From an optimization exercise on the open Yosys and OpenROAD flow, aimed at small area and a short achievable clock period; shortcuts taken in it are not production practice. At most, simulation tests tie the RTL to the original design; equivalence was not proved. Not every run is shown, and edits may drop behaviour that the tests do not exercise. Only the layout flow was run in run 3; the RTL was not checked for function there. Power is estimated from default activity; no workload was simulated.

<file path="design/flow/design.v">
module mul16lo (input [15:0] a, input [15:0] b, output [15:0] p);
    wire pp0_0 = a[0] & b[0];
    wire pp0_1 = a[1] & b[0];
    wire pp0_2 = a[2] & b[0];
    wire pp0_3 = a[3] & b[0];
    wire pp0_4 = a[4] & b[0];
    wire pp0_5 = a[5] & b[0];
    wire pp0_6 = a[6] & b[0];
    wire pp0_7 = a[7] & b[0];
    wire pp0_8 = a[8] & b[0];
    wire pp0_9 = a[9] & b[0];
    wire pp0_10 = a[10] & b[0];
    wire pp0_11 = a[11] & b[0];
    wire pp0_12 = a[12] & b[0];
    wire pp0_13 = a[13] & b[0];
    wire pp0_14 = a[14] & b[0];
    wire pp0_15 = a[15] & b[0];
    wire pp1_0 = a[0] & b[1];
    wire pp1_1 = a[1] & b[1];
    wire pp1_2 = a[2] & b[1];
    wire pp1_3 = a[3] & b[1];
    wire pp1_4 = a[4] & b[1];
    wire pp1_5 = a[5] & b[1];
    wire pp1_6 = a[6] & b[1];
    wire pp1_7 = a[7] & b[1];
    wire pp1_8 = a[8] & b[1];
    wire pp1_9 = a[9] & b[1];
    wire pp1_10 = a[10] & b[1];
    wire pp1_11 = a[11] & b[1];
    wire pp1_12 = a[12] & b[1];
    wire pp1_13 = a[13] & b[1];
    wire pp1_14 = a[14] & b[1];
    wire pp2_0 = a[0] & b[2];
    wire pp2_1 = a[1] & b[2];
    wire pp2_2 = a[2] & b[2];
    wire pp2_3 = a[3] & b[2];
    wire pp2_4 = a[4] & b[2];
    wire pp2_5 = a[5] & b[2];
    wire pp2_6 = a[6] & b[2];
    wire pp2_7 = a[7] & b[2];
    wire pp2_8 = a[8] & b[2];
    wire pp2_9 = a[9] & b[2];
    wire pp2_10 = a[10] & b[2];
    wire pp2_11 = a[11] & b[2];
    wire pp2_12 = a[12] & b[2];
    wire pp2_13 = a[13] & b[2];
    wire pp3_0 = a[0] & b[3];
    wire pp3_1 = a[1] & b[3];
    wire pp3_2 = a[2] & b[3];
    wire pp3_3 = a[3] & b[3];
    wire pp3_4 = a[4] & b[3];
    wire pp3_5 = a[5] & b[3];
    wire pp3_6 = a[6] & b[3];
    wire pp3_7 = a[7] & b[3];
    wire pp3_8 = a[8] & b[3];
    wire pp3_9 = a[9] & b[3];
    wire pp3_10 = a[10] & b[3];
    wire pp3_11 = a[11] & b[3];
    wire pp3_12 = a[12] & b[3];
    wire pp4_0 = a[0] & b[4];
    wire pp4_1 = a[1] & b[4];
    wire pp4_2 = a[2] & b[4];
    wire pp4_3 = a[3] & b[4];
    wire pp4_4 = a[4] & b[4];
    wire pp4_5 = a[5] & b[4];
    wire pp4_6 = a[6] & b[4];
    wire pp4_7 = a[7] & b[4];
    wire pp4_8 = a[8] & b[4];
    wire pp4_9 = a[9] & b[4];
    wire pp4_10 = a[10] & b[4];
    wire pp4_11 = a[11] & b[4];
    wire pp5_0 = a[0] & b[5];
    wire pp5_1 = a[1] & b[5];
    wire pp5_2 = a[2] & b[5];
    wire pp5_3 = a[3] & b[5];
    wire pp5_4 = a[4] & b[5];
    wire pp5_5 = a[5] & b[5];
    wire pp5_6 = a[6] & b[5];
    wire pp5_7 = a[7] & b[5];
    wire pp5_8 = a[8] & b[5];
    wire pp5_9 = a[9] & b[5];
    wire pp5_10 = a[10] & b[5];
    wire pp6_0 = a[0] & b[6];
    wire pp6_1 = a[1] & b[6];
    wire pp6_2 = a[2] & b[6];
    wire pp6_3 = a[3] & b[6];
    wire pp6_4 = a[4] & b[6];
    wire pp6_5 = a[5] & b[6];
    wire pp6_6 = a[6] & b[6];
    wire pp6_7 = a[7] & b[6];
    wire pp6_8 = a[8] & b[6];
    wire pp6_9 = a[9] & b[6];
    wire pp7_0 = a[0] & b[7];
    wire pp7_1 = a[1] & b[7];
    wire pp7_2 = a[2] & b[7];
    wire pp7_3 = a[3] & b[7];
    wire pp7_4 = a[4] & b[7];
    wire pp7_5 = a[5] & b[7];
    wire pp7_6 = a[6] & b[7];
    wire pp7_7 = a[7] & b[7];
    wire pp7_8 = a[8] & b[7];
    wire pp8_0 = a[0] & b[8];
    wire pp8_1 = a[1] & b[8];
    wire pp8_2 = a[2] & b[8];
    wire pp8_3 = a[3] & b[8];
    wire pp8_4 = a[4] & b[8];
    wire pp8_5 = a[5] & b[8];
    wire pp8_6 = a[6] & b[8];
    wire pp8_7 = a[7] & b[8];
    wire pp9_0 = a[0] & b[9];
    wire pp9_1 = a[1] & b[9];
    wire pp9_2 = a[2] & b[9];
    wire pp9_3 = a[3] & b[9];
    wire pp9_4 = a[4] & b[9];
    wire pp9_5 = a[5] & b[9];
    wire pp9_6 = a[6] & b[9];
    wire pp10_0 = a[0] & b[10];
    wire pp10_1 = a[1] & b[10];
    wire pp10_2 = a[2] & b[10];
    wire pp10_3 = a[3] & b[10];
    wire pp10_4 = a[4] & b[10];
    wire pp10_5 = a[5] & b[10];
    wire pp11_0 = a[0] & b[11];
    wire pp11_1 = a[1] & b[11];
    wire pp11_2 = a[2] & b[11];
    wire pp11_3 = a[3] & b[11];
    wire pp11_4 = a[4] & b[11];
    wire pp12_0 = a[0] & b[12];
    wire pp12_1 = a[1] & b[12];
    wire pp12_2 = a[2] & b[12];
    wire pp12_3 = a[3] & b[12];
    wire pp13_0 = a[0] & b[13];
    wire pp13_1 = a[1] & b[13];
    wire pp13_2 = a[2] & b[13];
    wire pp14_0 = a[0] & b[14];
    wire pp14_1 = a[1] & b[14];
    wire pp15_0 = a[0] & b[15];
    wire s1 = pp0_13 ^ pp1_12;
    wire c2 = pp0_13 & pp1_12;
    wire s3 = pp0_14 ^ pp1_13 ^ pp2_12;
    wire c4 = (pp0_14 & pp1_13) | (pp0_14 & pp2_12) | (pp1_13 & pp2_12);
    wire s5 = pp3_11 ^ pp4_10;
    wire c6 = pp3_11 & pp4_10;
    wire s7 = pp0_15 ^ pp1_14 ^ pp2_13;
    wire s9 = pp3_12 ^ pp4_11 ^ pp5_10;
    wire s11 = pp6_9 ^ pp7_8;
    wire s13 = pp0_9 ^ pp1_8;
    wire c14 = pp0_9 & pp1_8;
    wire s15 = pp0_10 ^ pp1_9 ^ pp2_8;
    wire c16 = (pp0_10 & pp1_9) | (pp0_10 & pp2_8) | (pp1_9 & pp2_8);
    wire s17 = pp3_7 ^ pp4_6;
    wire c18 = pp3_7 & pp4_6;
    wire s19 = pp0_11 ^ pp1_10 ^ pp2_9;
    wire c20 = (pp0_11 & pp1_10) | (pp0_11 & pp2_9) | (pp1_10 & pp2_9);
    wire s21 = pp3_8 ^ pp4_7 ^ pp5_6;
    wire c22 = (pp3_8 & pp4_7) | (pp3_8 & pp5_6) | (pp4_7 & pp5_6);
    wire s23 = pp6_5 ^ pp7_4;
    wire c24 = pp6_5 & pp7_4;
    wire s25 = pp0_12 ^ pp1_11 ^ pp2_10;
    wire c26 = (pp0_12 & pp1_11) | (pp0_12 & pp2_10) | (pp1_11 & pp2_10);
    wire s27 = pp3_9 ^ pp4_8 ^ pp5_7;
    wire c28 = (pp3_9 & pp4_8) | (pp3_9 & pp5_7) | (pp4_8 & pp5_7);
    wire s29 = pp6_6 ^ pp7_5 ^ pp8_4;
    wire c30 = (pp6_6 & pp7_5) | (pp6_6 & pp8_4) | (pp7_5 & pp8_4);
    wire s31 = pp9_3 ^ pp10_2;
    wire c32 = pp9_3 & pp10_2;
    wire s33 = pp2_11 ^ pp3_10 ^ pp4_9;
    wire c34 = (pp2_11 & pp3_10) | (pp2_11 & pp4_9) | (pp3_10 & pp4_9);
    wire s35 = pp5_8 ^ pp6_7 ^ pp7_6;
    wire c36 = (pp5_8 & pp6_7) | (pp5_8 & pp7_6) | (pp6_7 & pp7_6);
    wire s37 = pp8_5 ^ pp9_4 ^ pp10_3;
    wire c38 = (pp8_5 & pp9_4) | (pp8_5 & pp10_3) | (pp9_4 & pp10_3);
    wire s39 = pp11_2 ^ pp12_1 ^ pp13_0;
    wire c40 = (pp11_2 & pp12_1) | (pp11_2 & pp13_0) | (pp12_1 & pp13_0);
    wire s41 = pp5_9 ^ pp6_8 ^ pp7_7;
    wire c42 = (pp5_9 & pp6_8) | (pp5_9 & pp7_7) | (pp6_8 & pp7_7);
    wire s43 = pp8_6 ^ pp9_5 ^ pp10_4;
    wire c44 = (pp8_6 & pp9_5) | (pp8_6 & pp10_4) | (pp9_5 & pp10_4);
    wire s45 = pp11_3 ^ pp12_2 ^ pp13_1;
    wire c46 = (pp11_3 & pp12_2) | (pp11_3 & pp13_1) | (pp12_2 & pp13_1);
    wire s47 = pp14_0 ^ s3 ^ s5;
    wire c48 = (pp14_0 & s3) | (pp14_0 & s5) | (s3 & s5);
    wire s49 = pp8_7 ^ pp9_6 ^ pp10_5;
    wire s51 = pp11_4 ^ pp12_3 ^ pp13_2;
    wire s53 = pp14_1 ^ pp15_0 ^ s7;
    wire s55 = s9 ^ s11 ^ c4;
    wire s57 = pp0_6 ^ pp1_5;
    wire c58 = pp0_6 & pp1_5;
    wire s59 = pp0_7 ^ pp1_6 ^ pp2_5;
    wire c60 = (pp0_7 & pp1_6) | (pp0_7 & pp2_5) | (pp1_6 & pp2_5);
    wire s61 = pp3_4 ^ pp4_3;
    wire c62 = pp3_4 & pp4_3;
    wire s63 = pp0_8 ^ pp1_7 ^ pp2_6;
    wire c64 = (pp0_8 & pp1_7) | (pp0_8 & pp2_6) | (pp1_7 & pp2_6);
    wire s65 = pp3_5 ^ pp4_4 ^ pp5_3;
    wire c66 = (pp3_5 & pp4_4) | (pp3_5 & pp5_3) | (pp4_4 & pp5_3);
    wire s67 = pp6_2 ^ pp7_1;
    wire c68 = pp6_2 & pp7_1;
    wire s69 = pp2_7 ^ pp3_6 ^ pp4_5;
    wire c70 = (pp2_7 & pp3_6) | (pp2_7 & pp4_5) | (pp3_6 & pp4_5);
    wire s71 = pp5_4 ^ pp6_3 ^ pp7_2;
    wire c72 = (pp5_4 & pp6_3) | (pp5_4 & pp7_2) | (pp6_3 & pp7_2);
    wire s73 = pp8_1 ^ pp9_0 ^ s13;
    wire c74 = (pp8_1 & pp9_0) | (pp8_1 & s13) | (pp9_0 & s13);
    wire s75 = pp5_5 ^ pp6_4 ^ pp7_3;
    wire c76 = (pp5_5 & pp6_4) | (pp5_5 & pp7_3) | (pp6_4 & pp7_3);
    wire s77 = pp8_2 ^ pp9_1 ^ pp10_0;
    wire c78 = (pp8_2 & pp9_1) | (pp8_2 & pp10_0) | (pp9_1 & pp10_0);
    wire s79 = s15 ^ s17 ^ c14;
    wire c80 = (s15 & s17) | (s15 & c14) | (s17 & c14);
    wire s81 = pp8_3 ^ pp9_2 ^ pp10_1;
    wire c82 = (pp8_3 & pp9_2) | (pp8_3 & pp10_1) | (pp9_2 & pp10_1);
    wire s83 = pp11_0 ^ s19 ^ s21;
    wire c84 = (pp11_0 & s19) | (pp11_0 & s21) | (s19 & s21);
    wire s85 = s23 ^ c16 ^ c18;
    wire c86 = (s23 & c16) | (s23 & c18) | (c16 & c18);
    wire s87 = pp11_1 ^ pp12_0 ^ s25;
    wire c88 = (pp11_1 & pp12_0) | (pp11_1 & s25) | (pp12_0 & s25);
    wire s89 = s27 ^ s29 ^ s31;
    wire c90 = (s27 & s29) | (s27 & s31) | (s29 & s31);
    wire s91 = c20 ^ c22 ^ c24;
    wire c92 = (c20 & c22) | (c20 & c24) | (c22 & c24);
    wire s93 = s1 ^ s33 ^ s35;
    wire c94 = (s1 & s33) | (s1 & s35) | (s33 & s35);
    wire s95 = s37 ^ s39 ^ c26;
    wire c96 = (s37 & s39) | (s37 & c26) | (s39 & c26);
    wire s97 = c28 ^ c30 ^ c32;
    wire c98 = (c28 & c30) | (c28 & c32) | (c30 & c32);
    wire s99 = c2 ^ s41 ^ s43;
    wire c100 = (c2 & s41) | (c2 & s43) | (s41 & s43);
    wire s101 = s45 ^ s47 ^ c34;
    wire c102 = (s45 & s47) | (s45 & c34) | (s47 & c34);
    wire s103 = c36 ^ c38 ^ c40;
    wire c104 = (c36 & c38) | (c36 & c40) | (c38 & c40);
    wire s105 = c6 ^ s49 ^ s51;
    wire s107 = s53 ^ s55 ^ c42;
    wire s109 = c44 ^ c46 ^ c48;
    wire s111 = pp0_4 ^ pp1_3;
    wire c112 = pp0_4 & pp1_3;
    wire s113 = pp0_5 ^ pp1_4 ^ pp2_3;
    wire c114 = (pp0_5 & pp1_4) | (pp0_5 & pp2_3) | (pp1_4 & pp2_3);
    wire s115 = pp3_2 ^ pp4_1;
    wire c116 = pp3_2 & pp4_1;
    wire s117 = pp2_4 ^ pp3_3 ^ pp4_2;
    wire c118 = (pp2_4 & pp3_3) | (pp2_4 & pp4_2) | (pp3_3 & pp4_2);
    wire s119 = pp5_1 ^ pp6_0 ^ s57;
    wire c120 = (pp5_1 & pp6_0) | (pp5_1 & s57) | (pp6_0 & s57);
    wire s121 = pp5_2 ^ pp6_1 ^ pp7_0;
    wire c122 = (pp5_2 & pp6_1) | (pp5_2 & pp7_0) | (pp6_1 & pp7_0);
    wire s123 = s59 ^ s61 ^ c58;
    wire c124 = (s59 & s61) | (s59 & c58) | (s61 & c58);
    wire s125 = pp8_0 ^ s63 ^ s65;
    wire c126 = (pp8_0 & s63) | (pp8_0 & s65) | (s63 & s65);
    wire s127 = s67 ^ c60 ^ c62;
    wire c128 = (s67 & c60) | (s67 & c62) | (c60 & c62);
    wire s129 = s69 ^ s71 ^ s73;
    wire c130 = (s69 & s71) | (s69 & s73) | (s71 & s73);
    wire s131 = c64 ^ c66 ^ c68;
    wire c132 = (c64 & c66) | (c64 & c68) | (c66 & c68);
    wire s133 = s75 ^ s77 ^ s79;
    wire c134 = (s75 & s77) | (s75 & s79) | (s77 & s79);
    wire s135 = c70 ^ c72 ^ c74;
    wire c136 = (c70 & c72) | (c70 & c74) | (c72 & c74);
    wire s137 = s81 ^ s83 ^ s85;
    wire c138 = (s81 & s83) | (s81 & s85) | (s83 & s85);
    wire s139 = c76 ^ c78 ^ c80;
    wire c140 = (c76 & c78) | (c76 & c80) | (c78 & c80);
    wire s141 = s87 ^ s89 ^ s91;
    wire c142 = (s87 & s89) | (s87 & s91) | (s89 & s91);
    wire s143 = c82 ^ c84 ^ c86;
    wire c144 = (c82 & c84) | (c82 & c86) | (c84 & c86);
    wire s145 = s93 ^ s95 ^ s97;
    wire c146 = (s93 & s95) | (s93 & s97) | (s95 & s97);
    wire s147 = c88 ^ c90 ^ c92;
    wire c148 = (c88 & c90) | (c88 & c92) | (c90 & c92);
    wire s149 = s99 ^ s101 ^ s103;
    wire c150 = (s99 & s101) | (s99 & s103) | (s101 & s103);
    wire s151 = c94 ^ c96 ^ c98;
    wire c152 = (c94 & c96) | (c94 & c98) | (c96 & c98);
    wire s153 = s105 ^ s107 ^ s109;
    wire s155 = c100 ^ c102 ^ c104;
    wire s157 = pp0_3 ^ pp1_2;
    wire c158 = pp0_3 & pp1_2;
    wire s159 = pp2_2 ^ pp3_1 ^ pp4_0;
    wire c160 = (pp2_2 & pp3_1) | (pp2_2 & pp4_0) | (pp3_1 & pp4_0);
    wire s161 = pp5_0 ^ s113 ^ s115;
    wire c162 = (pp5_0 & s113) | (pp5_0 & s115) | (s113 & s115);
    wire s163 = s117 ^ s119 ^ c114;
    wire c164 = (s117 & s119) | (s117 & c114) | (s119 & c114);
    wire s165 = s121 ^ s123 ^ c118;
    wire c166 = (s121 & s123) | (s121 & c118) | (s123 & c118);
    wire s167 = s125 ^ s127 ^ c122;
    wire c168 = (s125 & s127) | (s125 & c122) | (s127 & c122);
    wire s169 = s129 ^ s131 ^ c126;
    wire c170 = (s129 & s131) | (s129 & c126) | (s131 & c126);
    wire s171 = s133 ^ s135 ^ c130;
    wire c172 = (s133 & s135) | (s133 & c130) | (s135 & c130);
    wire s173 = s137 ^ s139 ^ c134;
    wire c174 = (s137 & s139) | (s137 & c134) | (s139 & c134);
    wire s175 = s141 ^ s143 ^ c138;
    wire c176 = (s141 & s143) | (s141 & c138) | (s143 & c138);
    wire s177 = s145 ^ s147 ^ c142;
    wire c178 = (s145 & s147) | (s145 & c142) | (s147 & c142);
    wire s179 = s149 ^ s151 ^ c146;
    wire c180 = (s149 & s151) | (s149 & c146) | (s151 & c146);
    wire s181 = s153 ^ s155 ^ c150;
    wire s183 = pp0_2 ^ pp1_1;
    wire c184 = pp0_2 & pp1_1;
    wire s185 = pp2_1 ^ pp3_0 ^ s157;
    wire c186 = (pp2_1 & pp3_0) | (pp2_1 & s157) | (pp3_0 & s157);
    wire s187 = s111 ^ s159 ^ c158;
    wire c188 = (s111 & s159) | (s111 & c158) | (s159 & c158);
    wire s189 = c112 ^ s161 ^ c160;
    wire c190 = (c112 & s161) | (c112 & c160) | (s161 & c160);
    wire s191 = c116 ^ s163 ^ c162;
    wire c192 = (c116 & s163) | (c116 & c162) | (s163 & c162);
    wire s193 = c120 ^ s165 ^ c164;
    wire c194 = (c120 & s165) | (c120 & c164) | (s165 & c164);
    wire s195 = c124 ^ s167 ^ c166;
    wire c196 = (c124 & s167) | (c124 & c166) | (s167 & c166);
    wire s197 = c128 ^ s169 ^ c168;
    wire c198 = (c128 & s169) | (c128 & c168) | (s169 & c168);
    wire s199 = c132 ^ s171 ^ c170;
    wire c200 = (c132 & s171) | (c132 & c170) | (s171 & c170);
    wire s201 = c136 ^ s173 ^ c172;
    wire c202 = (c136 & s173) | (c136 & c172) | (s173 & c172);
    wire s203 = c140 ^ s175 ^ c174;
    wire c204 = (c140 & s175) | (c140 & c174) | (s175 & c174);
    wire s205 = c144 ^ s177 ^ c176;
    wire c206 = (c144 & s177) | (c144 & c176) | (s177 & c176);
    wire s207 = c148 ^ s179 ^ c178;
    wire c208 = (c148 & s179) | (c148 & c178) | (s179 & c178);
    wire s209 = c152 ^ s181 ^ c180;
    wire [15:0] r0 = {s209, s207, s205, s203, s201, s199, s197, s195, s193, s191, s189, s187, s185, pp2_0, pp0_1, pp0_0};
    wire [15:0] r1 = {c208, c206, c204, c202, c200, c198, c196, c194, c192, c190, c188, c186, c184, s183, pp1_0, 1'b0};
    assign p = r0 + r1;
endmodule
module swt16_top (
    input             clock,
    input             reset,
    output     [11:0] out_pmem_addr,
    input      [15:0] in_pmem_word,
    output     [11:0] out_dmem_rd_addr,
    input      [15:0] in_dmem_rd_word,
    output     [11:0] out_dmem_wr_addr,
    output     [15:0] out_dmem_wr_word,
    output            out_dmem_write_en,
    output            out_nop_in_WB
);
    reg [11:0] f_pc;         
    reg        f_bub;        
    reg [15:0] f_iw;         
    reg        f_stl;        
    reg [15:0] d_iw;         
    reg [11:0] d_pc;         
    reg        d_cyc;        
    reg        d_flush;
    reg        d_bub;
    reg [3:0]  d_rs2;        
    reg        d_u1, d_u2;   
    reg        p_e1, p_e2;   
    reg        p_z1, p_z2;   
    reg        p_m1, p_m2;   
    reg [15:0] e_a, e_b, e_c;
    reg        e_add, e_neg, e_mul, e_sll, e_srl, e_sra, e_and, e_or, e_xor;
    reg        e_beq, e_bgt, e_blt, e_br1, e_jmp;
    reg        e_ldw, e_ldbs, e_ldbu, e_stw, e_stb, e_wr, e_vex, e_vmem;
    reg [3:0]  e_rd;
    reg        e_flush, e_nop, e_c0;
    reg [15:0] m_res;
    reg [3:0]  m_rd;
    reg        m_wr, m_vmem, m_ldw, m_ldbs, m_ldbu, m_a0, m_nop;
    wire [255:0] rf_flat;
    wire [15:0]  rf_vld;
    wire [15:0] b_eff = e_b ^ {16{e_neg}};
    wire [15:0] sum   = e_a + b_eff + {15'd0, e_neg};
    wire        sum_z = (sum == 16'd0);
    wire        sum_n = sum[15];
    wire c0 = (e_beq & sum_z) | (e_bgt & ~sum_n & ~sum_z) | (e_blt & sum_n);
    wire set_pc   = ~e_flush & (e_jmp | (e_br1 & e_c0));
    wire flush_dx = set_pc;
    wire flush_if = set_pc | (~e_flush & c0);
    wire [15:0] prod;
    mul16lo u_mul (.a(e_a), .b(e_b), .p(prod));
    function [15:0] rev16(input [15:0] x);
        integer k;
        for (k = 0; k < 16; k = k + 1) rev16[k] = x[15-k];
    endfunction
    wire        sh_fill = e_sra & e_a[15];
    wire [15:0] sh_x    = e_sll ? rev16(e_a) : e_a;
    wire        sh_big  = |e_b[15:4];
    wire [31:0] sh_w    = {{16{sh_fill}}, sh_x} >> e_b[3:0];
    wire [15:0] sh_y    = sh_big ? {16{sh_fill}} : sh_w[15:0];
    wire [15:0] sh_res  = e_sll ? rev16(sh_y) : sh_y;
    wire s_add = e_add & ~e_flush & ~e_jmp;
    wire s_mul = e_mul & ~e_flush;
    wire s_shf = (e_sll | e_srl | e_sra) & ~e_flush;
    wire s_and = e_and & ~e_flush;
    wire s_or  = e_or  & ~e_flush;
    wire s_xor = e_xor & ~e_flush;
    wire [15:0] e_res = ({16{s_add}} & sum)
                      | ({16{s_mul}} & prod)
                      | ({16{s_shf}} & sh_res)
                      | ({16{s_and}} & (e_a & e_b))
                      | ({16{s_or}}  & (e_a | e_b))
                      | ({16{s_xor}} & (e_a ^ e_b))
                      | ({16{e_jmp}} & e_c);
    wire        e_ld  = e_ldw | e_ldbs | e_ldbu;
    wire        e_st  = e_stw | e_stb;
    wire [3:0]  e_rdx = e_flush ? 4'd0 : e_rd;
    assign out_dmem_rd_addr  = (~e_flush & e_ld) ? sum[11:0] : 12'd0;
    assign out_dmem_wr_addr  = (~e_flush & e_st) ? sum[11:0] : 12'd0;
    assign out_dmem_wr_word  = e_st ? e_c : 16'd0;
    assign out_dmem_write_en = e_stw & ~e_flush;
    wire        m_ld = m_ldw | m_ldbs | m_ldbu;
    wire [15:0] m_ldval = m_ldw ? in_dmem_rd_word
                        : {{8{m_ldbs & in_dmem_rd_word[7]}},
                           (m_a0 ? in_dmem_rd_word[15:8] : in_dmem_rd_word[7:0])};
    wire [15:0] m_out = m_ld ? m_ldval : m_res;
    assign out_nop_in_WB = m_nop;
    wire [3:0] opc  = d_iw[3:0];
    wire [3:0] f_rd = d_iw[7:4];
    wire [3:0] rs1  = d_iw[11:8];
    wire [3:0] f_hi = d_iw[15:12];
    wire       isU  = (opc == 4'b0001);
    wire       isJ  = (opc == 4'b0010);
    wire       isS  = (opc == 4'b0011);
    wire       isR  = (opc >= 4'b0110) && (opc <= 4'b1110);
    wire [3:0] rs2  = d_rs2;
    reg  [15:0] rf1, rf2;
    reg         rv1, rv2;
    integer k;
    always @(*) begin
        rf1 = 16'd0; rf2 = 16'd0;
        for (k = 1; k < 16; k = k + 1) begin
            rf1 = rf1 | ({16{rs1 == k}} & rf_flat[k*16 +: 16]);
            rf2 = rf2 | ({16{rs2 == k}} & rf_flat[k*16 +: 16]);
        end
        rv1 = |(rf_vld & (16'd1 << rs1));
        rv2 = |(rf_vld & (16'd1 << rs2));
    end
    wire eq1E = e_flush ? p_z1 : p_e1;
    wire eq2E = e_flush ? p_z2 : p_e2;
    wire hitE1 = eq1E & e_vex;
    wire hitE2 = eq2E & e_vex;
    wire hitM1 = p_m1 & m_vmem;
    wire hitM2 = p_m2 & m_vmem;
    wire [15:0] s1 = hitE1 ? e_res : hitM1 ? m_out : rv1 ? rf1 : 16'd0;
    wire [15:0] s2 = hitE2 ? e_res : hitM2 ? m_out : rv2 ? rf2 : 16'd0;
    wire stall1 = eq1E & ~e_vex & ~p_m1 & m_vmem & ~d_cyc & d_u1;
    wire stall2 = eq2E & ~e_vex & ~p_m2 & m_vmem & ~d_cyc & d_u2;
    wire stall  = stall1 | stall2;
    wire kill   = d_flush | stall;
    wire c1 = d_cyc;
    wire u_jal  = isU & (d_iw[11:8] == 4'b0000);
    wire u_inc  = isU & (d_iw[11:8] == 4'b0001);
    wire u_incl = isU & (d_iw[11:8] == 4'b0010);
    wire u_li   = isU & (d_iw[11:8] == 4'b0011);
    wire u_lil  = isU & (d_iw[11:8] == 4'b0100);
    wire u_apci = isU & (d_iw[11:8] == 4'b0101);
    wire s_br   = isS & (d_iw[7:6] == 2'b00);
    wire s_beq  = isS & (d_iw[7:4] == 4'b0000);
    wire s_bne  = isS & (d_iw[7:4] == 4'b0001);
    wire s_bge  = isS & (d_iw[7:4] == 4'b0010);
    wire s_blt  = isS & (d_iw[7:4] == 4'b0011);
    wire s_sth  = isS & (d_iw[7:4] == 4'b0100);
    wire s_sho  = isS & (d_iw[7:4] == 4'b0101);
    wire s_sb   = isS & (d_iw[7:4] == 4'b0110);
    wire s_sbo  = isS & (d_iw[7:4] == 4'b0111);
    wire j_jalr = isJ & (f_hi == 4'b0001);
    wire j_lh   = isJ & (f_hi == 4'b0010);
    wire j_lho  = isJ & (f_hi == 4'b0011);
    wire j_apc  = isJ & (f_hi == 4'b0100);
    wire j_lb   = isJ & (f_hi == 4'b0101);
    wire j_lbo  = isJ & (f_hi == 4'b0110);
    wire j_lbu  = isJ & (f_hi == 4'b0111);
    wire j_lbuo = isJ & (f_hi == 4'b1000);
    wire r_add  = (opc == 4'b0110);
    wire r_sub  = (opc == 4'b0111);
    wire r_mul  = (opc == 4'b1000);
    wire r_sll  = (opc == 4'b1001);
    wire r_srl  = (opc == 4'b1010);
    wire r_sra  = (opc == 4'b1011);
    wire r_and  = (opc == 4'b1100);
    wire r_or   = (opc == 4'b1101);
    wire r_xor  = (opc == 4'b1110);
    wire two    = u_jal | u_inc | u_li | u_apci | s_br | s_sho | s_sbo | j_lho | j_lbo | j_lbuo;
    wire cyc_next = ~kill & ~c1 & two;
    wire o_jal  = u_jal  & c1;
    wire o_inc  = u_inc  & c1;
    wire o_li   = u_li   & c1;
    wire o_apci = u_apci & c1;
    wire o_br0  = s_br   & ~c1;
    wire o_br1  = s_br   & c1;
    wire o_sho  = s_sho  & c1;
    wire o_sbo  = s_sbo  & c1;
    wire o_lho  = j_lho  & c1;
    wire o_lbo  = j_lbo  & c1;
    wire o_lbuo = j_lbuo & c1;
    wire o_ldw  = j_lh | o_lho;
    wire o_ldbs = j_lb | o_lbo;
    wire o_ldbu = j_lbu | o_lbuo;
    wire o_ld   = o_ldw | o_ldbs | o_ldbu;
    wire o_stw  = s_sth | o_sho;
    wire o_stb  = s_sb | o_sbo;
    wire o_jmp  = o_jal | j_jalr;
    wire o_rop  = r_add | r_sub | r_mul | r_sll | r_srl | r_sra | r_and | r_or | r_xor;
    wire o_addu = o_inc | u_incl | o_li | u_lil | o_apci | j_apc;     
    wire o_add  = o_addu | r_add | r_sub | o_br0 | o_br1 | o_stw | o_stb | o_jmp | o_ld;
    wire o_wr   = o_addu | o_rop | o_jmp | o_ld;
    wire o_vex  = o_addu | o_rop;
    wire o_vmem = o_addu | o_rop | o_ld;
    wire a_s1   = o_br0 | o_lho | o_lbo | o_lbuo | j_apc | o_rop;
    wire a_imm  = o_inc | o_br1 | o_sho | o_sbo;
    wire a_immA = u_incl;
    wire a_pc   = o_apci;
    wire b_s2   = o_inc | u_incl | o_br0 | o_stw | o_stb | o_rop;
    wire b_imm  = o_jal | o_li | o_apci | o_lho | o_lbo | o_lbuo;
    wire b_s1   = j_jalr | j_lh | j_lb | j_lbu;
    wire b_immA = u_lil;
    wire b_pc   = o_br1 | j_apc;
    wire c_s1   = o_stw | o_stb;
    wire [3:0]  immA = d_iw[15:12];
    wire [15:0] d_imm = f_bub ? 16'd0 : f_iw;
    wire [11:0] link = c1 ? f_pc : d_pc + 12'd2;
    wire [15:0] a_nx = ({16{a_s1}}   & s1)
                     | ({16{a_imm}}  & d_imm)
                     | ({16{a_immA}} & {{12{immA[3]}}, immA})
                     | ({16{a_pc}}   & {4'd0, d_pc});
    wire [15:0] b_nx = ({16{b_s2}}   & s2)
                     | ({16{b_imm}}  & d_imm)
                     | ({16{b_s1}}   & s1)
                     | ({16{b_immA}} & {12'd0, immA})
                     | ({16{b_pc}}   & {4'd0, d_pc});
    wire [15:0] c_nx = ({16{c_s1}}   & s1)
                     | ({16{o_jmp}}  & {4'd0, link});
    wire [11:0] pc_next = stall ? f_pc : set_pc ? sum[11:0] : f_pc + 12'd2;
    assign out_pmem_addr = pc_next;
    wire [15:0] f_out   = flush_if ? 16'd0 : stall ? f_iw : in_pmem_word;
    wire [15:0] iw_n   = cyc_next ? d_iw : f_out;
    wire [3:0]  rs1_n  = iw_n[11:8];
    wire        isU_n  = (iw_n[3:0] == 4'b0001);
    wire        isR_n  = (iw_n[3:0] >= 4'b0110) && (iw_n[3:0] <= 4'b1110);
    wire        isSR_n = (iw_n[3:0] == 4'b0011) | isR_n;
    wire [3:0]  rs2_n  = isU_n ? iw_n[7:4] : iw_n[15:12];
    always @(posedge clock or posedge reset) begin
        if (reset) begin
            f_pc    <= 12'hFFE;
            f_bub   <= 1'b0;
            f_stl   <= 1'b0;
            d_iw    <= 16'd0;
            d_cyc   <= 1'b0;
            d_flush <= 1'b0;
            d_bub   <= 1'b0;
        end else begin
            f_pc    <= pc_next;
            f_bub   <= flush_if;
            f_stl   <= stall;
            d_iw    <= iw_n;
            d_cyc   <= cyc_next;
            d_flush <= flush_dx;
            d_bub   <= f_bub;
        end
    end
    always @(posedge clock or posedge reset) begin
        if (reset) begin
            e_add <= 1'b0; e_neg <= 1'b0; e_mul <= 1'b0; e_sll <= 1'b0; e_srl <= 1'b0;
            e_sra <= 1'b0; e_and <= 1'b0; e_or <= 1'b0; e_xor <= 1'b0;
            e_beq <= 1'b0; e_bgt <= 1'b0; e_blt <= 1'b0; e_br1 <= 1'b0; e_jmp <= 1'b0;
            e_ldw <= 1'b0; e_ldbs <= 1'b0; e_ldbu <= 1'b0; e_stw <= 1'b0; e_stb <= 1'b0;
            e_wr <= 1'b0; e_vex <= 1'b0; e_vmem <= 1'b0;
            e_flush <= 1'b0; e_nop <= 1'b1; e_c0 <= 1'b0;
        end else begin
            e_add  <= ~kill & o_add;
            e_neg  <= ~kill & (r_sub | o_br0);
            e_mul  <= ~kill & r_mul;
            e_sll  <= ~kill & r_sll;
            e_srl  <= ~kill & r_srl;
            e_sra  <= ~kill & r_sra;
            e_and  <= ~kill & r_and;
            e_or   <= ~kill & r_or;
            e_xor  <= ~kill & r_xor;
            e_beq  <= ~kill & o_br0 & (s_beq | s_bge);
            e_bgt  <= ~kill & o_br0 & (s_bne | s_bge);
            e_blt  <= ~kill & o_br0 & (s_bne | s_blt);
            e_br1  <= ~kill & o_br1;
            e_jmp  <= ~kill & o_jmp;
            e_ldw  <= ~kill & o_ldw;
            e_ldbs <= ~kill & o_ldbs;
            e_ldbu <= ~kill & o_ldbu;
            e_stw  <= ~kill & o_stw;
            e_stb  <= ~kill & o_stb;
            e_wr   <= ~kill & o_wr;
            e_vex  <= ~kill & o_vex;
            e_vmem <= ~kill & o_vmem;
            e_flush <= flush_dx;
            e_nop  <= (d_iw == 16'd0) & ~stall & ~d_flush & ~d_bub & ~d_cyc;
            e_c0   <= ~e_flush & c0;
        end
    end
    always @(posedge clock or posedge reset) begin
        if (reset) begin
            m_wr <= 1'b0; m_vmem <= 1'b0; m_ldw <= 1'b0; m_ldbs <= 1'b0; m_ldbu <= 1'b0;
            m_nop <= 1'b1;
        end else begin
            m_wr   <= e_wr & ~e_flush;
            m_vmem <= e_vmem;
            m_ldw  <= e_ldw  & ~e_flush;
            m_ldbs <= e_ldbs & ~e_flush;
            m_ldbu <= e_ldbu & ~e_flush;
            m_nop  <= e_nop & ~e_flush;
        end
    end
    always @(posedge clock) begin
        f_iw   <= in_pmem_word;
        d_rs2   <= rs2_n;
        d_u1    <= isSR_n | (iw_n[3:0] == 4'b0010);
        d_u2    <= isSR_n;
        p_e1    <= (rs1_n == f_rd);
        p_e2    <= (rs2_n == f_rd);
        p_z1    <= (rs1_n == 4'd0);
        p_z2    <= (rs2_n == 4'd0);
        p_m1    <= (rs1_n == e_rdx);
        p_m2    <= (rs2_n == e_rdx);
        d_pc    <= (cyc_next | (stall & ~f_stl)) ? d_pc : f_pc;
        e_a    <= a_nx;
        e_b    <= b_nx;
        e_c    <= c_nx;
        e_rd   <= f_rd;
        m_res  <= e_res;
        m_rd   <= e_rdx;
        m_a0   <= sum[0];
    end
    assign rf_flat[15:0] = 16'd0;
    assign rf_vld[0] = 1'b0;
    genvar g;
    generate
        for (g = 1; g < 16; g = g + 1) begin : regs
            reg [15:0] q;
            reg        v;
            always @(posedge clock) begin
                if (m_wr && m_rd == g)
                    q <= m_out;
            end
            always @(posedge clock or posedge reset) begin
                if (reset)
                    v <= 1'b0;
                else if (m_wr && m_rd == g)
                    v <= 1'b1;
            end
            assign rf_flat[g*16 +: 16] = q;
            assign rf_vld[g] = v;
        end
    endgenerate
endmodule
</file>
<file path="design/flow/flow/run.sh">
#!/bin/bash
# Standard ORFS flow with two layout changes: port buffers use the smallest
# buffer cell (the resizer upsizes where needed), and clock tree synthesis
# adds no dummy loads.
set -uo pipefail
export BUFFER_PORTS_ARGS="-buffer_cell sky130_fd_sc_hd__buf_1"
export CTS_ARGS="-sink_clustering_enable -repair_clock_nets -dont_use_dummy_load -buf_list sky130_fd_sc_hd__clkbuf_8 -sink_clustering_size 14 -sink_clustering_max_diameter 60"
bash standard.sh synth > synth.log 2>&1 || exit 1
bash standard.sh finish > layout.log 2>&1 || exit 1
</file>
<file path="design/flow/standard.sh">
#!/bin/bash
# synth_recipe.tcl (not shown) runs the flow's synth.tcl, then flattens the netlist and writes it again
# the make line also repeats each setting of config.mk as NAME=value (left out here)
make -C /OpenROAD-flow-scripts/flow DESIGN_CONFIG=/design/flow/config.mk WORK_HOME=/design/flow/orfs CLKGATE_MAP_FILE= SYNTH_SCRIPT=/design/flow/synth_recipe.tcl "${@:-finish}"
</file>
<file path="design/flow/config.mk">
export PLATFORM = sky130hd
export DESIGN_NAME = swt16_top
export DESIGN_NICKNAME = swt16_top
export VERILOG_FILES = /design/flow/design.v
export SDC_FILE = /design/flow/constraint.sdc
export NUM_CORES = 4
export LEC_CHECK = 0
export ABC_CLOCK_PERIOD_IN_PS = 4000
export CAP_MARGIN = 20
export CORE_MARGIN = 2
export CORE_UTILIZATION = 60
export SETUP_SLACK_MARGIN = 5
export SLEW_MARGIN = 20
</file>
<file path="design/flow/constraint.sdc">
create_clock -name core_clock -period 10.5 [get_ports {clock}]
set_input_delay 2.1000 -clock core_clock [delete_from_list [all_inputs] [get_ports {clock}]]
set_output_delay 2.1000 -clock core_clock [all_outputs]
set_load 0.01 [all_outputs]
</file>
Figure 1. Routed clock nets over the placement (run 1).
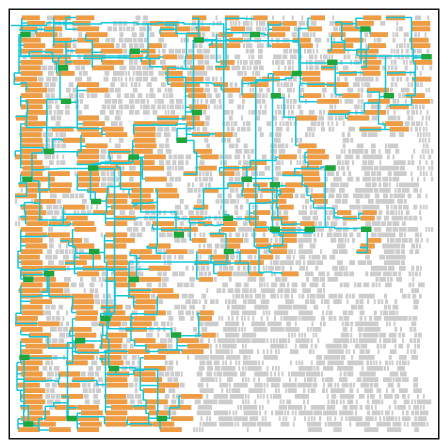
[clock-net drivers] green | count: 40
[clock wires] cyan | length: 4710 um
[flip-flops] orange | count: 431
routed clock nets: 41

Figure 2. Selected gate families (run 1).
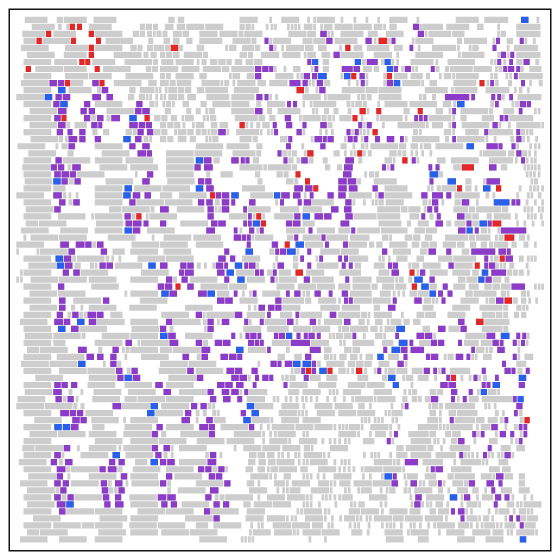
[and/or cells] red | cells: 59 | most used: or2_2
[aoi and oai cells] purple | cells: 626 | most used: a22oi_1 | where: spread over the die
[non-inverting ao/oa cells] blue | cells: 81 | most used: a22o_1 | where: spread over the die

Figure 3. Sizing map (run 1).
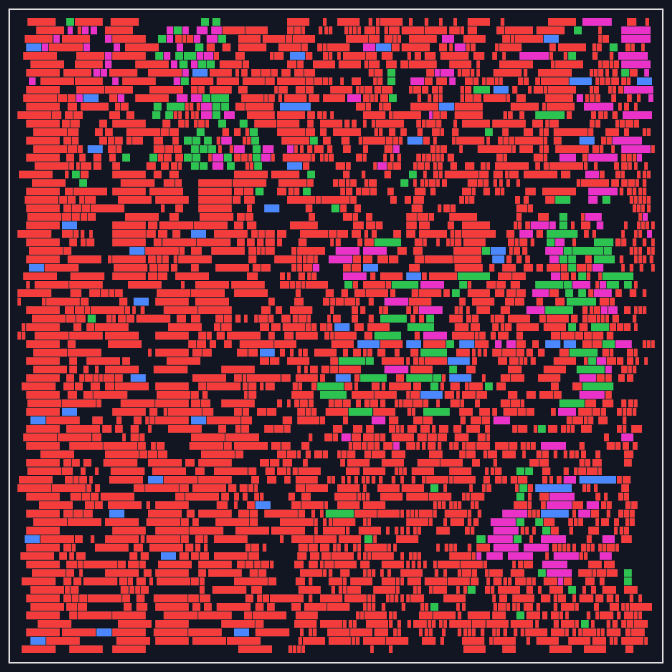
[x6 and larger] blue | cells: 51
[x2] magenta | cells: 138
[x3 and x4] green | cells: 143
[x1 and smaller] red | cells: 2222

==> impl_metrics.tcl, run 1 <==
set metrics [dict create \
    status "finished clean" \
    insertion_delay_ns 0.68 \
    post-cts-setup-buffer-count 13 \
    drive_gt1_frac 0.1300 \
    largest_class "multi-input combinational cells" \
    clkCellAreaFrac 0.01985 \
    pg_clk_mw 0.874 \
    antenna_found_initial 3 \
    cellLeakagePower_nw 10.25 \
    p_int_mw 3.919 \
    drtIter0Drc 4069 \
    firstDrtPassIters 10 \
    final_cell_count_no_fill 3095 \
    num-nonclk-inverters 156 \
    finalCriticalPeriod_ns 5.571 \
    cp_max_fo 6 \
    synth_compound_gate_area_share 0.2023 \
    nWellTaps 539 \
    grt_pass1_wl_mm 137.1 \
    p_switching_mw 3.556 \
    rsz0062_at_grt "yes" \
    hold_ws_ns 0.3601 \
    syn_area_um2 25260 \
    multi_input_area_share 0.4667 \
    clock_buffers 40 \
    seqPwrFrac 0.365 \
    place_inst 3007 \
    htree_levels 2 \
    multi_input_area_um2 12940 \
    clkTransAtPathRegs_ns 0.09 \
    pwr-share-comb 0.518 \
    critical_path_required_ns 8.40 \
    routed_wl_mm 94.27 \
    arrival_ns 3.47 \
    synth_edf_count 252 \
    worstSetupEndpointType "output pin" \
    cts_resized 69 \
    async_flop_share 0.1810 \
    grt-ovfl-total 0 \
    fp.dieH_um 209.2 \
    final_util 0.6642 \
    wl_per_cell_um 30.46 \
    maxCapViolations 0 \
    port_buffers 87 \
    synth.most_common_cell "edfxtp_1" \
    routed_via_density 7.253 \
    startpoint_type "register" \
    synth_common_cells "edfxtp_1 (252), nor2_1 (239), nand2_1 (202), a22oi_1 (169), inv_1 (146)" \
    synthesis.nets 2662 \
    dp_slack_ns 4.079 \
    synth_fa_ha_area_frac 0.1006 \
    top_power_group "combinational cells" \
    synth_xor_area_frac 0.03185 \
    start_util 0.6049 \
    via_count 22450 \
    grt.total_usage 0.4263 \
    fin_nets 2745 \
    vdd_drop_max_uv 164.0 \
    grt_max_degree 79 \
    max_slew.worst_pin.slew_ns 1.108 \
    synth_seq_cells 431 \
    setup_slack_ns 4.929 \
    most-common-layout-cells "edfxtp_1 (252), nor2_1 (223), nand2_1 (202)" \
    areaGrowthSynthToFinish_pct 9.813 \
    coreArea_um2 41760 \
    gp_congestion 1.007 \
    holdBufCountCts 0 \
    dpl.hpwl_mm 63.35 \
    period_share 0.5306 \
    n_antenna_cell 2 \
    yosys-top-cells-area "edfxtp_1 (30%), dfxtp_1 (8.0%), dfrtp_1 (6.4%)" \
    power_mw 7.476 \
    rows 75 \
    fill_cells 3388 \
    fmaxAchievable_mhz 179.5 \
]
[run 1: final timing paths]
kind / startpoint / endpoint / slack, ns / depth (start not counted)
worst min-delay path: e_vmem$_DFF_PP0_ / m_vmem$_DFF_PP0_ / 0.36 / 0
worst min register to register: e_vmem$_DFF_PP0_ / m_vmem$_DFF_PP0_ / 0.36 / 0
worst max register to register: e_a[3]$_DFF_P_ / e_a[15]$_DFF_P_ / 5.06 / 18
worst max-delay path: e_neg$_DFF_PP0_ / out_pmem_addr[10] / 4.93 / 12
max in group asynchronous: reset / f_pc[11]$_DFF_PP1_ / 8.33 / 4
min in group asynchronous: reset / regs[10].v$_DFFE_PP0P_ / 1.48 / 3
[run 1: state kept, by name, indices dropped and copies added, names as in the netlist, 15 cells and up]
register / flops
regs.q: 240
e_b: 16
d_iw: 16
e_c: 16
e_a: 16
regs.v: 15
f_iw: 16
m_res: 16
[run 1: routing by layer]
layer  vias to the layer above  global-route usage  wire length, um
met5                         -                   0               11
met3                       514             0.09348            11850
met1                     10730              0.5485            33690
met4                         2              0.2744             7155
met2                      1877              0.6574            41570
li1                       9326                   -                -
--- run 2 (diff from run 1) ---
--- a/design/flow/config.mk
+++ b/design/flow/config.mk
@@ -6,5 +6,5 @@
 export NUM_CORES = 4
 export LEC_CHECK = 0
-export ABC_CLOCK_PERIOD_IN_PS = 4000
+export ABC_CLOCK_PERIOD_IN_PS = 5000
 export CAP_MARGIN = 20
 export CORE_MARGIN = 2
Figure 4. I/O nets highlighted (run 2).
The bar under the picture is 50 um long.
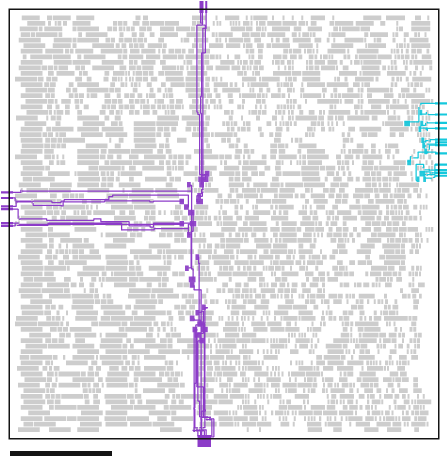
[out_dmem_wr_addr] cyan | bits: 12 | direction: output | end cells: 12 | buffers: 12 | wire: 137 um
[in_dmem_rd_word] purple | bits: 16 | direction: input | end cells: 25 | buffers: 16 | wire: 1430 um

Figure 5. Clock nets (run 2).
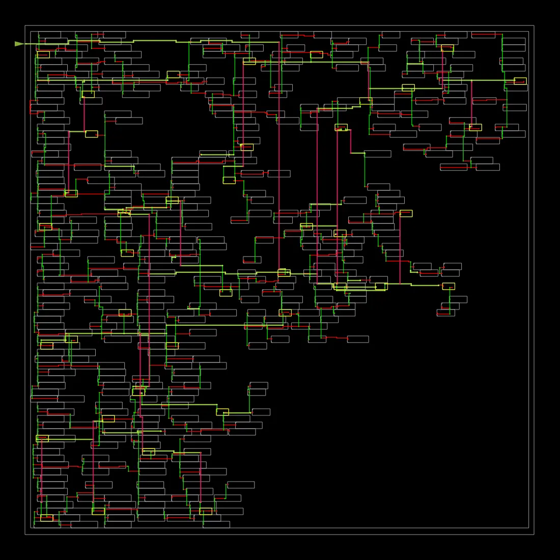
Layout Skew: 0.1593 ns
CTS Sinks: 431
later-pin clock latency in the skew report: 0.68 ns
Clk. pwr: 0.874 mW

==> impl_metrics.tcl, run 2 <==
set metrics [dict create \
    num-nonclk-inverters 156 \
    synth_top_area_frac 0.2996 \
    met1_length_mm 33.69 \
    r2r_end "e_a[15]$_DFF_P_" \
    busiest_layer "met2" \
    largest_reg_flops 240 \
    hold_violations 0 \
    fp.dieH_um 209.2 \
    hold_depth 0 \
    final_util 0.6642 \
    drive_gt1_frac 0.1300 \
    critical_path_required_ns 8.40 \
    top_register "regs.q" \
    ant_nets 0 \
    gr-usage-met1 0.5485 \
    htree_levels 2 \
    port_buffers 87 \
    largest_class "multi-input combinational cells" \
    r2r_cells 18 \
    yosys-top-cells-area "edfxtp_1 (30%), dfxtp_1 (8.0%), dfrtp_1 (6.4%)" \
    synth_seq_cells 431 \
    final_area_um2 27740 \
    holdBufCountCts 0 \
    wl_met2_mm 41.57 \
    multi_input_area_share 0.4667 \
    layout_commonest_cell "edfxtp_1" \
    clkPwrFrac 0.117 \
    hold_end "m_vmem$_DFF_PP0_" \
    setup-violations-final 0 \
    startpoint_type "register" \
    vdd_drop_max_uv 164.0 \
    coreArea_um2 41760 \
    avgSynthCellArea_um2 10.21 \
    routed_wl_mm 94.27 \
    multi_input_area_um2 12940 \
    place_inst 3007 \
    setup_slack_ns 4.929 \
    swShare 0.4757 \
    areaGrowthSynthToFinish_pct 9.813 \
    period_share 0.5306 \
    drc 0 \
    clock_buffers 40 \
    ys.flop_type "edfxtp_1" \
    status "finished clean" \
    grt.total_usage 0.4263 \
    start_util 0.6049 \
    arrival_ns 3.47 \
    top_layer "met5" \
    final_cell_count_no_fill 3095 \
    wl_per_cell_um 30.46 \
    dpl.hpwl_mm 63.35 \
    use_met2 0.6574 \
    hold_ws_ns 0.3601 \
    synth_edf_count 252 \
    crit_type "reg2out" \
    nWellTaps 539 \
    min_from "e_vmem$_DFF_PP0_" \
    grt_max_degree 79 \
    gr-usage-met3 0.09348 \
    worst-path-stages 12 \
    fin_nets 2745 \
    worstSetupEndpointType "output pin" \
    final-max-slew-violation-count 0 \
    async_flop_share 0.1810 \
    crit_chain "buf_6 -> xor2_4 -> fa_2 -> a21o_1 -> a221oi_4 -> a21oi_2 -> a21o_1 -> a21oi_2 -> xnor2_2 -> o22ai_2 -> a21oi_2 -> buf_2" \
    synth_common_cells "edfxtp_1 (252), nor2_1 (239), nand2_1 (202), a22oi_1 (169), inv_1 (146)" \
    endpoint "out_pmem_addr[10]" \
    fmaxAchievable_mhz 179.5 \
    p_switching_mw 3.556 \
    rrSetupSlack_ns 5.06 \
    p_int_mw 3.919 \
    fill_cells 3388 \
    cp_top_family "compound AO/OA/AOI/OAI gates" \
    max_slew.worst_pin.slew_ns 1.108 \
    synth.most_common_cell "edfxtp_1" \
    synth.distinct_cells 84 \
    power_mw 7.476 \
    cellLeakagePower_nw 10.25 \
    syn_area_um2 25260 \
    most-common-layout-cells "edfxtp_1 (252), nor2_1 (223), nand2_1 (202)" \
    cp_max_fo 6 \
    numCtsBuffers 40 \
    cts-root-buf "clkbuf_8" \
    antenna_found_initial 3 \
    crit_path_start "e_neg$_DFF_PP0_" \
    via_count 22450 \
    routed_via_density 7.253 \
    drtIter0Drc 4069 \
    maxCapViolations 0 \
    wl_met3_mm 11.85 \
    seqPwrFrac 0.365 \
    ys_warn_count 1 \
    grt_pass1_vias 21390 \
    pwr-share-comb 0.518 \
    clkCellAreaFrac 0.01985 \
    buf_share 0.04799 \
    dp_slack_ns 4.079 \
    die_w_um 209.2 \
    power_density_nw_per_um2 269.5 \
    gp_congestion 1.007 \
    finalCriticalPeriod_ns 5.571 \
    n_antenna_cell 2 \
    rows 75 \
    rsz0062_at_grt "yes" \
    ys_seq_area_frac 0.4575 \
    synthesis.nets 2662 \
    clkTransAtPathRegs_ns 0.09 \
    firstDrtPassIters 10 \
    yosys.area.top_type "edfxtp_1" \
    path_buf_inv 2 \
    comb.multi_input.count 1728 \
    regToRegStartpoint "e_a[3]$_DFF_P_" \
    grt_pass1_wl_mm 137.1 \
    grt-ovfl-total 0 \
]
==> run 2: cell counts after synthesis <==
No cell type changed its count.
==> run 2: cell families (layout without fill, tap and decap cells) <==
logic type | after synthesis | in the layout | share of synthesized area
buffers and inverters | 314 | 395 | 0.04731
multiplexers | 51 | 51 | 0.02789
other | 0 | 2 | 0
adder cells (fa/ha/maj) | 155 | 155 | 0.1006
XOR/XNOR | 91 | 91 | 0.03185
flip-flops | 431 | 431 | 0.4575
AO/OA/AOI/OAI | 707 | 707 | 0.2023
AND/OR/NAND/NOR | 724 | 724 | 0.1325
==> run 2: power groups by stage <==
| stage | Sequential [mW] | Combinational (mW) | Clock (mW) |
|---|---|---|---|
| after global placement | 2.72 | 3.44 | 0 |
| after detailed placement | 2.72 | 3.48 | 0 |
| after global routing | 2.74 | 4.09 | 0.939 |
| after CTS | 2.70 | 3.58 | 0.875 |
| final | 2.73 | 3.88 | 0.874 |
| after floorplan | 2.46 | 2.37 | 0 |
==> run 2: repair_timing <==
action,CTS,global route
cloned,2,2
endpoints found under the setup margin,59,39
buffers inserted,13,27
pin swaps,8,30
resized for setup,69,49
--- run 3 (diff from run 2) ---
--- a/design/flow/design.v
+++ b/design/flow/design.v
@@ -376,4 +376,5 @@
     wire [15:0] sum   = e_a + b_eff + {15'd0, e_neg};
     wire        sum_z = (sum == 16'd0);
+    wire [11:0] addr  = e_a[11:0] + e_b[11:0];
     wire        sum_n = sum[15];
     wire c0 = (e_beq & sum_z) | (e_bgt & ~sum_n & ~sum_z) | (e_blt & sum_n);
@@ -409,6 +410,6 @@
     wire        e_st  = e_stw | e_stb;
     wire [3:0]  e_rdx = e_flush ? 4'd0 : e_rd;
-    assign out_dmem_rd_addr  = (~e_flush & e_ld) ? sum[11:0] : 12'd0;
-    assign out_dmem_wr_addr  = (~e_flush & e_st) ? sum[11:0] : 12'd0;
+    assign out_dmem_rd_addr  = (~e_flush & e_ld) ? addr : 12'd0;
+    assign out_dmem_wr_addr  = (~e_flush & e_st) ? addr : 12'd0;
     assign out_dmem_wr_word  = e_st ? e_c : 16'd0;
     assign out_dmem_write_en = e_stw & ~e_flush;
@@ -535,5 +536,5 @@
     wire [15:0] c_nx = ({16{c_s1}}   & s1)
                      | ({16{o_jmp}}  & {4'd0, link});
-    wire [11:0] pc_next = stall ? f_pc : set_pc ? sum[11:0] : f_pc + 12'd2;
+    wire [11:0] pc_next = stall ? f_pc : set_pc ? addr : f_pc + 12'd2;
     assign out_pmem_addr = pc_next;
     wire [15:0] f_out   = flush_if ? 16'd0 : stall ? f_iw : in_pmem_word;
@@ -630,5 +631,5 @@
         m_res  <= e_res;
         m_rd   <= e_rdx;
-        m_a0   <= sum[0];
+        m_a0   <= addr[0];
     end
     assign rf_flat[15:0] = 16'd0;
--- a/design/flow/config.mk
+++ b/design/flow/config.mk
@@ -6,5 +6,5 @@
 export NUM_CORES = 4
 export LEC_CHECK = 0
-export ABC_CLOCK_PERIOD_IN_PS = 5000
+export ABC_CLOCK_PERIOD_IN_PS = 4000
 export CAP_MARGIN = 20
 export CORE_MARGIN = 2
Figure 6. Routed clock nets over the placement (run 3).
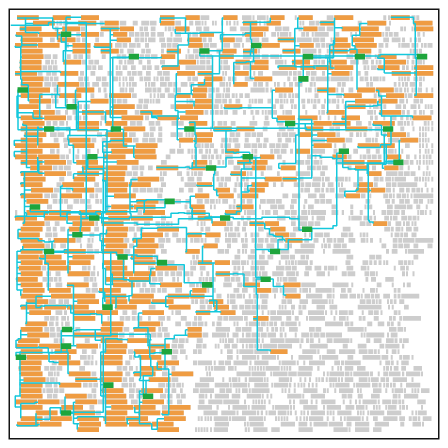
[flip-flops] orange | count: 431
[clock-net drivers] green | count: 40
[clock wires] cyan | length: 5020 um
routed clock nets: 41
flops lie: spread over the die

Figure 7. Sizing map (run 3).
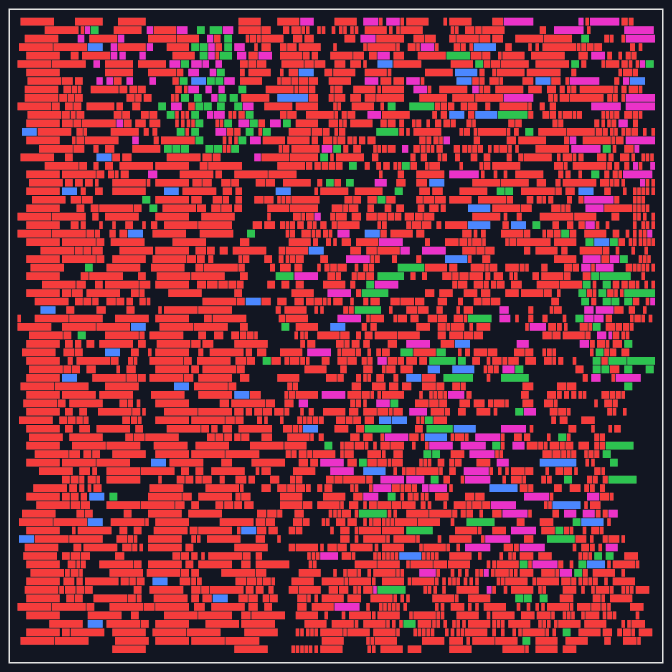
[x2] magenta | cells: 164
[x3 and x4] green | cells: 151
[x1 and smaller] red | cells: 2165
[x6 and larger] blue | cells: 59

==> impl_metrics.tcl, run 3 <==
set metrics [dict create \
    critical_path_required_ns 8.40 \
    use_met2 0.6801 \
    crit_type "reg2out" \
    clkPwrFrac 0.129 \
    cts_resized 83 \
    p_switching_mw 3.182 \
    wl_met2_mm 42.78 \
    worst-path-stages 16 \
    r2r_cells 17 \
    synth_edf_count 252 \
    hold_violations 0 \
    synth.distinct_cells 85 \
    ys_warn_count 1 \
    synth_fa_ha_area_frac 0.1014 \
    holdBufCountCts 0 \
    grt.total_usage 0.4304 \
    drc 0 \
    cts_buffer_depth 3 \
    max_slew.worst_pin.slew_ns 1.239 \
    max_slew_margin 0.1650 \
    synth_xor_area_frac 0.03644 \
    fin_nets 2731 \
    cp_top_family "compound AO/OA/AOI/OAI gates" \
    final.setup.tns_ns 0 \
    yosys-top-cells-area "edfxtp_1 (30%), dfxtp_1 (8.0%), dfrtp_1 (6.4%)" \
    critPathMostFrequentCell "a21oi_2" \
    synthMuxAreaShare 0.03292 \
    ys.flop_type "edfxtp_1" \
    most-common-layout-cells "edfxtp_1 (252), nor2_1 (212), nand2_1 (176)" \
    placed_area_um2 26360 \
    synth_top_area_frac 0.2999 \
    synth.most_common_cell "edfxtp_1" \
    period_share 0.5394 \
    finalClockSkew_ns 0.1075 \
    cp_max_fo 5 \
    comb-power_mw 3.41 \
    yosys.area.top_type "edfxtp_1" \
    finalCriticalPeriod_ns 5.664 \
    fill_cells 3251 \
    regToRegStartpoint "e_b[7]$_DFF_P_" \
    place_inst 2979 \
    clkTransAtPathRegs_ns 0.09 \
    wl_per_cell_um 31.01 \
    rsz0062_at_grt "yes" \
    async_flop_share 0.1810 \
    top_layer "met4" \
    die_w_um 209.1 \
    dpl.hpwl_mm 64.32 \
    crit_path_start "e_b[1]$_DFF_P_" \
    final_cell_count_no_fill 3079 \
    max_stage_delay_ns 0.38 \
    slowest_stage "or3_1" \
    powerSeq_mw 2.60 \
    fp.dieH_um 209.1 \
    hold_depth 0 \
    synth-simple-area-share 0.1293 \
    largest_reg_flops 240 \
    maxCapViolations 0 \
    cts_tree "built" \
    rrSetupSlack_ns 4.95 \
    firstDrtPassIters 9 \
    routed_via_density 7.234 \
    numCtsBuffers 40 \
    final-max-slew-violation-count 0 \
    gp_congestion 1.008 \
    cellLeakagePower_nw 10.42 \
    pwr-share-comb 0.494 \
    synth_compound_gate_area_share 0.1967 \
    antenna_found_initial 1 \
    r2r_end "e_b[15]$_DFF_P_" \
    via_count 22280 \
    ant_nets 0 \
    synth_seq_cells 431 \
    busiest_layer "met2" \
    top_register "regs.q" \
    worstSetupEndpointType "output pin" \
    arrival_ns 3.56 \
    final_util 0.6714 \
    layout_commonest_cell "edfxtp_1" \
    synthesis.nets 2616 \
    swShare 0.4609 \
    grt-ovfl-total 0 \
    final_area_um2 28040 \
    rows 75 \
    areaGrowthSynthToFinish_pct 11.11 \
    drtIter0Drc 3926 \
    insertion_delay_ns 0.65 \
    setup-violations-final 0 \
    start_util 0.6043 \
    holdCritPathClass "reg2reg" \
    power_density_nw_per_um2 246.2 \
    met1_length_mm 33.34 \
    path_buf_inv 3 \
    syn_area_um2 25240 \
    htree_levels 2 \
    post-cts-setup-buffer-count 34 \
    vdd_drop_max_uv 171.2 \
    top_power_group "combinational cells" \
    startpoint_type "register" \
    hold_ws_ns 0.4041 \
    wl_met3_mm 11.84 \
    synth_cells 2426 \
    drive_gt1_frac 0.1473 \
    cts_sinks 431 \
    gr-usage-met3 0.09152 \
    status "finished clean" \
    pg_clk_mw 0.890 \
    ys_seq_area_frac 0.4580 \
    setup_slack_ns 4.836 \
    endpoint "out_pmem_addr[11]" \
    synth_common_cells "edfxtp_1 (252), nor2_1 (227), nand2_1 (176), a22oi_1 (175), inv_1 (146)" \
    avgSynthCellArea_um2 10.40 \
    cts-root-buf "clkbuf_8" \
    seqPwrFrac 0.377 \
    p_int_mw 3.721 \
    coreArea_um2 41760 \
    gr-usage-met1 0.5433 \
    grt_pass1_vias 21440 \
    grt_pass1_wl_mm 138.0 \
    synth_top_family_by_area "compound AO/OA/AOI/OAI gates" \
    die_area_um2 43720 \
    dp_slack_ns 4.196 \
    routed_wl_mm 95.48 \
    grt_max_degree 79 \
    fmaxAchievable_mhz 176.6 \
    crit_chain "clkinvlp_4 -> buf_12 -> ha_4 -> a21o_1 -> a21oi_4 -> o21ai_2 -> a21oi_2 -> o21ai_2 -> a21oi_2 -> o21ai_1 -> a21oi_1 -> o21bai_1 -> a21oi_2 -> nor4_2 -> or3_1 -> buf_2" \
    power_mw 6.903 \
]
Figure 8. I/O nets highlighted (run 3).
The bar under the picture is 50 um long.
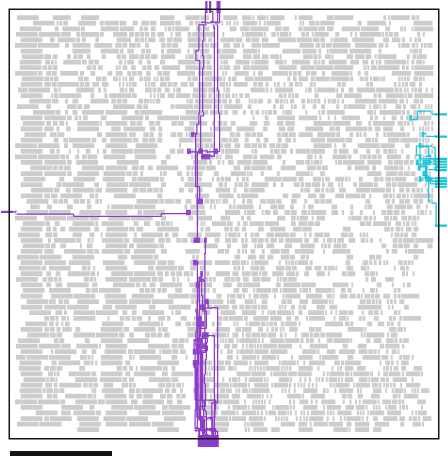
port bufs: 87
IO Pins: 88

==> run 3: cell types whose count changed after synthesis, moves of 7 or more <==
cell / change
mux2i_1: +8
clkbuf_1: -11
nor3_1: +7
nand2_1: -26
a221oi_1: -8
xnor2_1: +10
and3_1: +10
o21ai_0: -10
nor2_1: -12
nand3_1: -9
a21oi_1: -21
==> run 3: worst min path at each step <==
stage                            end             start  slack [ns]
global placement    m_vmem$_DFF_PP0_  e_vmem$_DFF_PP0_        0.34
finish              m_vmem$_DFF_PP0_  e_vmem$_DFF_PP0_        0.40
CTS                 m_vmem$_DFF_PP0_  e_vmem$_DFF_PP0_        0.41
detailed placement  m_vmem$_DFF_PP0_  e_vmem$_DFF_PP0_        0.34
floorplan           m_vmem$_DFF_PP0_  e_vmem$_DFF_PP0_        0.33
global route        m_vmem$_DFF_PP0_  e_vmem$_DFF_PP0_        0.44
==> run 3: layout make-up <==
class,instances,area (um2),share of cell area
Multi-Input combinational cell,1696,13020,0.4643
Sequential cell,431,11610,0.4140
Antenna cell,1,2.502,0.00008925
Clock buffer,40,550.5,0.01963
Inverter,153,618.1,0.02204
Timing Repair Buffer,219,1565,0.05583
Tap cell,539,674.4,0.02405
Figure 9. Selected gate families (run 3).
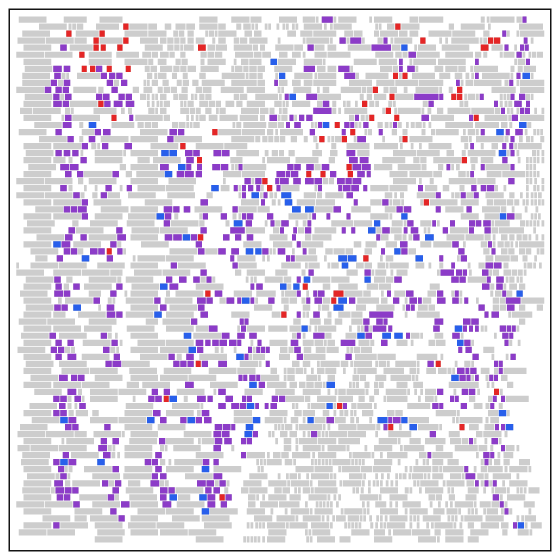

--- run 4 (diff from run 3) ---
--- a/design/flow/design.v
+++ b/design/flow/design.v
@@ -376,5 +376,4 @@
     wire [15:0] sum   = e_a + b_eff + {15'd0, e_neg};
     wire        sum_z = (sum == 16'd0);
-    wire [11:0] addr  = e_a[11:0] + e_b[11:0];
     wire        sum_n = sum[15];
     wire c0 = (e_beq & sum_z) | (e_bgt & ~sum_n & ~sum_z) | (e_blt & sum_n);
@@ -400,6 +399,5 @@
     wire s_or  = e_or  & ~e_flush;
     wire s_xor = e_xor & ~e_flush;
-    wire [15:0] e_res = ({16{s_add}} & sum)
-                      | ({16{s_mul}} & prod)
+    wire [15:0] e_rest = ({16{s_add}} & sum)
                       | ({16{s_shf}} & sh_res)
                       | ({16{s_and}} & (e_a & e_b))
@@ -407,9 +405,10 @@
                       | ({16{s_xor}} & (e_a ^ e_b))
                       | ({16{e_jmp}} & e_c);
+    wire [15:0] e_res = ({16{s_mul}} & prod) | e_rest;
     wire        e_ld  = e_ldw | e_ldbs | e_ldbu;
     wire        e_st  = e_stw | e_stb;
     wire [3:0]  e_rdx = e_flush ? 4'd0 : e_rd;
-    assign out_dmem_rd_addr  = (~e_flush & e_ld) ? addr : 12'd0;
-    assign out_dmem_wr_addr  = (~e_flush & e_st) ? addr : 12'd0;
+    assign out_dmem_rd_addr  = (~e_flush & e_ld) ? sum[11:0] : 12'd0;
+    assign out_dmem_wr_addr  = (~e_flush & e_st) ? sum[11:0] : 12'd0;
     assign out_dmem_wr_word  = e_st ? e_c : 16'd0;
     assign out_dmem_write_en = e_stw & ~e_flush;
@@ -447,6 +446,4 @@
     wire hitM1 = p_m1 & m_vmem;
     wire hitM2 = p_m2 & m_vmem;
-    wire [15:0] s1 = hitE1 ? e_res : hitM1 ? m_out : rv1 ? rf1 : 16'd0;
-    wire [15:0] s2 = hitE2 ? e_res : hitM2 ? m_out : rv2 ? rf2 : 16'd0;
     wire stall1 = eq1E & ~e_vex & ~p_m1 & m_vmem & ~d_cyc & d_u1;
     wire stall2 = eq2E & ~e_vex & ~p_m2 & m_vmem & ~d_cyc & d_u2;
@@ -525,16 +522,24 @@
     wire [15:0] d_imm = f_bub ? 16'd0 : f_iw;
     wire [11:0] link = c1 ? f_pc : d_pc + 12'd2;
-    wire [15:0] a_nx = ({16{a_s1}}   & s1)
+    wire [15:0] s1e = hitM1 ? m_out : rv1 ? rf1 : 16'd0;    
+    wire [15:0] s2e = hitM2 ? m_out : rv2 ? rf2 : 16'd0;
+    wire ka = a_s1 & hitE1;
+    wire kb = (b_s2 & hitE2) | (b_s1 & hitE1);
+    wire kc = c_s1 & hitE1;
+    wire [15:0] a_early = ({16{a_s1 & ~hitE1}} & s1e)
                      | ({16{a_imm}}  & d_imm)
                      | ({16{a_immA}} & {{12{immA[3]}}, immA})
                      | ({16{a_pc}}   & {4'd0, d_pc});
-    wire [15:0] b_nx = ({16{b_s2}}   & s2)
+    wire [15:0] b_early = ({16{b_s2 & ~hitE2}} & s2e)
                      | ({16{b_imm}}  & d_imm)
-                     | ({16{b_s1}}   & s1)
+                     | ({16{b_s1 & ~hitE1}} & s1e)
                      | ({16{b_immA}} & {12'd0, immA})
                      | ({16{b_pc}}   & {4'd0, d_pc});
-    wire [15:0] c_nx = ({16{c_s1}}   & s1)
+    wire [15:0] c_early = ({16{c_s1 & ~hitE1}} & s1e)
                      | ({16{o_jmp}}  & {4'd0, link});
-    wire [11:0] pc_next = stall ? f_pc : set_pc ? addr : f_pc + 12'd2;
+    wire [15:0] a_nx = ({16{ka & s_mul}} & prod) | ({16{ka}} & e_rest) | a_early;
+    wire [15:0] b_nx = ({16{kb & s_mul}} & prod) | ({16{kb}} & e_rest) | b_early;
+    wire [15:0] c_nx = ({16{kc & s_mul}} & prod) | ({16{kc}} & e_rest) | c_early;
+    wire [11:0] pc_next = stall ? f_pc : set_pc ? sum[11:0] : f_pc + 12'd2;
     assign out_pmem_addr = pc_next;
     wire [15:0] f_out   = flush_if ? 16'd0 : stall ? f_iw : in_pmem_word;
@@ -631,5 +636,5 @@
         m_res  <= e_res;
         m_rd   <= e_rdx;
-        m_a0   <= addr[0];
+        m_a0   <= sum[0];
     end
     assign rf_flat[15:0] = 16'd0;
Figure 10. Selected gate families (run 4).
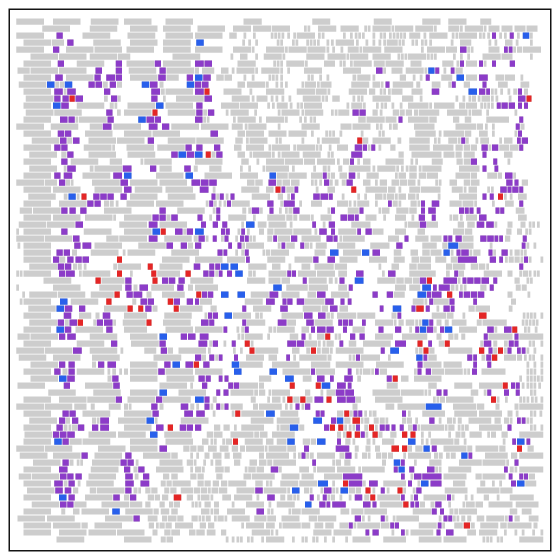
[non-inverting ao/oa cells] blue | cells: 79 | most used: a22o_1 | where: spread over the die
[and/or cells] red | cells: 74 | most used: and3_1
[aoi and oai cells] purple | cells: 609 | most used: a22oi_1 | where: spread over the die

Figure 11. Clock nets (run 4).
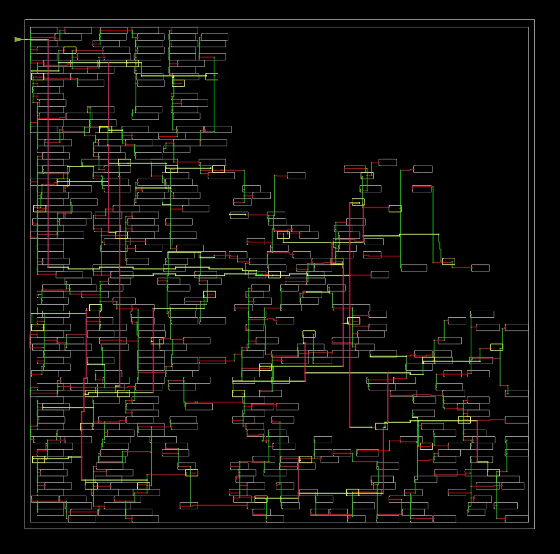
Layout Skew: 0.1041 ns
TritonCTS Buffers: 43

Figure 12. Routed clock nets over the placement (run 4).
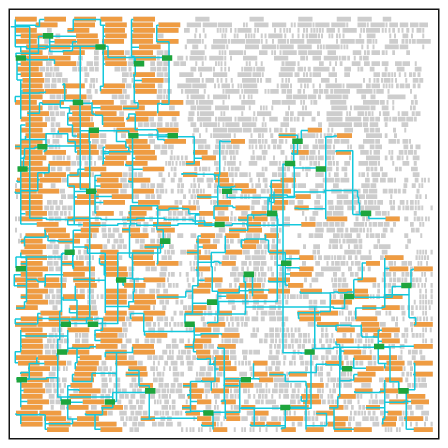
[clock-net drivers] green | count: 43
[flip-flops] orange | count: 431
[clock wires] cyan | length: 4910 um
flops lie: spread over the die
routed clock nets: 44

==> impl_metrics.tcl, run 4 <==
set metrics [dict create \
    regToRegStartpoint "e_a[14]$_DFF_P_" \
    cts_sinks 431 \
    port_buffers 87 \
    antenna_found_initial 2 \
    yosys-top-cells-area "edfxtp_1 (30%), dfxtp_1 (7.9%), dfrtp_1 (6.4%)" \
    ys_seq_area_frac 0.4544 \
    insertion_delay_ns 0.66 \
    final_cell_count_no_fill 3118 \
    synthMuxAreaShare 0.03571 \
    hold_ws_ns 0.3567 \
    max_stage_delay_ns 0.64 \
    layout_commonest_cell "nor2_1" \
    final_util 0.6581 \
    routed_wl_mm 96.19 \
    largest_reg_flops 240 \
    min_from "e_vmem$_DFF_PP0_" \
    dpl.hpwl_mm 65.76 \
    start_util 0.6077 \
    finalCriticalPeriod_ns 5.475 \
    status "finished clean" \
    wl_per_cell_um 30.85 \
    routed_via_density 7.288 \
    cts_buffer_depth 3 \
    synth_seq_cells 431 \
    synth_common_cells "nor2_1 (293), edfxtp_1 (252), a22oi_1 (167), nand2_1 (167), inv_1 (149)" \
    syn_area_um2 25440 \
    die_w_um 209.9 \
    synth_fa_ha_area_frac 0.1013 \
    avgSynthCellArea_um2 10.15 \
    power_mw 7.508 \
    hold_violations 0 \
    ys.flop_type "edfxtp_1" \
    startpoint_type "register" \
    hold_end "m_vmem$_DFF_PP0_" \
    num_io_pins 88 \
    async_flop_share 0.1810 \
    synthesis.nets 2697 \
    dp_slack_ns 4.607 \
    synth_compound_gate_area_share 0.1946 \
    final.setup.tns_ns 0 \
    hold_depth 0 \
    period_share 0.5215 \
    rows 75 \
    synth_top_family_by_area "compound AO/OA/AOI/OAI gates" \
    synth.most_common_cell "nor2_1" \
    coreArea_um2 41850 \
    maxCapViolations 0 \
    synth_edf_count 252 \
    grt.total_usage 0.4378 \
    synth_cells 2505 \
    die_area_um2 44060 \
    post-cts-setup-buffer-count 10 \
    worst-path-stages 10 \
    gp_congestion 1.054 \
    grt_pass1_vias 21860 \
    holdBufCountCts 0 \
    path_buf_inv 1 \
    r2r_cells 19 \
    drive_gt1_frac 0.1140 \
    final_area_um2 27540 \
    grt_max_degree 79 \
    synth_top_area_frac 0.2975 \
    clkTransAtPathRegs_ns 0.09 \
    synth.distinct_cells 84 \
    holdCritPathClass "reg2reg" \
    drc 0 \
    htree_levels 2 \
    synth-simple-area-share 0.1416 \
    cts_resized 38 \
    drtIter0Drc 3992 \
    rsz0062_at_grt "yes" \
    fp.dieH_um 209.9 \
    ys_warn_count 1 \
    vdd_drop_max_uv 165.6 \
    n_antenna_cell 0 \
    ant_nets 0 \
    endpoint "out_pmem_addr[7]" \
    max_slew.worst_pin.slew_ns 1.138 \
    placed_area_um2 26480 \
    critical_path_required_ns 8.40 \
    grt-ovfl-total 0 \
    setup_slack_ns 5.025 \
    cts-root-buf "clkbuf_8" \
    r2r_end "e_a[14]$_DFF_P_" \
    crit_chain "xor2_1 -> ha_1 -> a2111o_1 -> o21a_1 -> xnor2_2 -> and2_1 -> a31oi_1 -> o21ai_0 -> o21ai_0 -> buf_1" \
    crit_path_start "e_b[5]$_DFF_P_" \
]
==> run 4: cell types whose count changed in the layout (fill, tap and decap cells not counted), moves of 12 or more <==
cell / previous run / this run
o21ai_0: 78 / 114
buf_4: 114 / 78
and2_1: 5 / 17
o221ai_1: 24 / 4
o22ai_1: 24 / 41
a21oi_1: 75 / 99
nor2_1: 212 / 275
o211ai_1: 39 / 15
xnor2_1: 54 / 42
mux2i_1: 34 / 50
==> run 4: layout make-up <==
| class | count | area, um2 |
|---|---|---|
| inverter | 159 | 626.9 |
| timing repair buffer | 172 | 1054 |
| clock buffer | 43 | 591.8 |
| sequential | 431 | 11590 |
| tap | 539 | 674.4 |
| multi-input combinational | 1774 | 13000 |
| fill | 3362 | 14310 |
==> run 4: where the power goes <==
part	total [mW]	internal [mW]	switching (mW)
Sequential	2.74	2.29	0.454
Clock	0.919	0.364	0.554
Combinational	3.85	1.23	2.62
==> run 4: layer usage <==
layer | track usage | vias up | share of wire | wire length (um)
met5 | 0 | - | 0.00019 | 18
met4 | 0.2724 | 2 | 0.081 | 7753
met3 | 0.09217 | 524 | 0.13 | 12960
met2 | 0.6638 | 1987 | 0.43 | 41410
met1 | 0.5796 | 10810 | 0.35 | 34040
li1 | - | 9403 | - | -
--- run 5 (diff from run 4) ---
--- a/design/flow/flow/run.sh
+++ b/design/flow/flow/run.sh
@@ -1,6 +1,7 @@
 #!/bin/bash
-# Standard ORFS flow with two layout changes: port buffers use the smallest
-# buffer cell (the resizer upsizes where needed), and clock tree synthesis
-# adds no dummy loads.
+# Standard ORFS flow (standard.sh, standard synthesis) with layout
+# changes only: port buffers use the smallest buffer cell (the resizer upsizes
+# where needed), and clock tree synthesis adds no dummy loads and uses
+# clkbuf_8 buffers with sink clusters of up to 14 flip-flops.
 set -uo pipefail
 export BUFFER_PORTS_ARGS="-buffer_cell sky130_fd_sc_hd__buf_1"
Figure 13. I/O nets highlighted (run 5).
The bar under the picture is 50 um long.
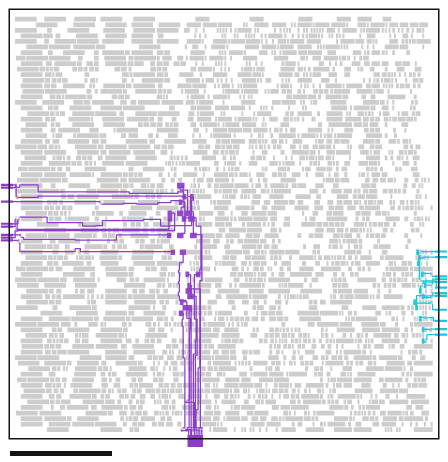
[in_dmem_rd_word] purple | bits: 16 | direction: input | end cells: 25 | buffers: 16 | wire: 1520 um
[out_dmem_wr_addr] cyan | bits: 12 | direction: output | end cells: 12 | buffers: 12 | wire: 124 um

==> impl_metrics.tcl, run 5 <==
set metrics [dict create \
    final.setup.tns_ns 0 \
    synth_seq_cells 431 \
    seq_share 0.4210 \
    period_share 0.5215 \
    status "finished clean" \
    drive_gt1_frac 0.1140 \
    crit_chain "xor2_1 -> ha_1 -> a2111o_1 -> o21a_1 -> xnor2_2 -> and2_1 -> a31oi_1 -> o21ai_0 -> o21ai_0 -> buf_1" \
    num_io_pins 88 \
    grt_max_degree 79 \
    seqPwrFrac 0.365 \
    clkPwrFrac 0.122 \
    comb.multi_input.count 1774 \
    hold_ws_ns 0.3567 \
    insertion_delay_ns 0.66 \
    cts-root-buf "clkbuf_8" \
    swShare 0.4838 \
    htree_levels 2 \
    layout_commonest_cell "nor2_1" \
    maxCapViolations 0 \
    routed_wl_mm 96.19 \
    cts_resized 38 \
    fill_cells 3362 \
    synth_edf_count 252 \
    finalCriticalPeriod_ns 5.475 \
    regArea_um2 11590 \
    clkCellAreaFrac 0.02149 \
    p_int_mw 3.876 \
    hold_violations 0 \
    syn_area_um2 25440 \
    holdCritPathClass "reg2reg" \
    comb-power_mw 3.85 \
    wl_met2_mm 41.41 \
    start_util 0.6077 \
    ant_nets 0 \
    rows 75 \
    final_util 0.6581 \
    coreArea_um2 41850 \
    buf_share 0.03825 \
    num-nonclk-inverters 159 \
    seq_cell_count 431 \
    drc 0 \
    top_layer "met5" \
    power_mw 7.508 \
    numCtsBuffers 43 \
    avgSynthCellArea_um2 10.15 \
    met1_length_mm 34.04 \
    max_stage_delay_ns 0.64 \
    grt.total_usage 0.4378 \
    worst-path-stages 10 \
    ys.flop_type "edfxtp_1" \
    drtIter0Drc 3992 \
    synth.distinct_cells 84 \
    vdd_drop_max_uv 165.6 \
    port_buffers 87 \
    critical_path_required_ns 8.40 \
    synth.most_common_cell "nor2_1" \
    async_flop_share 0.1810 \
    synth_common_cells "nor2_1 (293), edfxtp_1 (252), a22oi_1 (167), nand2_1 (167), inv_1 (149)" \
    cts_sinks 431 \
    powerSeq_mw 2.74 \
    multi_input_area_um2 13000 \
    synth_top_area_frac 0.2975 \
    finalClockSkew_ns 0.1041 \
    nWellTaps 539 \
    max_slew.worst_pin.slew_ns 1.138 \
    wl_per_cell_um 30.85 \
    pg_clk_mw 0.919 \
    holdBufCountCts 0 \
    ys_warn_count 1 \
    grt_pass1_vias 21860 \
    placed_area_um2 26480 \
    gp_congestion 1.054 \
    use_met2 0.6638 \
    pwr-share-comb 0.513 \
    fp.dieH_um 209.9 \
    p_switching_mw 3.632 \
    wl_met3_mm 12.96 \
    r2r_cells 19 \
    top_power_group "combinational cells" \
    yosys-top-cells-area "edfxtp_1 (30%), dfxtp_1 (7.9%), dfrtp_1 (6.4%)" \
    signal_buffers 172 \
    post-cts-setup-buffer-count 10 \
    clock_buffers 43 \
    clkTransAtPathRegs_ns 0.09 \
    grt-ovfl-total 0 \
    gr-usage-met3 0.09217 \
]
Figure 14. Sizing map (run 5).
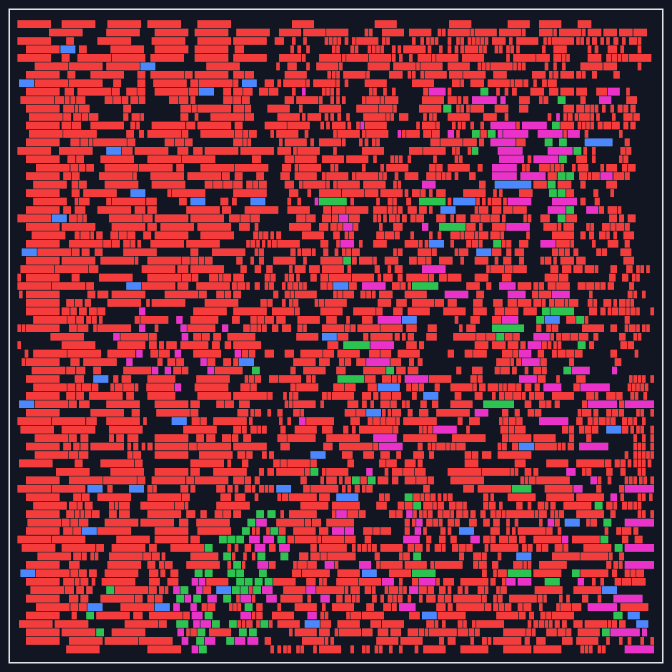
Non-Filler Cell Area, Final: 27540 um2
Final Worst Setup Slack: 5.025 ns

[run 5: through the flow]
step / setup WS (ns) / cells
floorplan: 5.004 / 2505
global placement: 4.717 / 3053
detailed placement: 4.607 / 3053
CTS: 4.996 / 3107
global route: 4.884 / 3118
finish: 5.025 / 3118
[run 5: final timing paths]
path,start,end,slack [ns]
setup / recovery,e_b[5]$_DFF_P_,out_pmem_addr[7],5.02
hold / removal,e_vmem$_DFF_PP0_,m_vmem$_DFF_PP0_,0.36
setup reg to reg,e_a[14]$_DFF_P_,e_a[14]$_DFF_P_,5.14
hold reg to reg,e_vmem$_DFF_PP0_,m_vmem$_DFF_PP0_,0.36
max in group asynchronous,reset,e_neg$_DFF_PP0_,8.21
min in group asynchronous,reset,e_flush$_DFF_PP0_,1.62
[run 5: logic make-up after synthesis]
group                    count (synthesis)  share of synthesized area
multiplexers                            72                    0.03571
AND/OR/NAND/NOR                        776                     0.1416
AO/OA/AOI/OAI                          688                     0.1946
XOR/XNOR                                80                    0.02755
adder cells (fa/ha/maj)                158                     0.1013
flip-flops                             431                     0.4544
buffers and inverters                  300                    0.04476

==> afterwards: timing with drivers on the ports <==
The results above use ideal ports. As a check the final layouts listed here were re-extracted and re-timed, cells and wires unchanged. Step 1 sets driving cells, clkbuf_16 on the clock port and buf_2 on the other inputs (assumed; they add their load-dependent delay and slew). Step 2 also shifts input and output timing later by t, the mid clock arrival at the registers, as if the neighbouring blocks saw the same clock. Three values: ideal, step 1, step 2; two values: the first two.
run	shift t [ns]	slack for setup (ns)	worst hold slack (ns)	worst setup path at the end	worst slew at a driven data input, ns
run 1	0.658	4.929 / 4.872 / 5.057	0.360 / 0.360 / 0.360	register to register	0.09
run 2	0.658	4.929 / 4.872 / 5.057	0.360 / 0.360 / 0.360	register to register	0.09
run 3	0.651	4.836 / 4.781 / 4.949	0.404 / 0.404 / 0.404	register to register	0.04
run 4	0.665	5.025 / 4.968 / 5.135	0.357 / 0.357 / 0.357	register to register	0.06
run 5	0.665	5.025 / 4.968 / 5.135	0.357 / 0.357 / 0.357	register to register	0.06
After both steps every run listed still meets setup and hold.
